Source: an optimization exercise on an open RTL-to-GDS flow (aim: small area). Production flows keep margins and buffers that such runs may drop.
At most, simulation tests tie the RTL to the original design; equivalence was not proved.
Some runs may be left out. An edit can pass the tests and still lose a function that they never use.
No functional check of the RTL was part of runs 2 to 4 and 6.
Power is estimated from default activity; no workload was simulated.

<file path="config.mk">
export PLATFORM = sky130hd
export DESIGN_NAME = MIPS_ALU
export DESIGN_NICKNAME = MIPS_ALU
export VERILOG_FILES = /design/flow/design.v
export SDC_FILE = /design/flow/constraint.sdc
export NUM_CORES = 4
export LEC_CHECK = 0
export CAP_MARGIN = 20
export CORE_MARGIN = 2
export CORE_UTILIZATION = 40
export SLEW_MARGIN = 20
</file>
<file path="constraint.sdc">
create_clock -name core_clock -period 6.0 [get_ports {clk}]
set_input_delay 1.2000 -clock core_clock [delete_from_list [all_inputs] [get_ports {clk}]]
set_output_delay 1.2000 -clock core_clock [all_outputs]
set_load 0.01 [all_outputs]
</file>
<file path="design.v">
module MIPS_ALU (
    input clk,
    input pipeline_flush_i,
    input r_type_i,
    input [6 - 1 : 0] opcode_i,
    input [6 - 1 : 0] funct_i,
    input [32 - 1 : 0] alu_input1_i,
    input [32 - 1 : 0] alu_input2_i,
    input [32 - 1 : 0] pc_i,
    output overflow_o,
    output zero_o,
    output negative_o,
    output [32 - 1 : 0] alu_result_o
);
    reg overflow;
    reg zero;
    reg negative;
    reg [32 - 1 : 0] alu_result;
    assign alu_result_o = alu_result;
    assign overflow_o = overflow;
    assign zero_o = zero;
    assign negative_o = negative;
    always @(posedge clk) begin
        if (r_type_i) begin
            case (funct_i)
                6'h20: begin
                    alu_result = alu_input1_i + alu_input2_i;
                    overflow = (~alu_result[32 - 1] & alu_input1_i[32 - 1] 
                    & alu_input2_i[32 - 1]) | (alu_result[32 - 1] 
                    & ~alu_input1_i[32 - 1] & ~alu_input2_i[32 - 1]);
                end 
                6'h21: begin
                    alu_result = alu_input1_i + alu_input2_i;
                end
                6'h22: begin
                    alu_result = alu_input1_i - alu_input2_i;
                    overflow = (~alu_result[32 - 1] & ~alu_input1_i[32 - 1] 
                    & alu_input2_i[32 - 1]) | (alu_result[32 - 1] 
                    & alu_input1_i[32 - 1] & ~alu_input2_i[32 - 1]);
                end
                6'h23: begin
                    alu_result = alu_input1_i - alu_input2_i;
                end
                6'h24: begin  
                    alu_result = alu_input1_i & alu_input2_i;
                end
                6'h27: begin  
                    alu_result = ~(alu_input1_i | alu_input2_i);
                end
                6'h25: begin  
                    alu_result = alu_input1_i | alu_input2_i;
                end
                6'h26: begin  
                    alu_result = alu_input1_i ^ alu_input2_i;
                end
                6'h00: begin  
                    alu_result = alu_input1_i << alu_input2_i[4:0];
                end
                6'h04: begin  
                    alu_result = alu_input1_i << alu_input2_i[4:0];
                end
                6'h02: begin  
                    alu_result = alu_input1_i >> alu_input2_i[4:0];
                end
                6'h06: begin  
                    alu_result = alu_input1_i >> alu_input2_i[4:0];
                end
                6'h03: begin  
                    alu_result = $signed(alu_input1_i) >>> alu_input2_i[4:0];
                end
                6'h07: begin  
                    alu_result = $signed(alu_input1_i) >>> alu_input2_i[4:0];
                end
                6'h2A: begin  
                    alu_result <= $signed(alu_input1_i) < $signed(alu_input2_i);
                    negative <= $signed(alu_input1_i) < $signed(alu_input2_i);
                end
                6'h08: begin  
                    alu_result = alu_input1_i;
                end
            endcase
        end
        else begin
            case (opcode_i)
                6'h08: begin
                    alu_result = alu_input1_i + alu_input2_i;
                    overflow = (~alu_result[32 - 1] & alu_input1_i[32 - 1] 
                    & alu_input2_i[32 - 1]) | (alu_result[32 - 1] 
                    & ~alu_input1_i[32 - 1] & ~alu_input2_i[32 - 1]);
                end
                6'h09: begin
                    alu_result = alu_input1_i + alu_input2_i;
                end
                6'h0C: begin
                    alu_result = alu_input1_i & alu_input2_i;
                end
                6'h0D: begin
                    alu_result = alu_input1_i | alu_input2_i;
                end
                6'h0E: begin
                    alu_result = alu_input1_i ^ alu_input2_i;
                end
                6'h04: begin
                    alu_result <= alu_input1_i == alu_input2_i;
                    zero <= alu_input1_i == alu_input2_i;
                end
                6'h05: begin
                    alu_result <= alu_input1_i != alu_input2_i;
                    zero <= alu_input1_i == alu_input2_i;
                end
                6'h23: begin
                    alu_result = alu_input1_i + alu_input2_i;
                end
                6'h2B: begin
                    alu_result = alu_input1_i + alu_input2_i;
                end
            endcase
        end
    end
endmodule
</file>
<file path="run.sh">
#!/bin/bash
# synth_recipe.tcl (not shown) runs the flow's synth.tcl, then flattens the netlist and writes it again
# the make line also repeats each setting of config.mk as NAME=value (left out here)
make -C /OpenROAD-flow-scripts/flow DESIGN_CONFIG=/design/flow/config.mk WORK_HOME=/design/flow/orfs CLKGATE_MAP_FILE= SYNTH_SCRIPT=/design/flow/synth_recipe.tcl finish
</file>
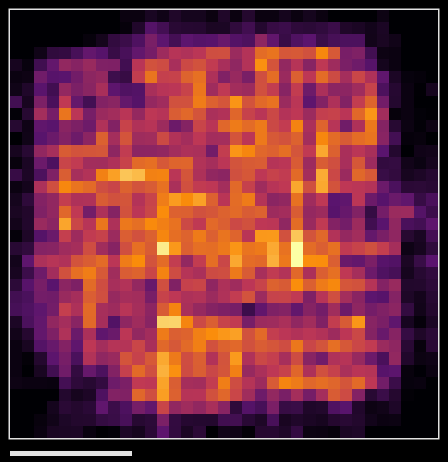
**Above:** run 1 (signal metal coverage by tile).
Bar = 50 um. 35 x 35 tiles, from black (low) to pale yellow (high), scaled to the fullest tile. Values are wire area over tile area, all layers added.
fullest tile	0.92
tiles over half the peak	32%
nearly empty tiles	8.2%
mean over tiles	0.34
densest ninth of the die	middle
WL final: 59600 um
Total GRT Usage: 0.378
DR WL/cell: 29.2 um
Vias: 14158

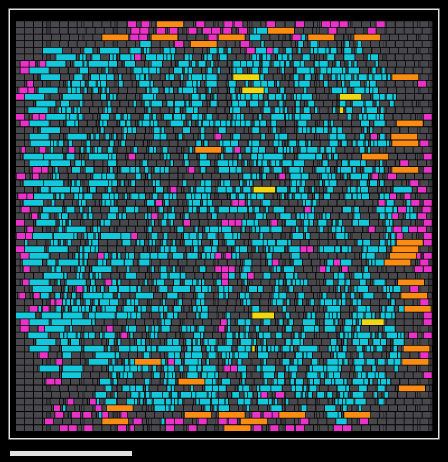
**Above:** run 1 (placed cells, one color a class).
Bar = 50 um. Fill, decap, tap and diode cells in gray.
class	color	cells	share of their area
remaining logic cells	cyan	1417	78%
remaining buffers and delay cells	magenta	193	13%
registers	orange	35	8.0%
clock drivers and dummy loads	yellow	8	1.2%
std cell rows: 62
Final Cell Area: 13600 um2

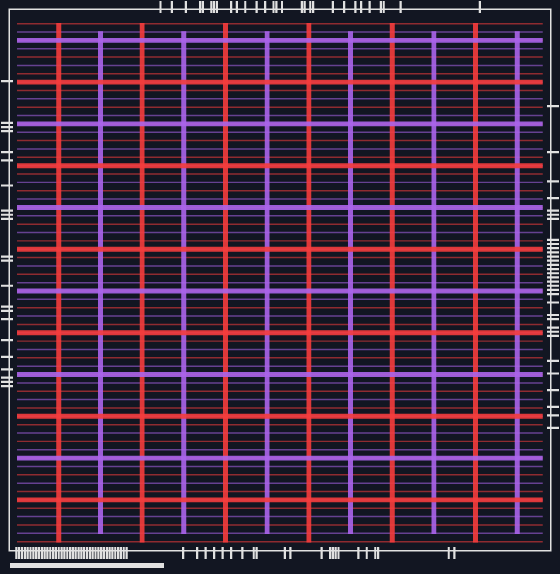
**Above:** run 1 (supply network).
Bar = 50 um. Pins as bars on the die edge.
net	color
VDD	purple
VSS	red
rows	62
met5 straps	12
met1 rails	63
met4 straps	12
signal pins	146
Core ar.: 28900 um2
Die Width: 176 um
Die H: 176 um
Peak supply drop: 0.0925 mV

==> run 1: power by group through the flow <==
stage	Sequential (mW)	Combinational, mW	Clock (mW)
CTS	0.309	1.18	0.330
finish	0.309	1.23	0.327
global route	0.311	1.29	0.336
detailed placement	0.315	1.18	0
global placement	0.313	1.18	0
floorplan	0.328	0.730	0
==> run 1: logic make-up after synthesis <==
family	count (synthesis)	share of synthesized area
AO/OA/AOI/OAI	567	0.334
AND/OR/NAND/NOR	509	0.202
buffers and inverters	235	0.0828
multiplexers	108	0.161
adder cells (fa/ha/maj)	100	0.107
flip-flops	35	0.0890
XOR/XNOR	31	0.0230
==> run 1: Yosys cell counts (28+ instances only) <==
cell / number
a211oi_1: 39
a21oi_1: 142
buf_2: 28
clkbuf_1: 82
edfxtp_1: 35
ha_1: 98
inv_1: 96
mux2i_1: 37
mux4_2: 65
nand2_1: 117
nand3_1: 48
nor2_1: 184
nor3_1: 48
o21ai_0: 95
xnor2_1: 28
==> run 1: cell type report <==
cell class                 instances  area [um2]
antenna                            2        5.00
fill                            2983       15200
clock buffer                       5         125
sequential                        35        1050
clock inverter                     3        38.8
multi-input combinational       1315        9820
timing repair buffer             193        1710
tap                              384         480
inverter                         102         383
==> run 1: registers in the layout (all words and copies together), names as in the netlist <==
name / count
alu_result: 32
negative: 1
overflow: 1
zero: 1
==> run 1: stage by stage <==
| step | hold slack [ns] | setup WS, ns | power [mW] | std cells | utilization |
|---|---|---|---|---|---|
| final | 1.60 | 0.926 | 1.86 | 2039 | 0.472 |
| after global routing | 1.61 | 0.749 | 1.94 | 2037 | 0.471 |
| after CTS | 1.57 | 1.09 | 1.82 | 2037 | 0.471 |
| after detailed placement | 1.89 | 0.783 | 1.49 | 2029 | 0.466 |
| after global placement | 1.89 | 0.746 | 1.49 | 2029 | 0.466 |
| after floorplan | 1.40 | 1.27 | 1.06 | 1585 | - |
==> run 1: routing by layer <==
| metal | vias up | wire (um) | global-route usage |
|---|---|---|---|
| li1 | 6182 | - | - |
| met1 | 6821 | 24400 | 0.535 |
| met2 | 1029 | 24900 | 0.543 |
| met3 | 126 | 8140 | 0.106 |
| met4 | 0 | 2210 | 0.140 |
| met5 | - | 0 | 0 |
==> run 1: cells in the final DEF (no fill, tap or decap), types with 9 or more instances in the layout <==
master           count
o21ai_0             95
and3_1              14
nor3_1              44
nor2b_1              9
nand4_1             13
and2_1               9
a222oi_1            16
nand2_1            117
nor4_1              13
o31ai_1             17
a31oi_1             20
o21bai_1            17
a221oi_1            20
o211ai_1            22
mux4_2              65
o22ai_1             26
nand2b_1            10
nor2_1             184
buf_4               82
nand3_1             48
mux2i_1             37
xnor2_1             28
ha_1                98
a21o_1              20
o221ai_1            15
clkdlybuf4s50_1    107
edfxtp_1            35
a21oi_1            142
inv_1               96
or3_1               14
a211oi_1            39
==> run 1: worst max-delay path, stage by stage <==
cell and delay, ns:
clkdlybuf4s50_1 0.73, inv_1 0.12, ha_1 0.48, and3_1 0.27, a21boi_1 0.34, nor4_2 0.08
o21ai_1 0.44, a31oi_1 0.32, o41ai_1 0.59, xnor2_1 0.17, a221oi_1 0.27, o22ai_1 0.11
==> run 1: how the worst max path moves through the flow <==
stage | end | depth (start not counted) | start
2_1_floorplan | alu_result[0] | 4 | r_type_i
3_3_place_gp | alu_result[29] | 12 | alu_input1_i[4]
3_5_place_dp | alu_result[29] | 12 | alu_input1_i[4]
4_1_cts | alu_result[29] | 12 | alu_input1_i[4]
5_1_grt | alu_result[29] | 12 | alu_input1_i[4]
6_report | alu_result[29] | 12 | alu_input1_i[4]
==> out/metrics.cfg, run 1 <==
[timing]
worst_pin_slew_ns=1.01
hold_viol=0
timing.final.crit_period_ns=5.07
tns_ns=0
slew_violations=0

[place]
place_area_um2=13400
port_buffers=112
hpwl_um=45600

[min_path]
min_from=r_type_i
hp-class=input pin to flip-flop

[cts]
cts_buffer_depth=2
cts_root_buf=clkbuf_16
path_clk_slew_ns=0.07
cts_tree=built
numCtsBuffers=5

[global_routing]
grt_max_degree=63
antenna_found_initial=0
grt_pass1_vias=12863

[synthesis]
async_flop_share=0
syn_nets=1796
ys_seq_area_frac=0.0890

[run_status]
outcome=complete, no violations

[power_and_ir_drop]
clock_power_share=0.176
p_int_mw=0.960

[die]
initial_utilization=0.409
io_pins=146

[setup_path]
worstPathArrival_ns=5.13
crit_path_end_kind=flip-flop

[detailed_routing]
first_pass_iters=9

**Run 1: clock tree after CTS**

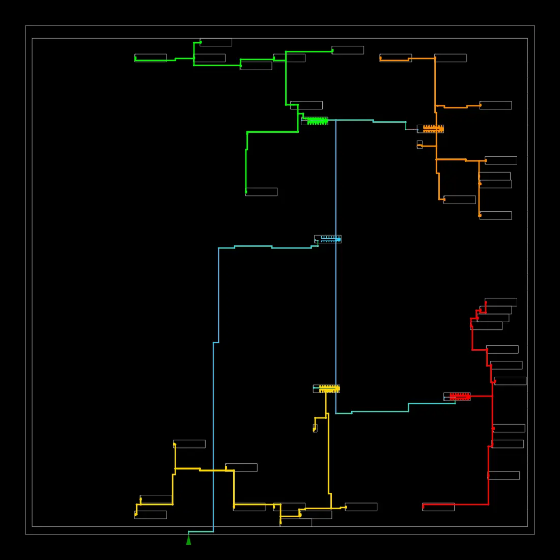

## Run 2: files that changed since run 1, shown whole
removed: run.sh
==> design.v <==
module MIPS_ALU (
    input clk,
    input pipeline_flush_i,
    input r_type_i,
    input [6 - 1 : 0] opcode_i,
    input [6 - 1 : 0] funct_i,
    input [32 - 1 : 0] alu_input1_i,
    input [32 - 1 : 0] alu_input2_i,
    input [32 - 1 : 0] pc_i,
    output overflow_o,
    output zero_o,
    output negative_o,
    output [32 - 1 : 0] alu_result_o
);
    reg overflow;
    reg zero;
    reg negative;
    reg [32 - 1 : 0] alu_result;
    assign alu_result_o = alu_result;
    assign overflow_o = overflow;
    assign zero_o = zero;
    assign negative_o = negative;
    wire [31:0] a = alu_input1_i;
    wire [31:0] b = alu_input2_i;
    wire [5:0] f = funct_i;
    wire [5:0] o = opcode_i;
    wire r_add  = r_type_i & (f == 6'h20);
    wire r_addu = r_type_i & (f == 6'h21);
    wire r_sub  = r_type_i & (f == 6'h22);
    wire r_subu = r_type_i & (f == 6'h23);
    wire r_and  = r_type_i & (f == 6'h24);
    wire r_or   = r_type_i & (f == 6'h25);
    wire r_xor  = r_type_i & (f == 6'h26);
    wire r_nor  = r_type_i & (f == 6'h27);
    wire r_sll  = r_type_i & (f[5:3] == 3'b000) & (f[1:0] == 2'b00);
    wire r_srl  = r_type_i & (f[5:3] == 3'b000) & (f[1:0] == 2'b10);
    wire r_sra  = r_type_i & (f[5:3] == 3'b000) & (f[1:0] == 2'b11);
    wire r_slt  = r_type_i & (f == 6'h2A);
    wire r_jr   = r_type_i & (f == 6'h08);
    wire i_addi  = ~r_type_i & (o == 6'h08);
    wire i_addiu = ~r_type_i & (o == 6'h09);
    wire i_andi  = ~r_type_i & (o == 6'h0C);
    wire i_ori   = ~r_type_i & (o == 6'h0D);
    wire i_xori  = ~r_type_i & (o == 6'h0E);
    wire i_beq   = ~r_type_i & (o == 6'h04);
    wire i_bne   = ~r_type_i & (o == 6'h05);
    wire i_lw    = ~r_type_i & (o == 6'h23);
    wire i_sw    = ~r_type_i & (o == 6'h2B);
    wire op_add  = r_add | r_addu | r_sub | r_subu | i_addi | i_addiu | i_lw | i_sw;
    wire op_and  = r_and | i_andi;
    wire op_or   = r_or | i_ori;
    wire op_xor  = r_xor | i_xori;
    wire op_nor  = r_nor;
    wire op_shr  = r_srl | r_sra | r_jr;
    wire op_shl  = r_sll;
    wire op_cmp  = r_slt | i_beq | i_bne;
    wire sub     = r_sub | r_subu | r_slt | i_beq | i_bne;
    wire wr_res  = op_add | op_and | op_or | op_xor | op_nor | op_shr | op_shl | op_cmp;
    wire wr_ov   = r_add | r_sub | i_addi;
    wire [31:0] bx = b ^ {32{sub}};
    wire [31:0] p = a ^ bx;
    wire [31:0] g = a & bx;
    wire [32:0] c;
    assign c[0] = sub;
    genvar i, k;
    generate for (k = 0; k < 8; k = k + 1) begin : g_cla
        wire [3:0] gg = g[4*k+3:4*k];
        wire [3:0] pp = p[4*k+3:4*k];
        wire ci = c[4*k];
        assign c[4*k+1] = gg[0] | (pp[0] & ci);
        assign c[4*k+2] = gg[1] | (pp[1] & gg[0]) | (pp[1] & pp[0] & ci);
        assign c[4*k+3] = gg[2] | (pp[2] & gg[1]) | (pp[2] & pp[1] & gg[0]) | (pp[2] & pp[1] & pp[0] & ci);
        assign c[4*k+4] = gg[3] | (pp[3] & gg[2]) | (pp[3] & pp[2] & gg[1]) | (pp[3] & pp[2] & pp[1] & gg[0]) | (pp[3] & pp[2] & pp[1] & pp[0] & ci);
    end endgenerate
    wire [31:0] r = p ^ c[31:0];
    wire ov_add = (~r[31] & a[31] & b[31]) | (r[31] & ~a[31] & ~b[31]);
    wire ov_sub = (~r[31] & ~a[31] & b[31]) | (r[31] & a[31] & ~b[31]);
    wire ov = r_add | i_addi ? ov_add : ov_sub;
    wire lt = (a[31] ^ b[31]) ? a[31] : r[31];
    wire eq = &p;
    wire [4:0] sh = b[4:0] & {5{~r_jr}};
    wire fill = r_sra & a[31];
    wire [31:0] x;
    generate for (i = 0; i < 32; i = i + 1) begin : g_rev_in
        assign x[i] = op_shl ? a[31 - i] : a[i];
    end endgenerate
    wire [31:0] z = $signed({fill, x}) >>> sh;
    wire [31:0] zl;
    generate for (i = 0; i < 32; i = i + 1) begin : g_rev_out
        assign zl[i] = z[31 - i];
    end endgenerate
    wire cmp_bit = r_slt ? lt : (eq ^ i_bne);
    wire [31:0] res =
          ({32{op_add}} & r)
        | ({32{op_and}} & g)
        | ({32{op_or}}  & (p | g))
        | ({32{op_xor}} & p)
        | ({32{op_nor}} & ~(p | g))
        | ({32{op_shr}} & z)
        | ({32{op_shl}} & zl)
        | {31'b0, op_cmp & cmp_bit};
    wire hold = ~wr_res;
    always @(posedge clk) begin
        alu_result <= res | ({32{hold}} & alu_result);
        overflow <= (wr_ov & ov) | (~wr_ov & overflow);
        zero <= ((i_beq | i_bne) & eq) | (~(i_beq | i_bne) & zero);
        negative <= (r_slt & lt) | (~r_slt & negative);
    end
endmodule
==> flow/run.sh <==
#!/bin/bash
# Own layout flow: the standard flow (standard.sh), with
#  - an area-oriented ABC mapping script for synthesis (flow/abc_area.script),
#  - port buffers built from the smallest buffer cell,
#  - power recovery (gate downsizing) after global routing.
# Each tool's full output stays in the ORFS logs under orfs/logs; make's output goes to make.log.
set -uo pipefail
W=$(pwd)
rm -rf "$W/scripts_local"
cp -r "$FLOW_HOME/scripts" "$W/scripts_local"
cp "$W/flow/abc_area.script" "$W/scripts_local/abc_area.script"
bash standard.sh SCRIPTS_DIR="$W/scripts_local" ABC_AREA=1 \
  "BUFFER_PORTS_ARGS=-buffer_cell sky130_fd_sc_hd__buf_1" \
  RECOVER_POWER=100 finish > "$W/make.log" 2>&1
rc=$?
tail -40 "$W/make.log"
exit $rc
==> flow/abc_area.script <==
&get -n
&st
&dch
&nf -p
&put
topo
stime -c
==> standard.sh <==
#!/bin/bash
# synth_recipe.tcl (not shown) runs the flow's synth.tcl, then flattens the netlist and writes it again
# the make line also repeats each setting of config.mk as NAME=value (left out here)
make -C /OpenROAD-flow-scripts/flow DESIGN_CONFIG=/design/flow/config.mk WORK_HOME=/design/flow/orfs CLKGATE_MAP_FILE= SYNTH_SCRIPT=/design/flow/synth_recipe.tcl "${@:-finish}"
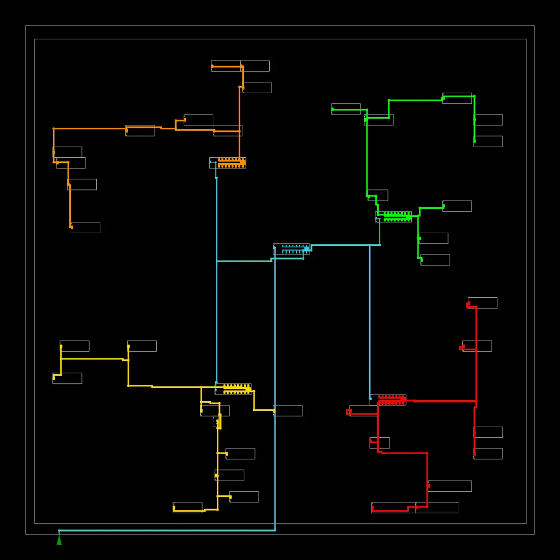
**Above:** run 2 (clock tree after CTS).
root buf cell: clkbuf_16
H-Tree Depth: 2
clk sinks: 35

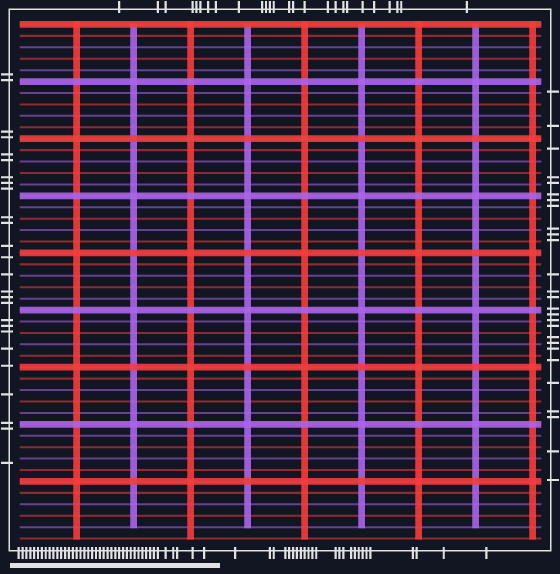
**Above:** run 2 (supply network).
Bar = 50 um. Pins as bars on the die edge.
net	color
VDD	purple
VSS	red
met5 straps	9
met1 rails	46
Die Width: 129 um
Peak supply drop: 0.0980 mV
Core ar.: 15200 um2
Die H: 129 um

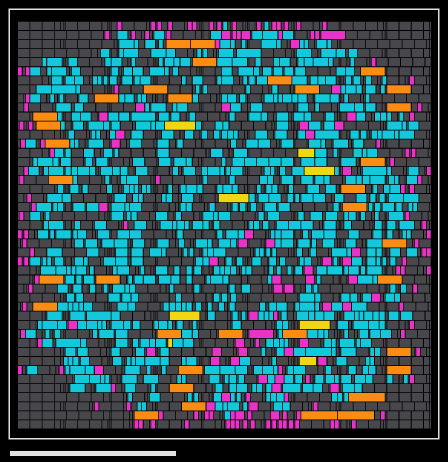
**Above:** run 2 (placed cells, one color a class).
Bar = 50 um. Fill, decap, tap and diode cells in gray.
class	color	cells	share of their area
registers	orange	35	10%
remaining buffers and delay cells	magenta	174	12%
clock drivers and dummy loads	yellow	8	2.1%
remaining logic cells	cyan	787	76%
std cell rows: 45
final core occ: 0.494
sequential fraction of total cell area: 0.0973
Final Cell Area: 7510 um2

==> run 2 against run 1 <==
Against the previous run:
- non-clock buffer count shrank 19
- cell count decreased by 42%
- critical path type unchanged
- core utilization increased by 2.3 points
- synthesized cell count fell by 48%
- power fell by 29%
- clock power down 11%
- cell area down 45%
- largest power group unchanged
==> out/metrics.cfg, run 2 <==
[run_status]
outcome=complete, no violations

[power_and_ir_drop]
total_power_mw=1.33  ; -29%
clock_power_share=0.220  ; +0.044
p_int_mw=0.764  ; -20%

[synthesis]
yosysMostFrequentCell=mux2i_1
synth_mux_area_frac=0.162  ; +0.00101
synth_top_family_by_area=compound AO/OA/AOI/OAI gates
synth_compound_area_frac=0.303  ; -0.0312
async_flop_share=0  ; unchanged
synth-simple-area-share=0.150  ; -0.0528
ys_seq_area_frac=0.118  ; +0.0287
syn_nets=1004  ; -44%
synthAdderAreaFrac=0.152  ; +0.0444
synth_common_cells=mux2i_1 (96), nand2_1 (81), clkinv_1 (77), a21oi_1 (76), o21ai_0 (68)

[cts]
path_clk_slew_ns=0.06  ; about the same
cts_tree=built

[die]
initial_utilization=0.408  ; -0.000892

[setup_path]
worstPathArrival_ns=5.81  ; +0.68 ns
crit_path_end_kind=flip-flop
critPathSlowestCell=or3_2
path_cells=buf_1, nor2b_1, nor3b_1, or3_2, buf_4, xor2_1, clkinv_1, ha_1, a21o_1, a21o_1, a21o_1, o21bai_1, a21oi_1, o21bai_1, a21oi_1, clkbuf_1, o21bai_1, and2_0, fa_1, o21ai_1, a21oi_1, o21ai_0, a21o_1

[timing]
slew_violations=0  ; unchanged
tns_ns=0  ; unchanged
hold_viol=0  ; unchanged
worst_pin_slew_ns=1.26  ; +0.253 ns

[finish]
nFillCells=1586  ; -47%
largest_reg_flops=32  ; unchanged
final_common_cell=buf_1
multi_input_area_um2=5220  ; -47%
seq_area_um2=731  ; -30%
antenna_cells=0  ; -2
final_cell_mix=buf_1 (112), mux2i_1 (96), nand2_1 (81)

[detailed_routing]
drtIter0Drc=531
avgRoutedWirePerCell_um=18.5  ; -37%
wl_um=22000  ; -63%
first_pass_iters=5  ; -4
via_count=6958  ; -51%

[global_routing]
antenna_found_initial=0  ; unchanged
grt_usage=0.263  ; -0.115
grt_pass1_vias=6434  ; -50%
grt_max_degree=38  ; -40%

[place]
port_buffers=112  ; unchanged

[min_path]
hp-class=flip-flop to flip-flop

-- run 2: cell count changes after synthesis, sizes merged, moves of 35 or more --
cell    change
inv       -101
nor2      -137
buf        -51
xor2       +35
a211oi     -41
clkbuf     -82
nand2      -37
mux4       -65
clkinv     +76
mux2i      +59
a21oi      -71
nor3       -45
-- run 2: logic make-up (layout without fill, tap and decap cells) --
family | after synthesis | count (layout)
compound gates | 290 | 290
xor+xnor | 49 | 49
fa+ha+maj | 71 | 71
buf+inv | 77 | 259
flops | 35 | 35
mux | 100 | 100
simple gates | 200 | 200
-- run 2: metal layers --
| layer | GRT usage | up-vias | wire [um] |
|---|---|---|---|
| met3 | 0.0324 | 30 | 1250 |
| met1 | 0.360 | 3223 | 10300 |
| met2 | 0.432 | 236 | 10000 |
| li1 | - | 3469 | - |
| met5 | 0 | - | 0 |
| met4 | 0.0799 | 0 | 452 |
-- run 2: through the flow --
| stage | std cells | setup slack, ns | hold WS [ns] |
|---|---|---|---|
| after floorplan | 822 | 0.0434 | 0.463 |
| after global placement | 1184 | 0.0637 | 0.429 |
| after detailed placement | 1184 | 0.0282 | 0.428 |
| after CTS | 1192 | 0.316 | 0.436 |
| after global routing | 1192 | 0.0872 | 0.455 |
| final | 1192 | 0.429 | 0.433 |
-- run 2: area by class of cell --
type	count	area share
clock buffer	8	0.0208
timing repair buffer	174	0.117
multi-input combinational	710	0.695
tap	188	0.0313
sequential	35	0.0973
inverter	77	0.0385
-- run 2: worst max-delay path: cells and delay by family --
family / cells / cell delay (ns)
xor gates and xnor gates: 1 / 0.18
and+or+nand+nor: 4 / 1.05
buffers and inverters: 4 / 0.53
AOI/OAI and AO/OA: 12 / 2.06
adders and majority gates: 2 / 0.78
-- run 2: worst paths after layout --
kind                                startpoint             end  slack (ns)  cells past startpoint
worst max-delay path                funct_i[1]  alu_result[28]        0.43                     23
worst min-delay path            alu_result[12]  alu_result[12]        0.43                      2
worst max register to register   alu_result[7]   alu_result[7]        4.97                      4
worst min register to register  alu_result[12]  alu_result[12]        0.43                      2
-- run 2: power by group through the flow --
stage	Clock, mW	Combinational, mW	Sequential (mW)
floorplan	0	0.399	0.384
global placement	0	0.673	0.357
detailed placement	0	0.678	0.356
CTS	0.297	0.683	0.351
global route	0.304	0.756	0.359
finish	0.292	0.684	0.350
-- run 2: repair_timing --
action,in CTS,in global routing
setup endpoints to repair,0,1
resized for setup,0,2
setup buffers,0,0
**Run 2: met1 routing**

Supply wires on this layer in gray. Cells faint in the background.
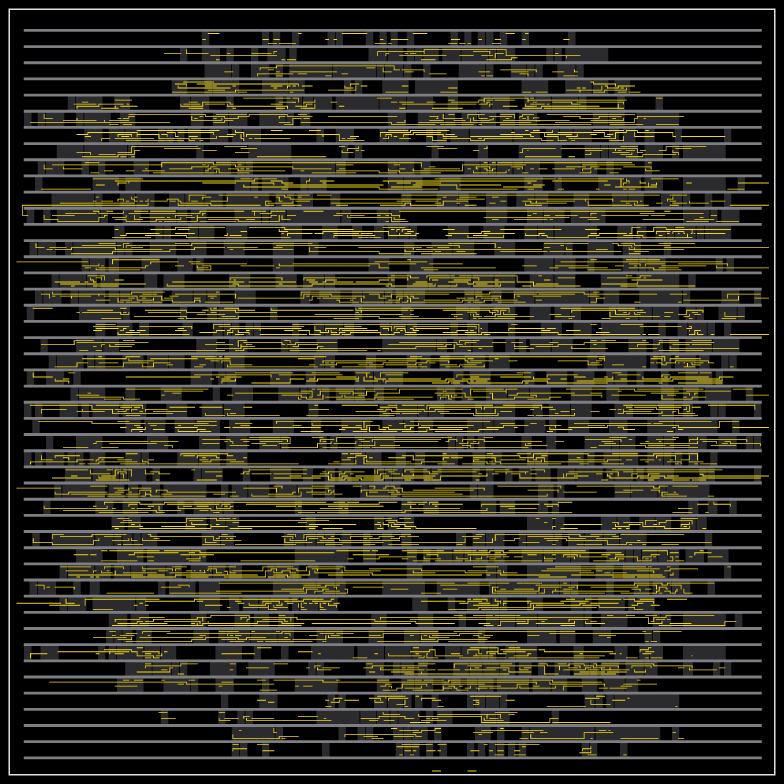

## Run 3: what changed since run 2
==> flow/run.sh (replaced) <==
#!/bin/bash
# Own layout flow: the standard flow (standard.sh), with
#  - an area-oriented ABC mapping script for synthesis (flow/abc_area.script),
#  - port buffers built from the smallest buffer cell,
#  - no full-adder extraction before ABC,
#  - power recovery (gate downsizing) after global routing.
# Each tool's full output stays in the ORFS logs under orfs/logs; make's output goes to make.log.
set -uo pipefail
W=$(pwd)
rm -rf "$W/scripts_local"
cp -r "$FLOW_HOME/scripts" "$W/scripts_local"
cp "$W/flow/abc_area.script" "$W/scripts_local/abc_area.script"
bash standard.sh SCRIPTS_DIR="$W/scripts_local" ABC_AREA=1 \
  "BUFFER_PORTS_ARGS=-buffer_cell sky130_fd_sc_hd__buf_1" \
  RECOVER_POWER=100 ADDER_MAP_FILE= finish > "$W/make.log" 2>&1
rc=$?
tail -40 "$W/make.log"
exit $rc
--- a/config.mk
+++ b/config.mk
@@ -5,7 +5,8 @@
 export SDC_FILE = /design/flow/constraint.sdc
 export NUM_CORES = 4
 export LEC_CHECK = 0
-export CAP_MARGIN = 20
+export CAP_MARGIN = 0
 export CORE_MARGIN = 2
 export CORE_UTILIZATION = 40
-export SLEW_MARGIN = 20
+export GPL_TIMING_DRIVEN = 0
+export SLEW_MARGIN = 0
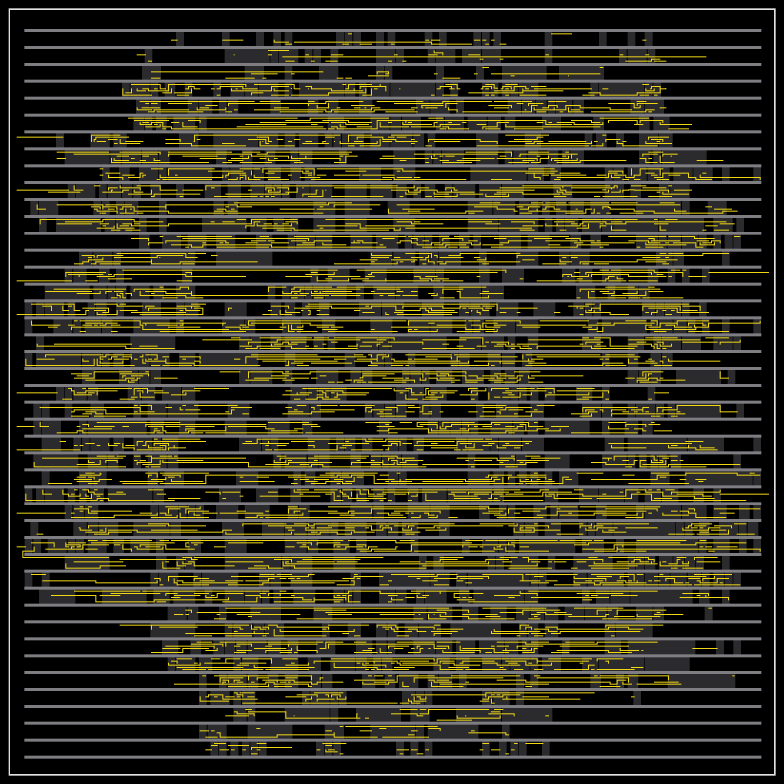
**Above:** run 3 (met1 routing).
Supply wires on this layer in gray. Cells faint in the background.
share of all routed wire	45%
main direction	horizontal
longest straight run	68.1 um
WL final: 22400 um
M1 GR Usage: 0.419
Vias: 7213

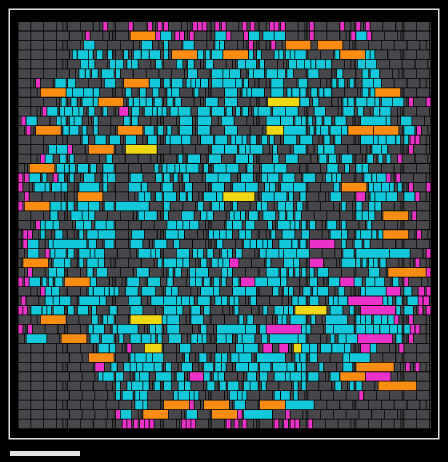
**Above:** run 3 (placed cells, one color a class).
Bar = 20 um. Fill, decap, tap and diode cells in gray.
class	color	cells	share of their area
clock drivers and dummy loads	yellow	8	2.4%
remaining logic cells	cyan	790	77%
registers	orange	35	11%
remaining buffers and delay cells	magenta	130	10%
std cell rows: 43
final core occ: 0.499
sequential fraction of total cell area: 0.106

==> run 3 against run 2 <==
Against the previous run:
- the layout now fails its checks (capacitance limit, slew limit)
- via count grew 3.7%
- clock skew is the same
- cell area shrank 7.8%
- clock-buffer cell count shrank 1
- register-to-register slack lost 0.32 ns
- critical path depth shrank 3
- fmax shrank 5.2%
- combinational power grew 4.7%
- critical path type unchanged
- critical endpoint is now alu_result[0]
==> out/metrics.cfg, run 3 <==
[detailed_routing]
drtIter0Drc=731  ; +38%
avgRoutedWirePerCell_um=19.6  ; +5.7%
first_pass_iters=5  ; unchanged

[finish]
antenna_cells=0  ; unchanged
final_cell_mix=nand2_1 (118), o21ai_0 (113), buf_1 (109)
largest_reg_flops=32  ; unchanged
fin_area_um2=6920  ; -7.8%
nFillCells=1449  ; -8.6%
finalNonFillerCells=1143  ; -4.1%
final_common_cell=nand2_1

[synthesis]
yosys.area.top_type=mux2i_1
synth_common_cells=nand2_1 (118), o21ai_0 (114), nor2_1 (93), mux2i_1 (87), a21oi_1 (68)
ys_seq_area_frac=0.129  ; +0.0113
yosysMostFrequentCell=nand2_1
async_flop_share=0  ; unchanged

[cts]
cts_root_buf=clkbuf_16
htree_levels=2  ; unchanged
cts_tree=built
path_clk_slew_ns=0.07  ; about the same
clock-sinks=35  ; unchanged

[global_routing]
antenna_found_initial=0  ; unchanged
grt_max_degree=38  ; unchanged
grt_pass1_vias=6295  ; -2.2%
grt_usage=0.290  ; +0.0271

[run_status]
violations=capacitance limit, slew limit
outcome=finished with violations

[die]
initial_utilization=0.408  ; about the same
die_h_um=123  ; -4.3%
core-area_um2=13900  ; -8.7%
dieWidth_um=123  ; -4.3%

[setup_path]
crit_path_end_kind=flip-flop
path_cells=buf_2, nor3b_1, nand2_1, clkinv_2, nor3_4, buf_12, buf_16, xnor3_1, nand2b_1, o221a_2, o221ai_4, a211oi_4, o21ai_1, a221o_1, a211o_4, a221oi_4, o22ai_2, xor2_1, maj3_2, a21o_1
critPathSlowestCell=a221o_1
critical_path.top_delay_family=compound AO/OA/AOI/OAI gates
crit_buf_inv=4  ; unchanged
worstPathArrival_ns=6.07  ; +0.26 ns

[place]
dp.cells=1129  ; -4.6%
port_buffers=112  ; unchanged
hpwl_um=17000

[timing]
timing.final.crit_period_ns=5.88
tns_ns=0  ; unchanged
hold_viol=0  ; unchanged
worst_pin_slew_ns=1.68  ; +0.424 ns
slew_violations=37  ; +37

[power_and_ir_drop]
clock_power_share=0.222  ; +0.002
p_int_mw=0.772  ; +1.0%
peakVddDrop_mv=0.104  ; +5.6%

[job]
maxCapViolations=1

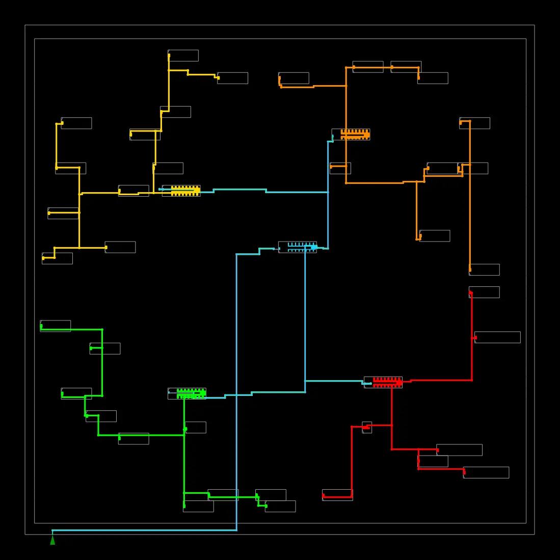
**Above:** run 3 (clock tree after CTS).
cts bufs inserted: 5
sequential cell count: 35

run 3: cell type report:
cell class              instances  area (um2)  area share
inverters                      11        47.5     0.00687
clock buffers                   7         153      0.0220
clock inverters                 1        6.26    0.000904
repair buffers                130         682      0.0985
well taps                     180         225      0.0325
multi-input cells             779        5080       0.734
flip-flops and latches         35         731       0.106
run 3: final timing paths:
path / cells past startpoint / slack (ns) / end / start
setup / recovery: 20 / 0.12 / alu_result[0] / r_type_i
setup reg to reg: 4 / 4.65 / alu_result[12] / alu_result[12]
hold / removal: 3 / 0.59 / alu_result[19] / alu_result[19]
hold reg to reg: 3 / 0.59 / alu_result[19] / alu_result[19]
run 3: cell families after synthesis:
logic type	share of synthesized area
AO/OA/AOI/OAI	0.340
XOR/XNOR	0.106
adder cells (fa/ha/maj)	0.00353
multiplexers	0.162
AND/OR/NAND/NOR	0.252
buffers and inverters	0.00729
flip-flops	0.129
run 3: through the flow:
stage / utilization / hold WS, ns / setup slack, ns / total power [mW]
2_1_floorplan: - / 0.602 / -0.198 / 0.813
3_3_place_gp: 0.459 / 0.577 / -2.91 / 1.03
3_5_place_dp: 0.478 / 0.570 / -1.22 / 1.04
4_1_cts: 0.495 / 0.590 / 0.0272 / 1.35
5_1_grt: 0.499 / 0.636 / -0.00763 / 1.46
6_report: 0.499 / 0.587 / 0.124 / 1.37
run 3: power groups by stage:
stage	combinational, mW	sequential [mW]	clock, mW
6_report	0.716	0.350	0.304
5_1_grt	0.784	0.358	0.315
4_1_cts	0.694	0.349	0.304
3_5_place_dp	0.682	0.354	0
3_3_place_gp	0.675	0.353	0
2_1_floorplan	0.431	0.382	0
run 3: metal layers:
metal / vias to the layer above / wire [um] / GRT usage
met1: 3361 / 10100 / 0.419
met2: 379 / 9960 / 0.455
met5: - / 0 / 0
met3: 32 / 1970 / 0.0401
li1: 3441 / - / -
met4: 0 / 357 / 0.0653
run 3: tightest hold or removal path, delay by kind of cell (launching register included):
family / cells / cell delay (ns)
AOI/OAI and AO/OA: 3 / 0.22
DFF: 1 / 0.33
run 3: timing repair:
item | 4_1_cts | 5_1_grt
resized for setup | 7 | 6
buffers inserted | 4 | 2
hold buffers | 0 | 0
pin swaps | 1 | 3
endpoints found under the setup margin | 10 | 5
**Run 3: signal metal coverage by tile**

Bar = 20 um. 25 x 25 tiles, from black (low) to pale yellow (high), scaled to the fullest tile. Values are wire area over tile area, all layers added.
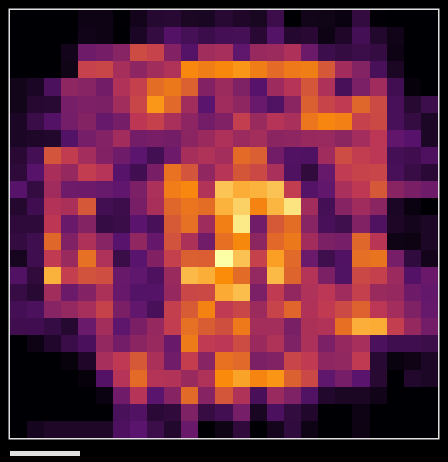

## Run 4: what changed since run 3
--- a/config.mk
+++ b/config.mk
@@ -7,6 +7,6 @@
 export LEC_CHECK = 0
 export CAP_MARGIN = 0
 export CORE_MARGIN = 2
-export CORE_UTILIZATION = 40
+export CORE_UTILIZATION = 60
 export GPL_TIMING_DRIVEN = 0
 export SLEW_MARGIN = 0
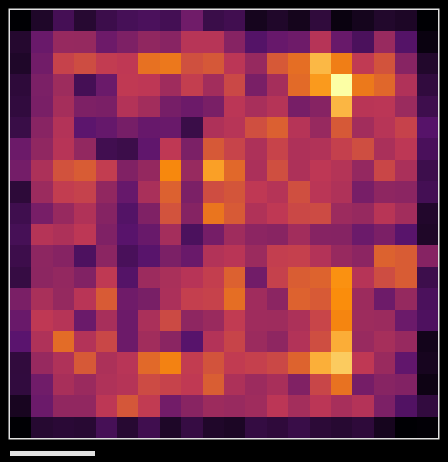
**Above:** run 4 (signal metal coverage by tile).
Bar = 20 um. 20 x 20 tiles, from black (low) to pale yellow (high), scaled to the fullest tile. Values are wire area over tile area, all layers added.
emptiest ninth of the die	top left
nearly empty tiles	1.3%
mean over tiles	0.38
fullest tile	0.97
tiles over half the peak	26%
DR WL/cell: 21.1 um
WL final: 22500 um
Vias: 7529

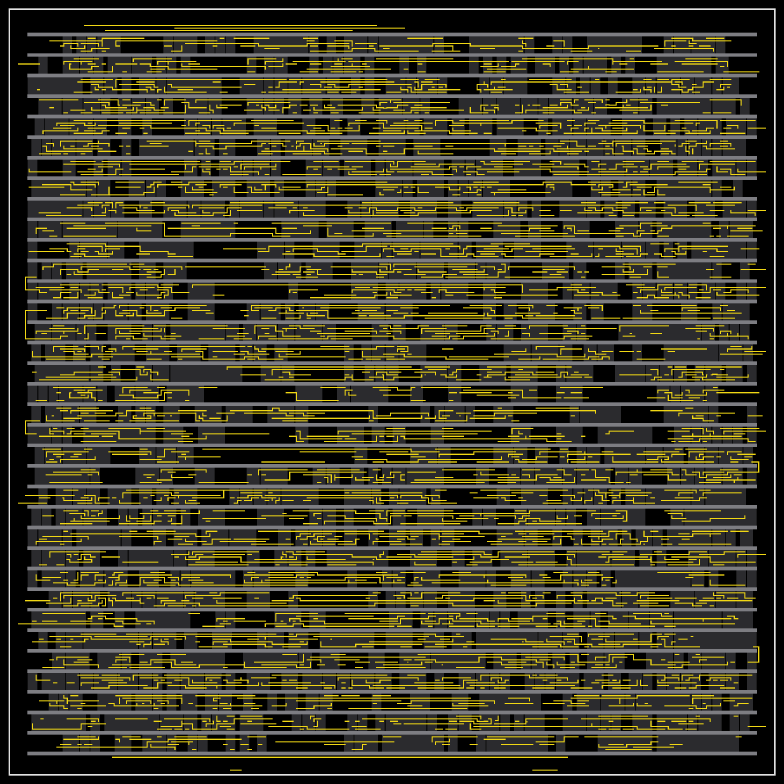
**Above:** run 4 (met1 routing).
Supply wires on this layer in gray. Cells faint in the background.
nets with wire on the layer	953
wire length on this layer	8940 um
main direction	horizontal
M1 GR Usage: 0.554

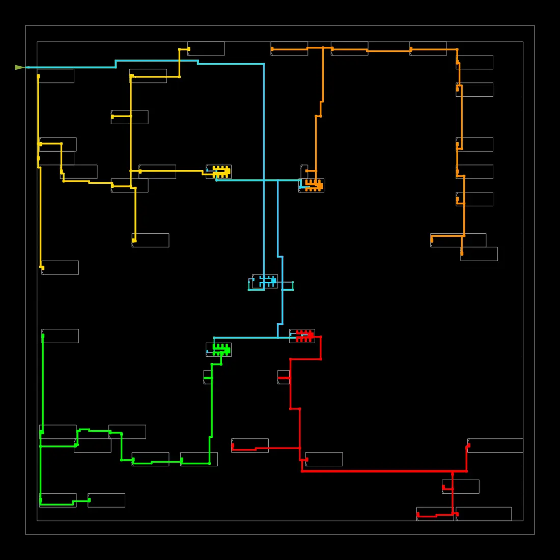
**Above:** run 4 (clock tree after CTS).
root buf cell: clkbuf_8

==> run 4 against run 3 <==
Against the previous run:
- still fails the layout checks on capacitance limit, slew limit
- wire length increased by 0.78%
- register-to-register slack improved by 0.02 ns
- hold slack better by 0.014 ns
- flip-flop and latch count unchanged
- setup slack got worse by 0.037 ns
- highest routed layer unchanged
- global-route usage rose by 12 points
- cell count fell by 6.4%
- critical path depth unchanged
==> out/metrics.cfg, run 4 <==
[setup_path]
rr_worst_depth=4  ; unchanged
path_cells=buf_2, and3b_2, nand3_4, clkinv_4, nor3_4, buf_4, buf_4, xnor3_1, nand2b_1, o221a_2, o221ai_4, a211oi_4, o21ai_1, a221o_1, a211o_1, a221oi_4, o22ai_2, xor2_1, maj3_2, a21o_1
worst_r2r_startpoint=alu_result[5]
crit_path_end_kind=flip-flop
reg2reg_to=alu_result[5]

[timing]
hold_viol=0  ; unchanged
slew_violations=37  ; unchanged
timing.final.crit_period_ns=5.91  ; +0.0371 ns

[place]
port_buffers=112  ; unchanged

[detailed_routing]
wl_met2_um=10000  ; +0.42%
wl_met3_um=2770  ; +41%
drtIter0Drc=810  ; +11%
first_pass_iters=7  ; +2
top_layer=met4

[run_status]
violations=capacitance limit, slew limit
outcome=finished with violations

[finish]
antenna_cells=0  ; unchanged
final_cell_mix=nand2_1 (118), o21ai_0 (113), buf_1 (109)

[cts]
clock-sinks=35  ; unchanged
path_clk_slew_ns=0.08  ; about the same

[power_and_ir_drop]
p_int_mw=0.672  ; -13%
clock_power_share=0.149  ; -0.073
total_power_mw=1.26  ; -8.2%

[synthesis]
synth_common_cells=nand2_1 (118), o21ai_0 (114), nor2_1 (93), mux2i_1 (87), a21oi_1 (68)
async_flop_share=0  ; unchanged

[global_routing]
grt_max_degree=38  ; unchanged

[die]
core-area_um2=9200  ; -34%
dieWidth_um=101  ; -18%

[job]
maxCapViolations=1  ; unchanged

[min_path]
min_from=alu_result[8]

-- run 4: changes by cell type in the layout (fill, tap and decap cells not counted), moves of 2 or more --
cell	change
buf_16	-3
buf_8	+4
clkbuf_8	+3
a31oi_1	-2
clkbuf_16	-5
buf_6	-3
a31oi_2	+2
-- run 4: layout make-up --
cell class / count / area (um2)
clock inverter: 2 / 11.3
timing repair buffer: 126 / 598
fill: 797 / 2510
inverter: 11 / 47.5
clock buffer: 6 / 72.6
tap: 111 / 139
multi-input combinational: 779 / 5090
sequential: 35 / 731
-- run 4: power groups by stage --
stage	logic (mW)	clock network [mW]	registers (mW)
after floorplan	0.431	0	0.382
after CTS	0.689	0.190	0.346
after global routing	0.781	0.190	0.354
after detailed placement	0.680	0	0.351
after global placement	0.657	0	0.346
final	0.721	0.187	0.349
-- run 4: kinds of logic (layout without fill, tap and decap cells) --
logic type,after synthesis,after routing,share of synthesized area
DFF,35,35,0.129
AOI/OAI and AO/OA,311,311,0.340
xor gates and xnor gates,61,61,0.106
and+or+nand+nor,314,314,0.252
buffers and inverters,11,145,0.00729
muxes,91,91,0.162
adders and majority gates,2,2,0.00353
-- run 4: worst max path at each step --
stage | start | end | cells after the start
after floorplan | funct_i[3] | alu_result[0] | 17
after global placement | opcode_i[5] | alu_result[5] | 9
after detailed placement | r_type_i | alu_result[0] | 19
after CTS | r_type_i | alu_result[0] | 20
after global routing | r_type_i | alu_result[0] | 20
final | r_type_i | alu_result[0] | 20
-- run 4: through the flow --
stage | area [um2] | setup slack (ns) | setup TNS (ns) | instances | utilization
5_1_grt | 6690 | 0.00741 | 0 | 1070 | 0.727
3_5_place_dp | 6470 | -0.957 | -5.55 | 1056 | 0.703
4_1_cts | 6610 | 0.0422 | 0 | 1068 | 0.719
2_1_floorplan | 5730 | -0.198 | -0.397 | 825 | -
3_3_place_gp | 6280 | -2.58 | -80.48 | 1048 | 0.683
6_report | 6690 | 0.0871 | 0 | 1070 | 0.727
-- run 4: routing by layer --
metal,GRT usage,vias to the layer above
met1,0.554,3455
met2,0.655,573
met4,0.169,0
li1,-,3423
met5,0,-
met3,0.0801,78
-- run 4: what timing repair did --
item | CTS | global route
setup endpoints to repair | 7 | 4
cloned | 0 | 0
resized for setup | 6 | 7
buffers inserted | 4 | 1
pin swaps | 1 | 2
-- run 4: worst max-delay path: cells and delay by family --
family          cells  cell delay [ns]
xor+xnor            2             0.51
fa+ha+maj           1             0.35
buf+inv             4             0.64
simple gates        4             0.69
compound gates      9             2.71
**Run 4: supply network**

Bar = 20 um. Pins as bars on the die edge.
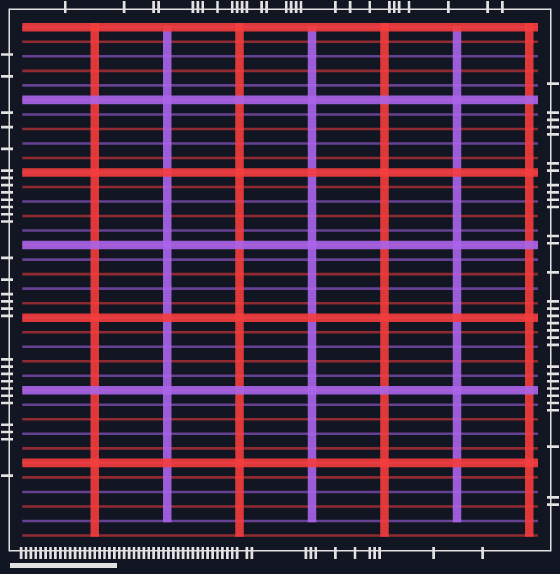

## Run 5: what changed since run 4
--- a/design.v
+++ b/design.v
@@ -99,11 +99,10 @@
         | ({32{op_shr}} & z)
         | ({32{op_shl}} & zl)
         | {31'b0, op_cmp & cmp_bit};
-    wire hold = ~wr_res;
     always @(posedge clk) begin
-        alu_result <= res | ({32{hold}} & alu_result);
-        overflow <= (wr_ov & ov) | (~wr_ov & overflow);
-        zero <= ((i_beq | i_bne) & eq) | (~(i_beq | i_bne) & zero);
-        negative <= (r_slt & lt) | (~r_slt & negative);
+        if (wr_res) alu_result <= res;
+        if (wr_ov) overflow <= ov;
+        if (i_beq | i_bne) zero <= eq;
+        if (r_slt) negative <= lt;
     end
 endmodule
==> run.sh (new file) <==
#!/bin/bash
# synth_recipe.tcl (not shown) runs the flow's synth.tcl, then flattens the netlist and writes it again
# the make line also repeats each setting of config.mk as NAME=value (left out here)
make -C /OpenROAD-flow-scripts/flow DESIGN_CONFIG=/design/flow/config.mk WORK_HOME=/design/flow/orfs CLKGATE_MAP_FILE= SYNTH_SCRIPT=/design/flow/synth_recipe.tcl finish
==> config.mk (replaced) <==
export PLATFORM = sky130hd
export DESIGN_NAME = MIPS_ALU
export DESIGN_NICKNAME = MIPS_ALU
export VERILOG_FILES = /design/flow/design.v
export SDC_FILE = /design/flow/constraint.sdc
export NUM_CORES = 4
export LEC_CHECK = 0
export ABC_AREA = 1
export CAP_MARGIN = 20
export CORE_MARGIN = 2
export CORE_UTILIZATION = 40
export SLEW_MARGIN = 20
removed: flow/run.sh
removed: flow/abc_area.script
removed: standard.sh
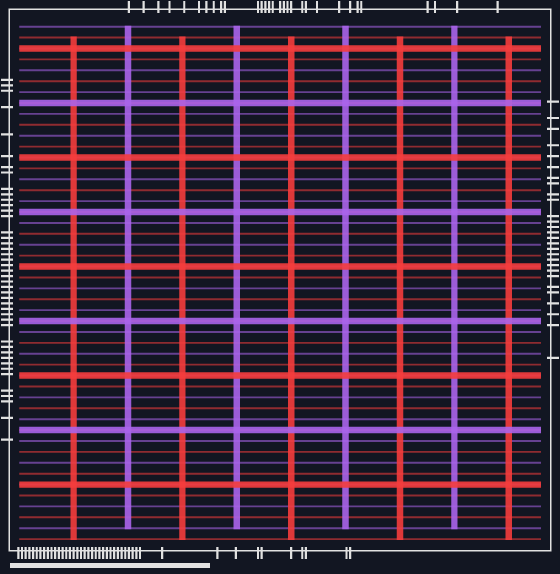
**Above:** run 5 (supply network).
Bar = 50 um. Pins as bars on the die edge.
net	color
VDD	purple
VSS	red
met1 rails	48
rows	47
met4 straps	9
Core ar.: 16600 um2
Peak supply drop: 0.102 mV
Die Width: 135 um
Die H: 135 um

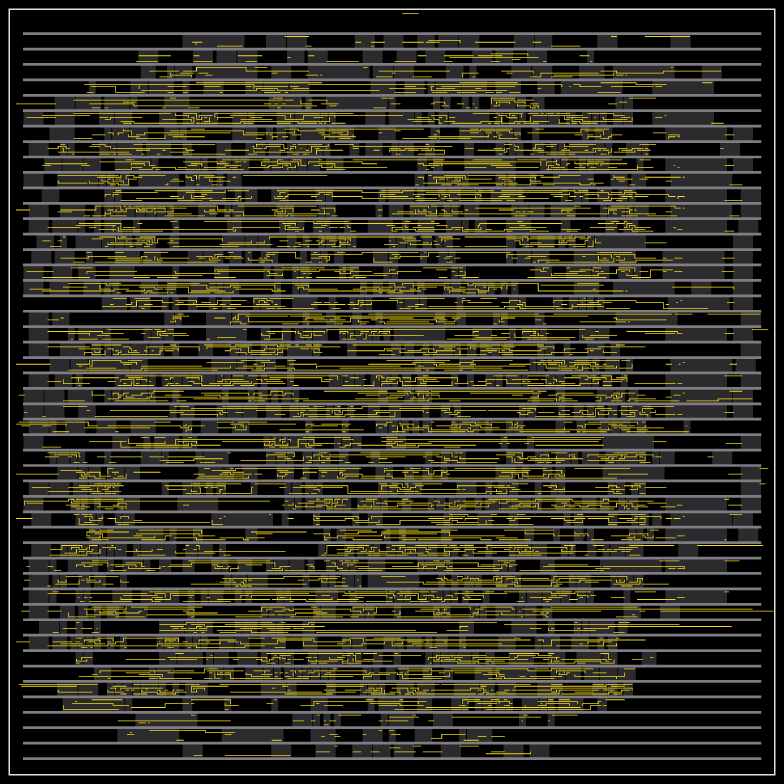
**Above:** run 5 (met1 routing).
Supply wires on this layer in gray. Cells faint in the background.
main direction	horizontal
nets with wire on the layer	1225
wire length on this layer	11000 um
longest straight run	52.4 um
M1 GR Usage: 0.387
WL final: 25000 um

==> run 5 against run 4 <==
Against the previous run:
- synthesized cell count grew 31%
- first-iteration DRC count decreased by 7.0%
- now clean on timing, DRC and antenna
- non-clock buffer count increased by 39
- global-route usage fell by 13 points
==> out/metrics.cfg, run 5 <==
[run_status]
outcome=complete, no violations

[synthesis]
yosys.area.top_type=edfxtp_1
async_flop_share=0  ; unchanged

[cts]
ctsResizeCount=0  ; -6
path_clk_slew_ns=0.06  ; -0.02 ns
cts_tree=built
cts_root_buf=clkbuf_16
clock-sinks=35  ; unchanged

[detailed_routing]
drtIter0Drc=753  ; -7.0%
first_pass_iters=5  ; -2

[finish]
final_cell_mix=nand2_1 (266), inv_1 (146), clkdlybuf4s50_1 (112)
utilization=0.516  ; -0.211
nFillCells=1736  ; +120%
finalNonFillerCells=1419  ; +33%

[global_routing]
gr-usage-met2=0.439  ; -0.216
top_usage_layer=met2
grt_max_degree=47  ; +24%

[setup_path]
crit_path_end_kind=flip-flop
max_stage_delay_ns=0.57

[job]
maxCapViolations=0  ; -1

[place]
port_buffers=112  ; unchanged
dp.cells=1411  ; +34%

[die]
die_area_um2=18100

[timing]
worst_slack_ns=0.504  ; +0.417 ns
slew_violations=0  ; -100%

[min_path]
min_from=funct_i[0]

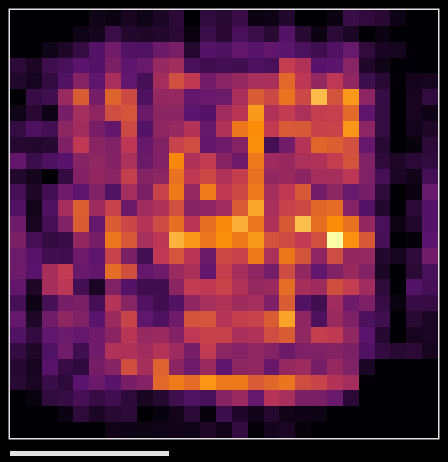
**Above:** run 5 (signal metal coverage by tile).
Bar = 50 um. 27 x 27 tiles, from black (low) to pale yellow (high), scaled to the fullest tile. Values are wire area over tile area, all layers added.
densest ninth of the die	middle
emptiest ninth of the die	bottom right
tiles over half the peak	20%
fullest tile	0.78
mean over tiles	0.23
nearly empty tiles	11%
DR WL/cell: 17.6 um
Total GRT Usage: 0.279
Vias: 7793

-- run 5: layout make-up --
| class | instances | area [um2] | area share |
|---|---|---|---|
| Multi-Input combinational cell | 830 | 4960 | 0.577 |
| Timing Repair Buffer | 165 | 1530 | 0.178 |
| Sequential cell | 35 | 1050 | 0.122 |
| Inverter | 161 | 604 | 0.0704 |
| Tap cell | 220 | 275 | 0.0320 |
| Clock buffer | 5 | 125 | 0.0146 |
| Clock inverter | 3 | 43.8 | 0.00510 |
-- run 5: worst max-delay path by stage --
stage / startpoint / to / slack, ns
5_1_grt: r_type_i / alu_result[29] / 0.16
4_1_cts: r_type_i / alu_result[29] / 0.52
3_3_place_gp: r_type_i / alu_result[29] / 0.28
6_report: r_type_i / alu_result[29] / 0.50
2_1_floorplan: funct_i[1] / alu_result[28] / 1.03
3_5_place_dp: r_type_i / alu_result[29] / 0.23
-- run 5: report_power, final --
group	switching [mW]	total, mW	leakage (nW)	internal, mW
sequential	0.00621	0.308	0.279	0.302
combinational	0.367	0.630	3.56	0.262
clock	0.113	0.309	0.0838	0.196
-- run 5: through the flow --
step	hold slack (ns)	power, mW	cell area [um2]
final	1.64	1.25	8590
after global routing	1.71	1.33	8590
after CTS	1.65	1.25	8590
after detailed placement	1.97	0.934	8420
after global placement	1.96	0.928	8420
after floorplan	1.44	0.682	6840
-- run 5: worst max-delay path, delay by kind of cell --
kind	cells	cell delay, ns
AO/OA/AOI/OAI	1	0.36
AND/OR/NAND/NOR	23	2.06
adder cells (fa/ha/maj)	2	0.71
XOR/XNOR	1	0.13
buffers and inverters	5	1.06
-- run 5: cells by family after synthesis --
kind of cell,Yosys count,synth area share
AND/OR/NAND/NOR,408,0.256
AO/OA/AOI/OAI,302,0.265
buffers and inverters,215,0.124
adder cells (fa/ha/maj),71,0.138
XOR/XNOR,41,0.0525
flip-flops,35,0.154
multiplexers,8,0.0117
-- run 5: per-layer routing --
metal	routed length, um	part of all wire
met4	672	0.027
met1	11000	0.44
met2	10900	0.44
met5	0	0
met3	2360	0.094
**Run 5: clock tree after CTS**

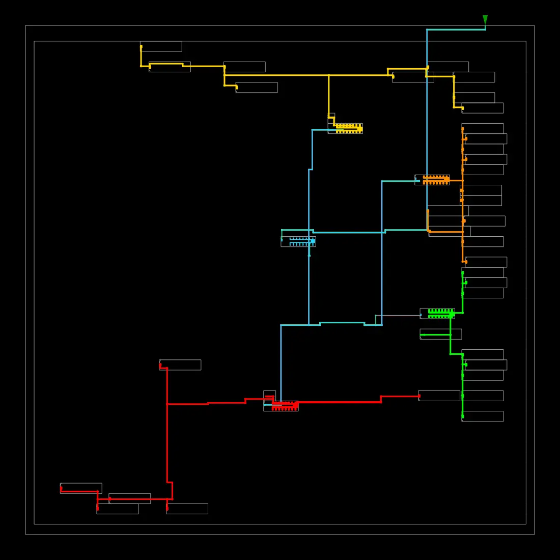

## Run 6: files that changed since run 5, shown whole
removed: run.sh
==> design.v <==
module MIPS_ALU (
    input clk,
    input pipeline_flush_i,
    input r_type_i,
    input [6 - 1 : 0] opcode_i,
    input [6 - 1 : 0] funct_i,
    input [32 - 1 : 0] alu_input1_i,
    input [32 - 1 : 0] alu_input2_i,
    input [32 - 1 : 0] pc_i,
    output overflow_o,
    output zero_o,
    output negative_o,
    output [32 - 1 : 0] alu_result_o
);
    reg overflow;
    reg zero;
    reg negative;
    reg [32 - 1 : 0] alu_result;
    assign alu_result_o = alu_result;
    assign overflow_o = overflow;
    assign zero_o = zero;
    assign negative_o = negative;
    wire [31:0] a = alu_input1_i;
    wire [31:0] b = alu_input2_i;
    wire [5:0] f = funct_i;
    wire [5:0] o = opcode_i;
    wire r_add  = r_type_i & (f == 6'h20);
    wire r_addu = r_type_i & (f == 6'h21);
    wire r_sub  = r_type_i & (f == 6'h22);
    wire r_subu = r_type_i & (f == 6'h23);
    wire r_and  = r_type_i & (f == 6'h24);
    wire r_or   = r_type_i & (f == 6'h25);
    wire r_xor  = r_type_i & (f == 6'h26);
    wire r_nor  = r_type_i & (f == 6'h27);
    wire r_sll  = r_type_i & (f[5:3] == 3'b000) & (f[1:0] == 2'b00);
    wire r_srl  = r_type_i & (f[5:3] == 3'b000) & (f[1:0] == 2'b10);
    wire r_sra  = r_type_i & (f[5:3] == 3'b000) & (f[1:0] == 2'b11);
    wire r_slt  = r_type_i & (f == 6'h2A);
    wire r_jr   = r_type_i & (f == 6'h08);
    wire i_addi  = ~r_type_i & (o == 6'h08);
    wire i_addiu = ~r_type_i & (o == 6'h09);
    wire i_andi  = ~r_type_i & (o == 6'h0C);
    wire i_ori   = ~r_type_i & (o == 6'h0D);
    wire i_xori  = ~r_type_i & (o == 6'h0E);
    wire i_beq   = ~r_type_i & (o == 6'h04);
    wire i_bne   = ~r_type_i & (o == 6'h05);
    wire i_lw    = ~r_type_i & (o == 6'h23);
    wire i_sw    = ~r_type_i & (o == 6'h2B);
    wire op_add  = r_add | r_addu | r_sub | r_subu | i_addi | i_addiu | i_lw | i_sw;
    wire op_and  = r_and | i_andi;
    wire op_or   = r_or | i_ori;
    wire op_xor  = r_xor | i_xori;
    wire op_nor  = r_nor;
    wire op_shr  = r_srl | r_sra | r_jr;
    wire op_shl  = r_sll;
    wire op_cmp  = r_slt | i_beq | i_bne;
    wire sub     = r_sub | r_subu | r_slt | i_beq | i_bne;
    wire wr_res  = op_add | op_and | op_or | op_xor | op_nor | op_shr | op_shl | op_cmp;
    wire wr_ov   = r_add | r_sub | i_addi;
    wire [31:0] bx = b ^ {32{sub}};
    wire [31:0] p = a ^ bx;
    wire [31:0] g = a & bx;
    wire [31:0] gk = g & {32{op_add | r_slt}};
    genvar i, k;
    wire [32:0] c;
    assign c[0] = sub;   
    wire [7:0] G, P;
    wire [8:0] cg;
    assign cg[0] = c[0];
    generate for (k = 0; k < 8; k = k + 1) begin : g_grp
        wire [3:0] gg = gk[4*k+3:4*k];
        wire [3:0] pp = p[4*k+3:4*k];
        assign G[k] = gg[3] | (pp[3] & gg[2]) | (pp[3] & pp[2] & gg[1]) | (pp[3] & pp[2] & pp[1] & gg[0]);
        assign P[k] = &pp;
        wire ci = cg[k];
        assign c[4*k] = ci;
        assign c[4*k+1] = gg[0] | (pp[0] & ci);
        assign c[4*k+2] = gg[1] | (pp[1] & gg[0]) | (pp[1] & pp[0] & ci);
        assign c[4*k+3] = gg[2] | (pp[2] & gg[1]) | (pp[2] & pp[1] & gg[0]) | (pp[2] & pp[1] & pp[0] & ci);
    end endgenerate
    generate for (k = 0; k < 2; k = k + 1) begin : g_sup
        wire ci = cg[4*k];
        assign cg[4*k+1] = G[4*k] | (P[4*k] & ci);
        assign cg[4*k+2] = G[4*k+1] | (P[4*k+1] & G[4*k]) | (P[4*k+1] & P[4*k] & ci);
        assign cg[4*k+3] = G[4*k+2] | (P[4*k+2] & G[4*k+1]) | (P[4*k+2] & P[4*k+1] & G[4*k]) | (P[4*k+2] & P[4*k+1] & P[4*k] & ci);
        assign cg[4*k+4] = G[4*k+3] | (P[4*k+3] & G[4*k+2]) | (P[4*k+3] & P[4*k+2] & G[4*k+1]) | (P[4*k+3] & P[4*k+2] & P[4*k+1] & G[4*k]) | (P[4*k+3] & P[4*k+2] & P[4*k+1] & P[4*k] & ci);
    end endgenerate
    assign c[32] = cg[8];
    wire [31:0] r = p ^ c[31:0];
    wire ov_add = (~r[31] & a[31] & b[31]) | (r[31] & ~a[31] & ~b[31]);
    wire ov_sub = (~r[31] & ~a[31] & b[31]) | (r[31] & a[31] & ~b[31]);
    wire ov = r_add | i_addi ? ov_add : ov_sub;
    wire lt = (a[31] ^ b[31]) ? a[31] : r[31];
    wire eq = &p;
    wire [4:0] sh = b[4:0] & {5{~r_jr}};
    wire fill = r_sra & a[31];
    wire [31:0] x;
    generate for (i = 0; i < 32; i = i + 1) begin : g_rev_in
        assign x[i] = op_shl ? a[31 - i] : a[i];
    end endgenerate
    wire [31:0] z = $signed({fill, x}) >>> sh;
    wire [31:0] zl;
    generate for (i = 0; i < 32; i = i + 1) begin : g_rev_out
        assign zl[i] = z[31 - i];
    end endgenerate
    wire cmp_bit = r_slt ? lt : (eq ^ i_bne);
    wire [31:0] res =
          ({32{op_add | op_xor | op_or}} & r)
        | ({32{op_and | op_or}} & g)
        | ({32{op_nor}} & ~(p | g))
        | ({32{op_shr}} & z)
        | ({32{op_shl}} & zl)
        | {31'b0, op_cmp & cmp_bit};
    wire hold = ~wr_res;
    always @(posedge clk) begin
        alu_result <= res | ({32{hold}} & alu_result);
        overflow <= (wr_ov & ov) | (~wr_ov & overflow);
        zero <= ((i_beq | i_bne) & eq) | (~(i_beq | i_bne) & zero);
        negative <= (r_slt & lt) | (~r_slt & negative);
    end
endmodule
==> flow/run.sh <==
#!/bin/bash
# Own layout flow: the standard flow (standard.sh), with
#  - an area-oriented ABC mapping script for synthesis (flow/abc_area.script),
#  - port buffers built from the smallest buffer cell,
#  - no full-adder extraction before ABC,
#  - a small clock tree (small clock buffers, no dummy loads),
#  - power recovery (gate downsizing) after global routing.
# Each tool's full output stays in the ORFS logs under orfs/logs; make's output goes to make.log.
set -uo pipefail
W=$(pwd)
rm -rf "$W/scripts_local"
cp -r "$FLOW_HOME/scripts" "$W/scripts_local"
cp "$W/flow/abc_area.script" "$W/scripts_local/abc_area.script"
bash standard.sh SCRIPTS_DIR="$W/scripts_local" ABC_AREA=1 \
  "BUFFER_PORTS_ARGS=-buffer_cell sky130_fd_sc_hd__buf_1" \
  "CTS_ARGS=-sink_clustering_enable -repair_clock_nets -sink_clustering_size 12 -buf_list {sky130_fd_sc_hd__clkbuf_8} -root_buf sky130_fd_sc_hd__clkbuf_8 -dont_use_dummy_load" \
  RECOVER_POWER=100 ADDER_MAP_FILE= finish > "$W/make.log" 2>&1
rc=$?
tail -40 "$W/make.log"
exit $rc
==> flow/abc_area.script <==
&get -n
&st
&dch
&nf -R 1000 -p
&put
topo
stime -c
==> standard.sh <==
#!/bin/bash
# synth_recipe.tcl (not shown) runs the flow's synth.tcl, then flattens the netlist and writes it again
# the make line also repeats each setting of config.mk as NAME=value (left out here)
make -C /OpenROAD-flow-scripts/flow DESIGN_CONFIG=/design/flow/config.mk WORK_HOME=/design/flow/orfs CLKGATE_MAP_FILE= SYNTH_SCRIPT=/design/flow/synth_recipe.tcl "${@:-finish}"
==> config.mk <==
export PLATFORM = sky130hd
export DESIGN_NAME = MIPS_ALU
export DESIGN_NICKNAME = MIPS_ALU
export VERILOG_FILES = /design/flow/design.v
export SDC_FILE = /design/flow/constraint.sdc
export NUM_CORES = 4
export LEC_CHECK = 0
export CAP_MARGIN = 10
export CORE_MARGIN = 2
export CORE_UTILIZATION = 55
export GPL_TIMING_DRIVEN = 0
export SLEW_MARGIN = 10
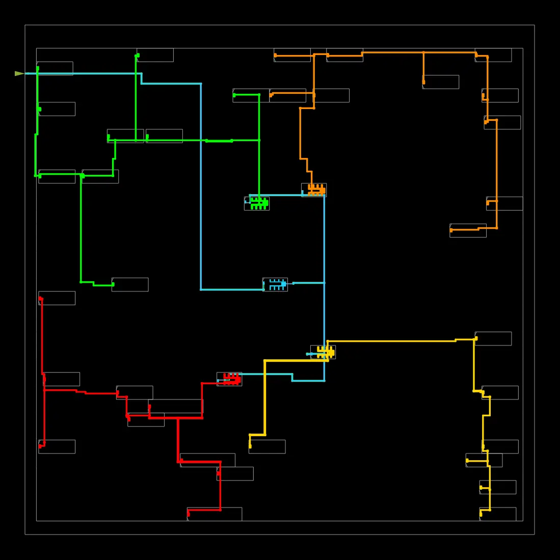
**Above:** run 6 (clock tree after CTS).

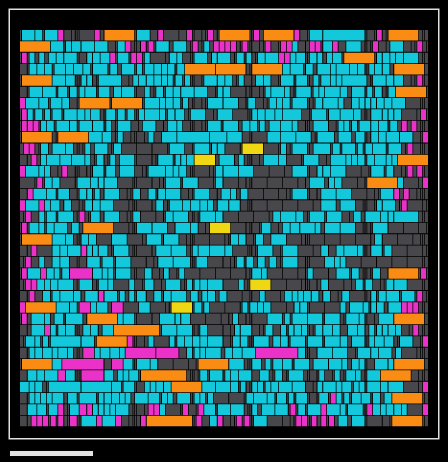
**Above:** run 6 (placed cells, one color a class).
Bar = 20 um. Fill, decap, tap and diode cells in gray.
class	color	cells	share of their area
clock-net drivers	yellow	5	1.1%
registers	orange	35	12%
remaining logic cells	cyan	749	78%
remaining buffers and delay cells	magenta	122	9.4%
sequential fraction of total cell area: 0.116
std cell rows: 35

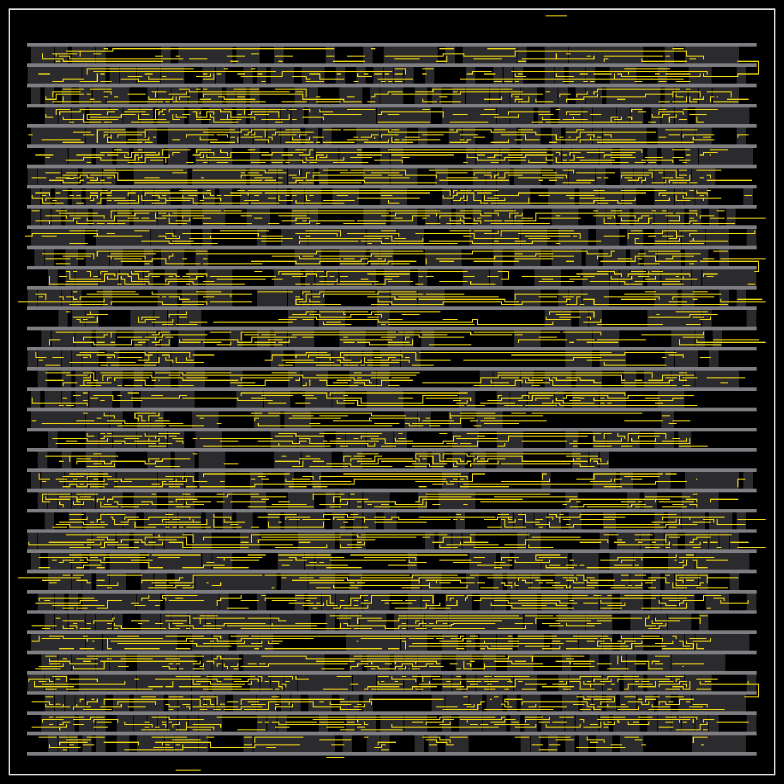
**Above:** run 6 (met1 routing).
Supply wires on this layer in gray. Cells faint in the background.
share of all routed wire	39%
longest straight run	34.0 um
main direction	horizontal
wire length on this layer	8800 um
nets with wire on the layer	912
M1 GR Usage: 0.549
Vias: 7163
WL final: 22400 um

==> run 6 against run 5 <==
Against the previous run:
- combinational power shrank 6.8%
- cell area shrank 27%
- non-clock buffer count shrank 43
- power shrank 11%
- core utilization grew 16 points
- die area shrank 42%
- synthesized cell count shrank 28%
- via count shrank 8.1%
- sequential power grew 12%
- synthesized area shrank 22%
- largest power group unchanged
- highest routed layer unchanged
==> out/metrics.cfg, run 6 <==
[run_status]
outcome=complete, no violations

[cts]
path_clk_slew_ns=0.08  ; +0.02 ns
clock-sinks=35  ; unchanged
cts_root_buf=clkbuf_8

[power_and_ir_drop]
p_int_mw=0.596  ; -22%
power_frac_comb=0.529  ; +0.024
switchingPower_mw=0.514  ; +5.8%
netSwitchingFraction=0.463  ; +0.0729
total_power_mw=1.11  ; -11%
seq_power_share=0.311  ; +0.064
peakVddDrop_mv=0.112  ; +9.6%
clock_power_share=0.161  ; -0.087

[finish]
fin_area_um2=6300  ; -27%
utilization=0.676  ; +0.160
finalNonFillerCells=1040  ; -27%
final_cell_mix=nand2_1 (110), buf_1 (109), mux2i_1 (90)

[place]
place_area_um2=6080  ; -28%
dp.cells=1030  ; -27%
port_buffers=112  ; unchanged

[die]
dieWidth_um=103  ; -24%
core-area_um2=9330  ; -44%
die_h_um=103  ; -24%

[setup_path]
endpoint=alu_result[26]
crit_path_end_kind=flip-flop
timing.critical_path.from=r_type_i

[synthesis]
yosys.area.top_type=mux2i_1
yosysMostFrequentCell=nand2_1
syn_nets=894
async_flop_share=0  ; unchanged

[timing]
clock_skew_ns=0
worst_slack_ns=0.137  ; -0.367 ns

[detailed_routing]
first_pass_iters=6  ; +1
drtIter0Drc=837  ; +11%
avgRoutedWirePerCell_um=21.6  ; +22%

[global_routing]
grt_max_degree=38  ; -19%
grt_usage=0.417  ; +0.138

[job]
maxCapViolations=0  ; unchanged

-- run 6: how the worst min path moves through the flow --
stage	startpoint	end	slack, ns	cells past startpoint
final	alu_result[20]	alu_result[20]	0.45	2
after global routing	alu_result[20]	alu_result[20]	0.47	2
after CTS	alu_result[20]	alu_result[20]	0.45	2
after detailed placement	alu_result[20]	alu_result[20]	0.44	2
after global placement	alu_result[20]	alu_result[20]	0.43	2
after floorplan	alu_result[20]	alu_result[20]	0.46	2
-- run 6: logic make-up after synthesis --
family	after synthesis	synth area share
buf+inv	4	0.00281
flops	35	0.137
mux	94	0.177
xor+xnor	71	0.116
simple gates	317	0.265
compound gates	262	0.303
-- run 6: worst max-delay path, stage by stage --
cell	delay [ns]
buf_2	0.17
and3b_1	0.22
and3b_2	0.27
nor2_4	0.17
nand2_8	0.20
xor2_1	0.21
nand2_1	0.12
nor2b_1	0.26
nor2b_1	0.26
or4b_1	0.53
nor4_4	0.38
nand3_1	0.12
nand4_1	0.14
and2_2	0.23
a31oi_2	0.24
o21ai_1	0.27
and2_0	0.27
a21oi_1	0.12
xor2_1	0.16
o22ai_1	0.11
a221oi_2	0.27
nand3_1	0.12
-- run 6: power groups by stage --
stage / sequential, mW / combinational (mW) / clock, mW
6_report: 0.345 / 0.587 / 0.178
5_1_grt: 0.350 / 0.635 / 0.181
4_1_cts: 0.343 / 0.570 / 0.175
3_5_place_dp: 0.349 / 0.560 / 0
3_3_place_gp: 0.345 / 0.542 / 0
2_1_floorplan: 0.379 / 0.331 / 0
-- run 6: final cells by class --
class / count / area (um2)
repair buffers: 122 / 574
fillers: 885 / 3030
multi-input cells: 745 / 4750
flip-flops and latches: 35 / 731
inverters: 4 / 15.0
well taps: 129 / 161
clock buffers: 5 / 68.8
-- run 6: routing by layer --
metal,part of all wire,global-route usage,vias to the layer above,routed length [um]
met4,0.045,0.159,0,1000
met2,0.44,0.674,550,9890
met5,0,0,-,0
li1,-,-,3226,-
met3,0.12,0.0814,92,2760
met1,0.39,0.549,3295,8790
-- run 6: timing repair --
item,4_1_cts,5_1_grt
pin swaps,2,2
hold buffers,0,0
endpoints found under the setup margin,20,4
resized for setup,16,7
cloned,1,0
buffers inserted,1,3
**Run 6: supply network**

Bar = 20 um. Pins as bars on the die edge.
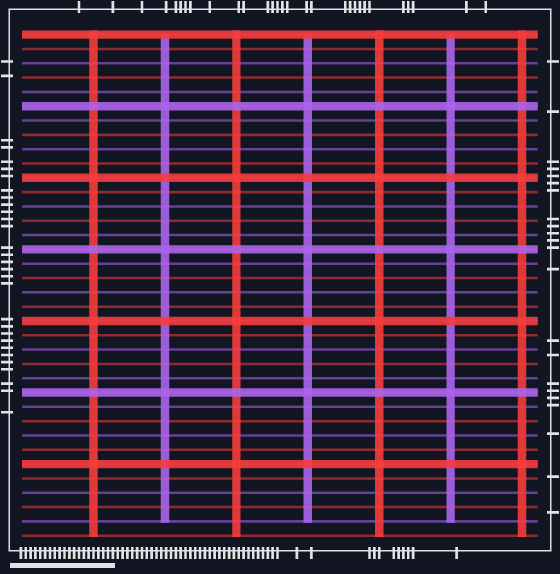

## Run 7: what changed since run 6
--- a/design.v
+++ b/design.v
@@ -114,8 +114,8 @@
     wire hold = ~wr_res;
     always @(posedge clk) begin
         alu_result <= res | ({32{hold}} & alu_result);
-        overflow <= (wr_ov & ov) | (~wr_ov & overflow);
-        zero <= ((i_beq | i_bne) & eq) | (~(i_beq | i_bne) & zero);
-        negative <= (r_slt & lt) | (~r_slt & negative);
+        if (wr_ov) overflow <= ov;
+        if (i_beq | i_bne) zero <= eq;
+        if (r_slt) negative <= lt;
     end
 endmodule
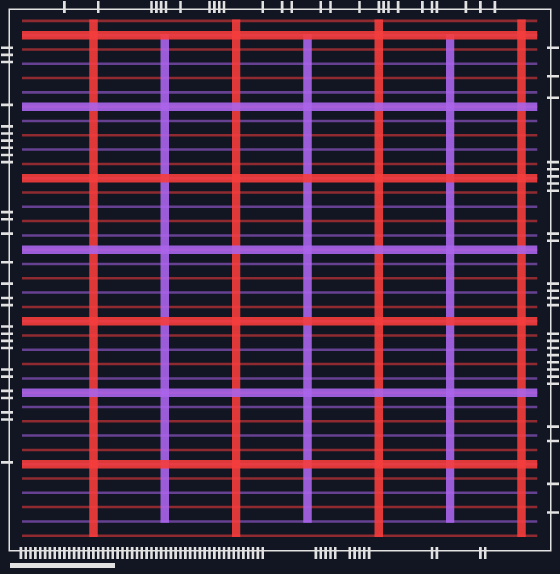
**Above:** run 7 (supply network).
Bar = 20 um. Pins as bars on the die edge.
net	color
VSS	red
VDD	purple
met4 straps	7
met5 straps	7
rows	36
signal pins	146
Core ar.: 9590 um2
Die H: 103 um
Peak supply drop: 0.118 mV
Die Width: 103 um

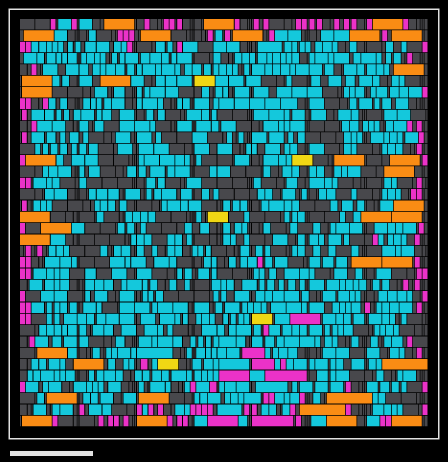
**Above:** run 7 (placed cells, one color a class).
Bar = 20 um. Fill, decap, tap and diode cells in gray.
class	color	cells	share of their area
registers	orange	35	12%
remaining logic cells	cyan	771	77%
clock-net drivers	yellow	5	1.1%
remaining buffers and delay cells	magenta	120	9.4%
final core occ: 0.652
std cell rows: 36
sequential fraction of total cell area: 0.117
Final Cell Area: 6260 um2

==> run 7 against run 6 <==
Against the previous run:
- now fails the layout checks on capacitance limit, slew limit
- first-iteration DRC count is 25% lower
- wire length is 3.7% lower
- global-route usage shrank 1.3 points
- non-clock buffer count down 2
- setup slack improved by 0.14 ns
- die area up 0.20%
- sequential share of layout area is 0.079 points higher
- cell area fell by 0.67%
- fmax is 2.4% higher
- combinational power shrank 2%
- power shrank 2.1%
- hold slack better by 0.0033 ns
==> out/metrics.cfg, run 7 <==
[cts]
cts_root_buf=clkbuf_8
clock-sinks=35  ; unchanged
path_clk_slew_ns=0.08  ; about the same

[power_and_ir_drop]
switchingPower_mw=0.496  ; -3.5%
p_int_mw=0.591  ; -0.85%
clock_power_share=0.157  ; -0.004
power_frac_comb=0.527  ; -0.002
seq_power_share=0.316  ; +0.005

[finish]
finalNonFillerCells=1064  ; +2.3%
final_cell_mix=nand2_1 (126), nor2_1 (111), buf_1 (110)

[place]
place_area_um2=6110  ; +0.45%
dp.cells=1057  ; +2.6%
port_buffers=112  ; unchanged

[setup_path]
critPathSlowestCell=a2111oi_1
path_cells=clkbuf_2, nand2b_1, nor4_4, nor2_4, o21ai_4, buf_12, clkbuf_2, xor2_1, nand2_1, nor2b_1, nand2_1, nor2_1, nor2_1, nor2_1, a2111oi_1, a21oi_1, nor2_1, o21a_1, o22ai_1, a31oi_1, xor2_1, o22ai_1, a221oi_1, nand3_1
max_stage_delay_ns=0.55  ; +0.02 ns
crit_path_end_kind=flip-flop
cpMostUsedCell=nor2_1
endpoint=alu_result[27]
timing.critical_path.from=r_type_i

[detailed_routing]
wl_um=21600  ; -3.7%
via_count=7036  ; -1.8%

[run_status]
violations=capacitance limit, slew limit
outcome=finished with violations

[synthesis]
syn_nets=917  ; +2.6%
yosysMostFrequentCell=nand2_1
yosys.area.top_type=mux2i_1
async_flop_share=0  ; unchanged

[global_routing]
grt_usage=0.404  ; -0.0132

[job]
maxCapViolations=1  ; +1

[timing]
slew_violations=25

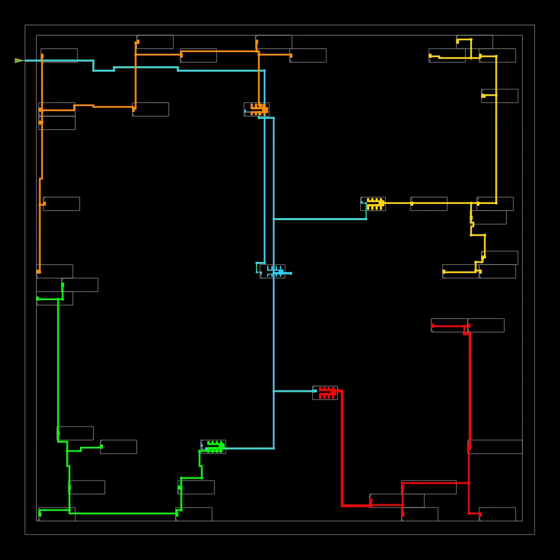
**Above:** run 7 (clock tree after CTS).

[run 7: power groups by stage]
| stage | sequential [mW] | clock [mW] | combinational (mW) |
|---|---|---|---|
| CTS | 0.343 | 0.174 | 0.557 |
| global route | 0.351 | 0.179 | 0.626 |
| floorplan | 0.379 | 0 | 0.330 |
| detailed placement | 0.348 | 0 | 0.553 |
| global placement | 0.343 | 0 | 0.535 |
| finish | 0.343 | 0.170 | 0.573 |
[run 7: cell type report]
cell class | count | area, um2
Sequential cell | 35 | 731
Inverter | 3 | 11.3
Timing Repair Buffer | 120 | 572
Tap cell | 133 | 166
Clock buffer | 5 | 68.8
Multi-Input combinational cell | 768 | 4710
Fill cell | 900 | 3330
[run 7: cell families after synthesis]
group           after synthesis  synth area share
buf+inv                       3           0.00210
xor+xnor                     71             0.116
compound gates              257             0.297
mux                          85             0.159
simple gates                355             0.290
flops                        35             0.136
[run 7: worst max-delay path, delay by kind of cell]
family / cells / cell delay (ns)
AOI/OAI and AO/OA: 8 / 1.78
xor gates and xnor gates: 2 / 0.40
buffers and inverters: 3 / 0.68
and+or+nand+nor: 11 / 1.83
[run 7: what timing repair did]
action | in CTS | in global routing
hold buffers | 0 | 0
buffers inserted | 2 | 0
setup endpoints to repair | 11 | 10
gates resized for setup | 2 | 12
pin swaps | 1 | 2
[run 7: through the flow]
step           worst slack, ns  power, mW   util
5_1_grt                 0.0165       1.16  0.652
2_1_floorplan           0.0347      0.709      -
4_1_cts                  0.147       1.07  0.648
3_5_place_dp            -0.834      0.901  0.637
6_report                 0.277       1.09  0.652
3_3_place_gp             -2.28      0.879  0.620
[run 7: worst min path at each step]
| stage | endpoint | slack [ns] | depth (start not counted) |
|---|---|---|---|
| after floorplan | alu_result[20] | 0.46 | 2 |
| after global routing | alu_result[20] | 0.48 | 2 |
| after CTS | alu_result[20] | 0.45 | 2 |
| after global placement | alu_result[20] | 0.42 | 2 |
| final | alu_result[20] | 0.45 | 2 |
| after detailed placement | alu_result[20] | 0.44 | 2 |
[run 7: layer usage]
layer	GRT usage	routed length, um	vias up
li1	-	-	3274
met1	0.510	8540	3193
met2	0.646	9700	460
met3	0.0705	2120	109
met4	0.232	1250	0
met5	0	0	-
**Run 7: signal metal coverage by tile**

Bar = 20 um. 21 x 21 tiles, from black (low) to pale yellow (high), scaled to the fullest tile. Values are wire area over tile area, all layers added.
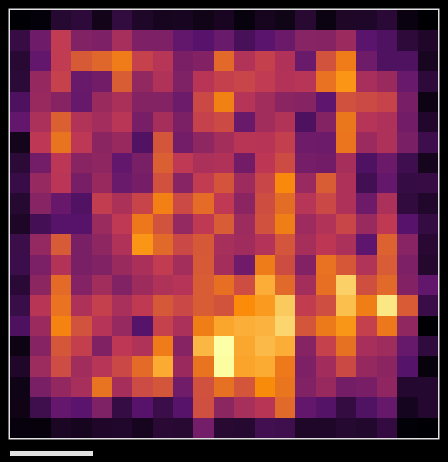

## Run 8: what changed since run 7
--- a/config.mk
+++ b/config.mk
@@ -5,8 +5,8 @@
 export SDC_FILE = /design/flow/constraint.sdc
 export NUM_CORES = 4
 export LEC_CHECK = 0
-export CAP_MARGIN = 10
+export CAP_MARGIN = 20
 export CORE_MARGIN = 2
 export CORE_UTILIZATION = 55
 export GPL_TIMING_DRIVEN = 0
-export SLEW_MARGIN = 10
+export SLEW_MARGIN = 25
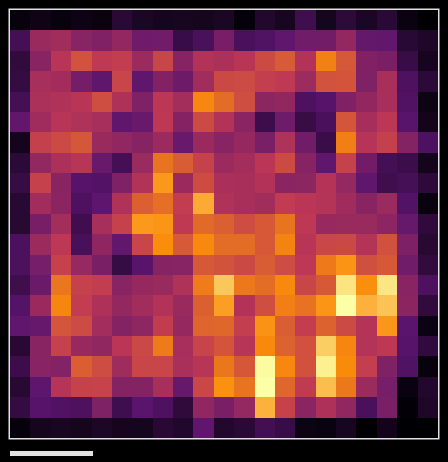
**Above:** run 8 (signal metal coverage by tile).
Bar = 20 um. 21 x 21 tiles, from black (low) to pale yellow (high), scaled to the fullest tile. Values are wire area over tile area, all layers added.
mean over tiles	0.36
fullest tile	0.90
nearly empty tiles	2.0%
tiles over half the peak	32%
emptiest ninth of the die	top right
WL final: 21800 um
Total GRT Usage: 0.405
Vias: 7099

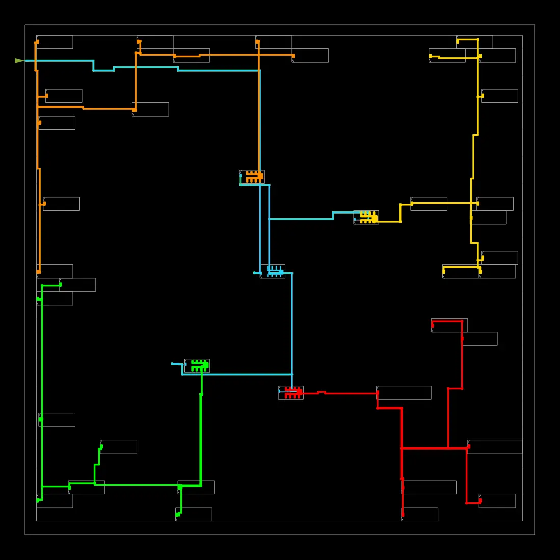
**Above:** run 8 (clock tree after CTS).

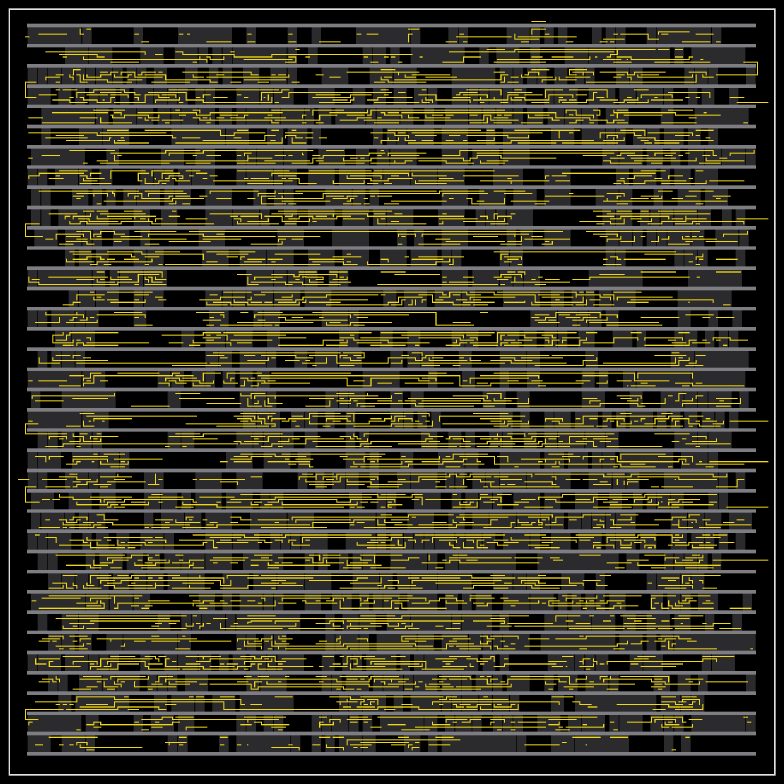
**Above:** run 8 (met1 routing).
Supply wires on this layer in gray. Cells faint in the background.
wire length on this layer	8360 um
longest straight run	50.1 um
nets with wire on the layer	924
M1 GR Usage: 0.490

==> run 8 against run 7 <==
Against the previous run:
- the layout still fails its checks (capacitance limit, slew limit)
- via count grew 0.90%
- sequential share of layout area is essentially flat
- clock-buffer cell count did not move
- non-clock buffer count did not move
- global-route usage rose by 0.10 points
==> out/metrics.cfg, run 8 <==
[run_status]
outcome=finished with violations
violations=capacitance limit, slew limit

[finish]
final_cell_mix=nand2_1 (125), nor2_1 (110), buf_1 (110)
finalNetCount=1044
multi_input_area_um2=4730  ; +0.50%
fin_area_um2=6260  ; about the same
drive_gt1_frac=0.0344
final_common_cell=nand2_1
seq_area_um2=731  ; unchanged
nFillCells=948  ; +5.3%
utilization=0.653  ; about the same

[power_and_ir_drop]
seq_power_share=0.314  ; -0.002
power.leakage_nw=2.44
clock_power_share=0.156  ; about the same
switchingPower_mw=0.502  ; +1.1%
total_power_mw=1.09  ; +0.58%
peakVddDrop_mv=0.114  ; -3.0%
power_frac_comb=0.530  ; +0.003
p_int_mw=0.592  ; +0.13%

[die]
die_h_um=103  ; unchanged
dieWidth_um=103  ; unchanged
rows=36  ; unchanged
core-area_um2=9590  ; unchanged

[cts]
cts_root_buf=clkbuf_8
path_clk_slew_ns=0.08  ; about the same
clock-sinks=35  ; unchanged
cts_tree=built
ctsHoldBuffers=0  ; unchanged

[synthesis]
synth-seq-cells=35
syn_avg_cell_area_um2=6.65
ys_seq_area_frac=0.136
syn_nets=917  ; unchanged
yosysMostFrequentCell=nand2_1
async_flop_share=0  ; unchanged
synth_area_um2=5360
synthCells=806
yosys.area.top_type=mux2i_1

[setup_path]
timing.critical_path.from=funct_i[1]
crit_path_end_kind=flip-flop
endpoint=alu_result[20]
cp.required_ns=6.19
worst_r2r_startpoint=alu_result[0]
r2r_slack_ns=4.52

[place]
port_buffers=112  ; unchanged
place_area_um2=6120  ; +0.23%
hpwl_um=16200
dp_slack_ns=-0.910  ; -0.0759 ns

[detailed_routing]
avgRoutedWirePerCell_um=20.5
drc=0

[timing]
slew_violations=30  ; +20%
worst_slack_ns=0.236  ; -0.0416 ns

[job]
maxCapViolations=1  ; unchanged

## run 8: area by class of cell
| class | count | area share |
|---|---|---|
| Tap cell | 133 | 0.0266 |
| Inverter | 3 | 0.00180 |
| Timing Repair Buffer | 120 | 0.0877 |
| Clock buffer | 5 | 0.0110 |
| Sequential cell | 35 | 0.117 |
| Multi-Input combinational cell | 768 | 0.756 |
## run 8: kinds of logic (layout without fill, tap and decap cells)
| family | Yosys count | in the layout | synth area share |
|---|---|---|---|
| compound gates | 257 | 257 | 0.297 |
| xor+xnor | 71 | 71 | 0.116 |
| buf+inv | 3 | 128 | 0.00210 |
| flops | 35 | 35 | 0.136 |
| mux | 85 | 85 | 0.159 |
| simple gates | 355 | 355 | 0.290 |
## run 8: metrics by stage
| stage | hold WS, ns | TNS (ns) | std cells |
|---|---|---|---|
| 2_1_floorplan | 0.463 | 0 | 806 |
| 3_3_place_gp | 0.424 | -59.65 | 1051 |
| 3_5_place_dp | 0.441 | -8.27 | 1058 |
| 4_1_cts | 0.453 | 0 | 1063 |
| 5_1_grt | 0.485 | 0 | 1064 |
| 6_report | 0.454 | 0 | 1064 |
## run 8: critical path: stages
cell and delay [ns]:
clkbuf_1 0.18, nor2_1 0.22, nand3_1 0.46, nand2_1 0.48
dlymetal6s4s_1 1.25, mux2i_1 0.38, nor2_1 0.18, nor2_1 0.08
o21ai_0 0.21, a21oi_1 0.14, o21ai_0 0.41, a21oi_1 0.14
a2111oi_0 0.50, nand2_1 0.10
## run 8: timing repair
action	4_1_cts	5_1_grt
setup endpoints to repair	15	12
gates resized for setup	4	12
buffers inserted	0	1
pin swaps	0	3
## run 8: worst min path at each step
stage | from | to | cells after the start
floorplan | alu_result[20] | alu_result[20] | 2
global placement | alu_result[20] | alu_result[20] | 2
detailed placement | alu_result[20] | alu_result[20] | 2
CTS | alu_result[20] | alu_result[20] | 2
global route | alu_result[14] | alu_result[14] | 2
finish | alu_result[20] | alu_result[20] | 2
## run 8: per-layer routing
metal / part of all wire / track usage / routed length (um)
met1: 0.38 / 0.490 / 8360
met2: 0.46 / 0.667 / 9960
met3: 0.10 / 0.0834 / 2210
met5: 0 / 0 / 0
met4: 0.056 / 0.228 / 1220
## run 8: power groups by stage
stage | Combinational [mW] | Sequential [mW] | Clock [mW]
after floorplan | 0.330 | 0.379 | 0
after global placement | 0.535 | 0.343 | 0
after detailed placement | 0.556 | 0.347 | 0
after CTS | 0.561 | 0.342 | 0.173
after global routing | 0.628 | 0.351 | 0.179
final | 0.580 | 0.343 | 0.171
**Run 8: placed cells, one color a class**

Bar = 20 um. Fill, decap, tap and diode cells in gray.
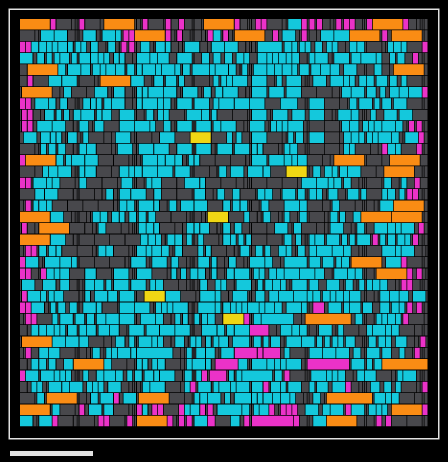

## Run 9: what changed since run 8
--- a/design.v
+++ b/design.v
@@ -94,22 +94,21 @@
     wire eq = &p;
     wire [4:0] sh = b[4:0] & {5{~r_jr}};
     wire fill = r_sra & a[31];
-    wire [31:0] x;
-    generate for (i = 0; i < 32; i = i + 1) begin : g_rev_in
-        assign x[i] = op_shl ? a[31 - i] : a[i];
+    wire [31:0] st [0:5];
+    assign st[0] = a;
+    generate for (k = 0; k < 5; k = k + 1) begin : g_sh
+        mips_alu_shift_stage #(.K(1 << k), .INV(k % 2)) u_stage (
+            .x(st[k]), .fill(fill ^ (k % 2 == 1)),
+            .sel_l(op_shl & sh[k]), .sel_r(op_shr & sh[k]), .sel_n(~sh[k]),
+            .y_n(st[k+1]));
     end endgenerate
-    wire [31:0] z = $signed({fill, x}) >>> sh;
-    wire [31:0] zl;
-    generate for (i = 0; i < 32; i = i + 1) begin : g_rev_out
-        assign zl[i] = z[31 - i];
-    end endgenerate
+    wire [31:0] z = ~st[5];
     wire cmp_bit = r_slt ? lt : (eq ^ i_bne);
     wire [31:0] res =
           ({32{op_add | op_xor | op_or}} & r)
         | ({32{op_and | op_or}} & g)
         | ({32{op_nor}} & ~(p | g))
-        | ({32{op_shr}} & z)
-        | ({32{op_shl}} & zl)
+        | ({32{op_shr | op_shl}} & z)
         | {31'b0, op_cmp & cmp_bit};
     wire hold = ~wr_res;
     always @(posedge clk) begin
@@ -119,3 +118,18 @@
         if (r_slt) negative <= lt;
     end
 endmodule
+module mips_alu_shift_stage #(parameter K = 1, parameter INV = 0) (
+    input [31:0] x,
+    input fill,
+    input sel_l,
+    input sel_r,
+    input sel_n,
+    output [31:0] y_n
+);
+    genvar i;
+    generate for (i = 0; i < 32; i = i + 1) begin : g_bit
+        wire from_l = (i >= K) ? x[(i - K) & 31] : (INV == 1);
+        wire from_r = (i + K < 32) ? x[(i + K) & 31] : fill;
+        assign y_n[i] = ~((sel_l & from_l) | (sel_r & from_r) | (sel_n & x[i]));
+    end endgenerate
+endmodule
--- a/config.mk
+++ b/config.mk
@@ -10,3 +10,4 @@
 export CORE_UTILIZATION = 55
 export GPL_TIMING_DRIVEN = 0
 export SLEW_MARGIN = 25
+export SYNTH_HIERARCHICAL = 1
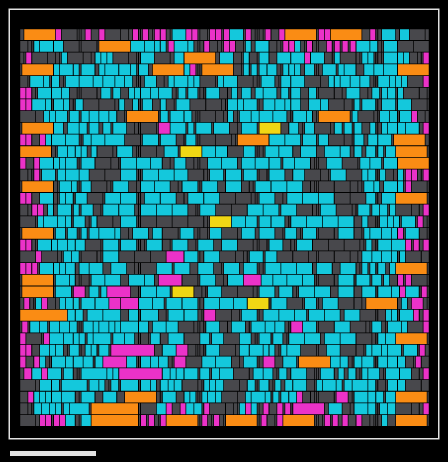
**Above:** run 9 (placed cells, one color a class).
Bar = 20 um. Fill, decap, tap and diode cells in gray.
class	color	cells	share of their area
clock-net drivers	yellow	5	1.2%
remaining logic cells	cyan	639	75%
registers	orange	35	12%
remaining buffers and delay cells	magenta	131	11%
final core occ: 0.679
sequential fraction of total cell area: 0.122

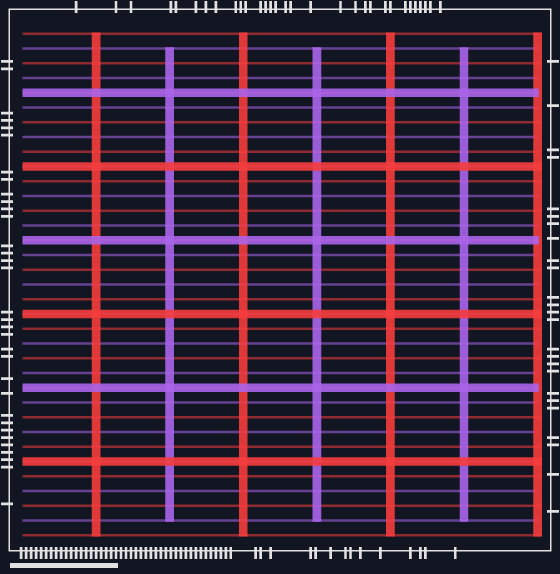
**Above:** run 9 (supply network).
Bar = 20 um. Pins as bars on the die edge.
net	color
VDD	purple
VSS	red
signal pins	146
rows	34
met5 straps	6
Peak supply drop: 0.106 mV
Die Width: 99.6 um
Die H: 99.6 um

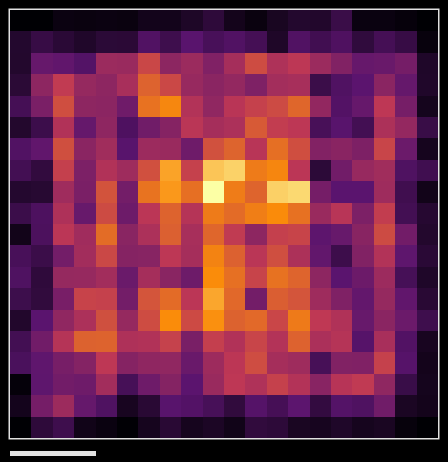
**Above:** run 9 (signal metal coverage by tile).
Bar = 20 um. 20 x 20 tiles, from black (low) to pale yellow (high), scaled to the fullest tile. Values are wire area over tile area, all layers added.
fullest tile	1.0
mean over tiles	0.35
tiles over half the peak	23%
densest ninth of the die	middle
nearly empty tiles	2.2%
WL final: 19700 um
Vias: 7132
DR WL/cell: 21.5 um
Total GRT Usage: 0.377

==> run 9 against run 8 <==
Against the previous run:
- now clean on timing, DRC and antenna
- critical path depth unchanged
- critical path type unchanged
- hold slack better by 0.015 ns
- clock power about the same
- highest routed layer unchanged
==> out/metrics.cfg, run 9 <==
[power_and_ir_drop]
total_power_mw=1.02  ; -6.7%
power.leakage_nw=2.01  ; -18%

[timing]
worst_slack_ns=0.171  ; -0.0646 ns
slew_violations=0  ; -100%
clock_skew_ns=0
hold_viol=0
tns_ns=0  ; unchanged

[setup_path]
cp_max_fo=34
crit_path_end_kind=flip-flop
cp.required_ns=6.19  ; about the same
critPathLaunchType=input pin

[finish]
drive_gt1_frac=0.0617  ; +0.0274
final_common_cell=buf_1
seq_area_um2=731  ; unchanged
final_cell_mix=buf_1 (110), a222oi_1 (105), nand2_1 (98)
finalNetCount=923  ; -12%
multi_input_area_um2=4380  ; -7.6%

[global_routing]
grt_use_met3=0.0773  ; -0.00609
met1_usage=0.490  ; about the same
top_usage_layer=met2
gr-usage-met2=0.603  ; -0.0643

[cts]
cts_root_buf=clkbuf_8
clock-sinks=35  ; unchanged
ctsHoldBuffers=0  ; unchanged
cts_tree=built
path_clk_slew_ns=0.08  ; about the same

[synthesis]
synth_area_um2=5020  ; -6.2%
synth-seq-cells=35  ; unchanged
async_flop_share=0  ; unchanged
yosysMostFrequentCell=a222oi_1
syn_nets=785  ; -14%
yosys.area.top_type=a222oi_1
synthCells=674  ; -16%
ys_seq_area_frac=0.145  ; +0.00907
syn_avg_cell_area_um2=7.46  ; +12%

[run_status]
outcome=complete, no violations

[place]
port_buffers=112  ; unchanged
hpwl_um=14400  ; -11%
dp_slack_ns=-0.440  ; +0.470 ns

[die]
rows=34  ; -5.6%
io_pins=146
core-area_um2=8810  ; -8.2%

[job]
maxCapViolations=0  ; -1

[detailed_routing]
drc=0  ; unchanged

run 9: worst max-delay path, stage by stage:
cell,delay [ns]
clkbuf_1,0.17
nor2_1,0.26
nand3_1,0.35
nand2_2,0.65
nor2_2,0.24
buf_6,0.24
a222oi_1,0.61
a222oi_1,0.29
a222oi_1,0.60
a221oi_1,0.23
a221oi_1,0.70
o22ai_1,0.14
a221oi_1,0.24
nand2_1,0.07
run 9: area by class of cell:
class | instances | area share
clock buffer | 5 | 0.0115
multi-input combinational | 633 | 0.731
inverter | 6 | 0.00376
sequential | 35 | 0.122
timing repair buffer | 131 | 0.109
tap | 108 | 0.0226
run 9: repair_timing:
action	CTS	global route
pin swaps	0	1
setup endpoints to repair	3	6
resized for setup	2	3
setup buffers	0	8
cloned	0	0
run 9: stage by stage:
step / cell area (um2) / utilization / std cells / hold WS [ns]
after floorplan: 5020 / - / 674 / 0.502
after global placement: 5580 / 0.634 / 894 / 0.444
after detailed placement: 5810 / 0.660 / 905 / 0.460
after CTS: 5890 / 0.669 / 910 / 0.477
after global routing: 5980 / 0.679 / 918 / 0.508
final: 5980 / 0.679 / 918 / 0.469
run 9: final timing paths:
check | end | startpoint | slack (ns) | cells past startpoint
setup / recovery | alu_result[27] | funct_i[1] | 0.17 | 14
hold / removal | alu_result[1] | alu_result[1] | 0.47 | 2
setup reg to reg | alu_result[0] | alu_result[0] | 5.13 | 4
hold reg to reg | alu_result[1] | alu_result[1] | 0.47 | 2
run 9: logic make-up (layout without fill, tap and decap cells):
logic type	count (synthesis)	count (layout)	synth area share
simple gates	259	259	0.241
compound gates	309	309	0.496
buf+inv	6	142	0.00448
flops	35	35	0.145
fa+ha+maj	1	1	0.00199
xor+xnor	64	64	0.112
run 9: where the power goes:
part / switching, mW / internal [mW]
combinational: 0.312 / 0.197
sequential: 0.0366 / 0.304
clock: 0.0948 / 0.0752
run 9: layer usage:
| layer | wire length, um | vias to the layer above |
|---|---|---|
| met5 | 0 | - |
| met4 | 985 | 0 |
| met3 | 2350 | 85 |
| met2 | 8700 | 525 |
| met1 | 7670 | 3296 |
| li1 | - | 3226 |

[port drivers added, routing unchanged]
Ports are ideal in the flow. The routed layouts listed here were re-timed in OpenROAD. Step 1 assumes that a clkbuf_16 drives the clock port and a buf_2 every other input. Step 2 moves the port delays by t, midway between the first and last clock arrival at a register: inputs arrive t later, outputs are due t later. That takes back most of the time a late clock gives input paths. a / b / c = ideal ports / drivers / drivers and shift; a / b = the first two.
| run | t (ns) | setup WS [ns] | clock arrival spread, ns |
|---|---|---|---|
| run 1 | 0.360 | 0.926 / 0.951 / 0.591 | 0.012 / 0.012 |
| run 2 | 0.337 | 0.429 / 0.451 / 0.115 | 0.005 / 0.005 |
| run 3 | 0.345 | 0.124 / 0.146 / -0.199 | 0.008 / 0.008 |
| run 4 | 0.339 | 0.087 / 0.101 / -0.238 | 0.004 / 0.004 |
| run 5 | 0.342 | 0.504 / 0.520 / 0.178 | 0.014 / 0.014 |
| run 6 | 0.337 | 0.137 / 0.155 / -0.182 | 0.015 / 0.015 |
| run 7 | 0.340 | 0.277 / 0.283 / -0.056 | 0.006 / 0.007 |
| run 8 | 0.338 | 0.236 / 0.248 / -0.090 | 0.009 / 0.008 |
| run 9 | 0.327 | 0.171 / 0.184 / -0.143 | 0.005 / 0.006 |
For run 1, which loses most, drivers alone change the setup slack by +0.025 ns; drivers and shift together by -0.335 ns.
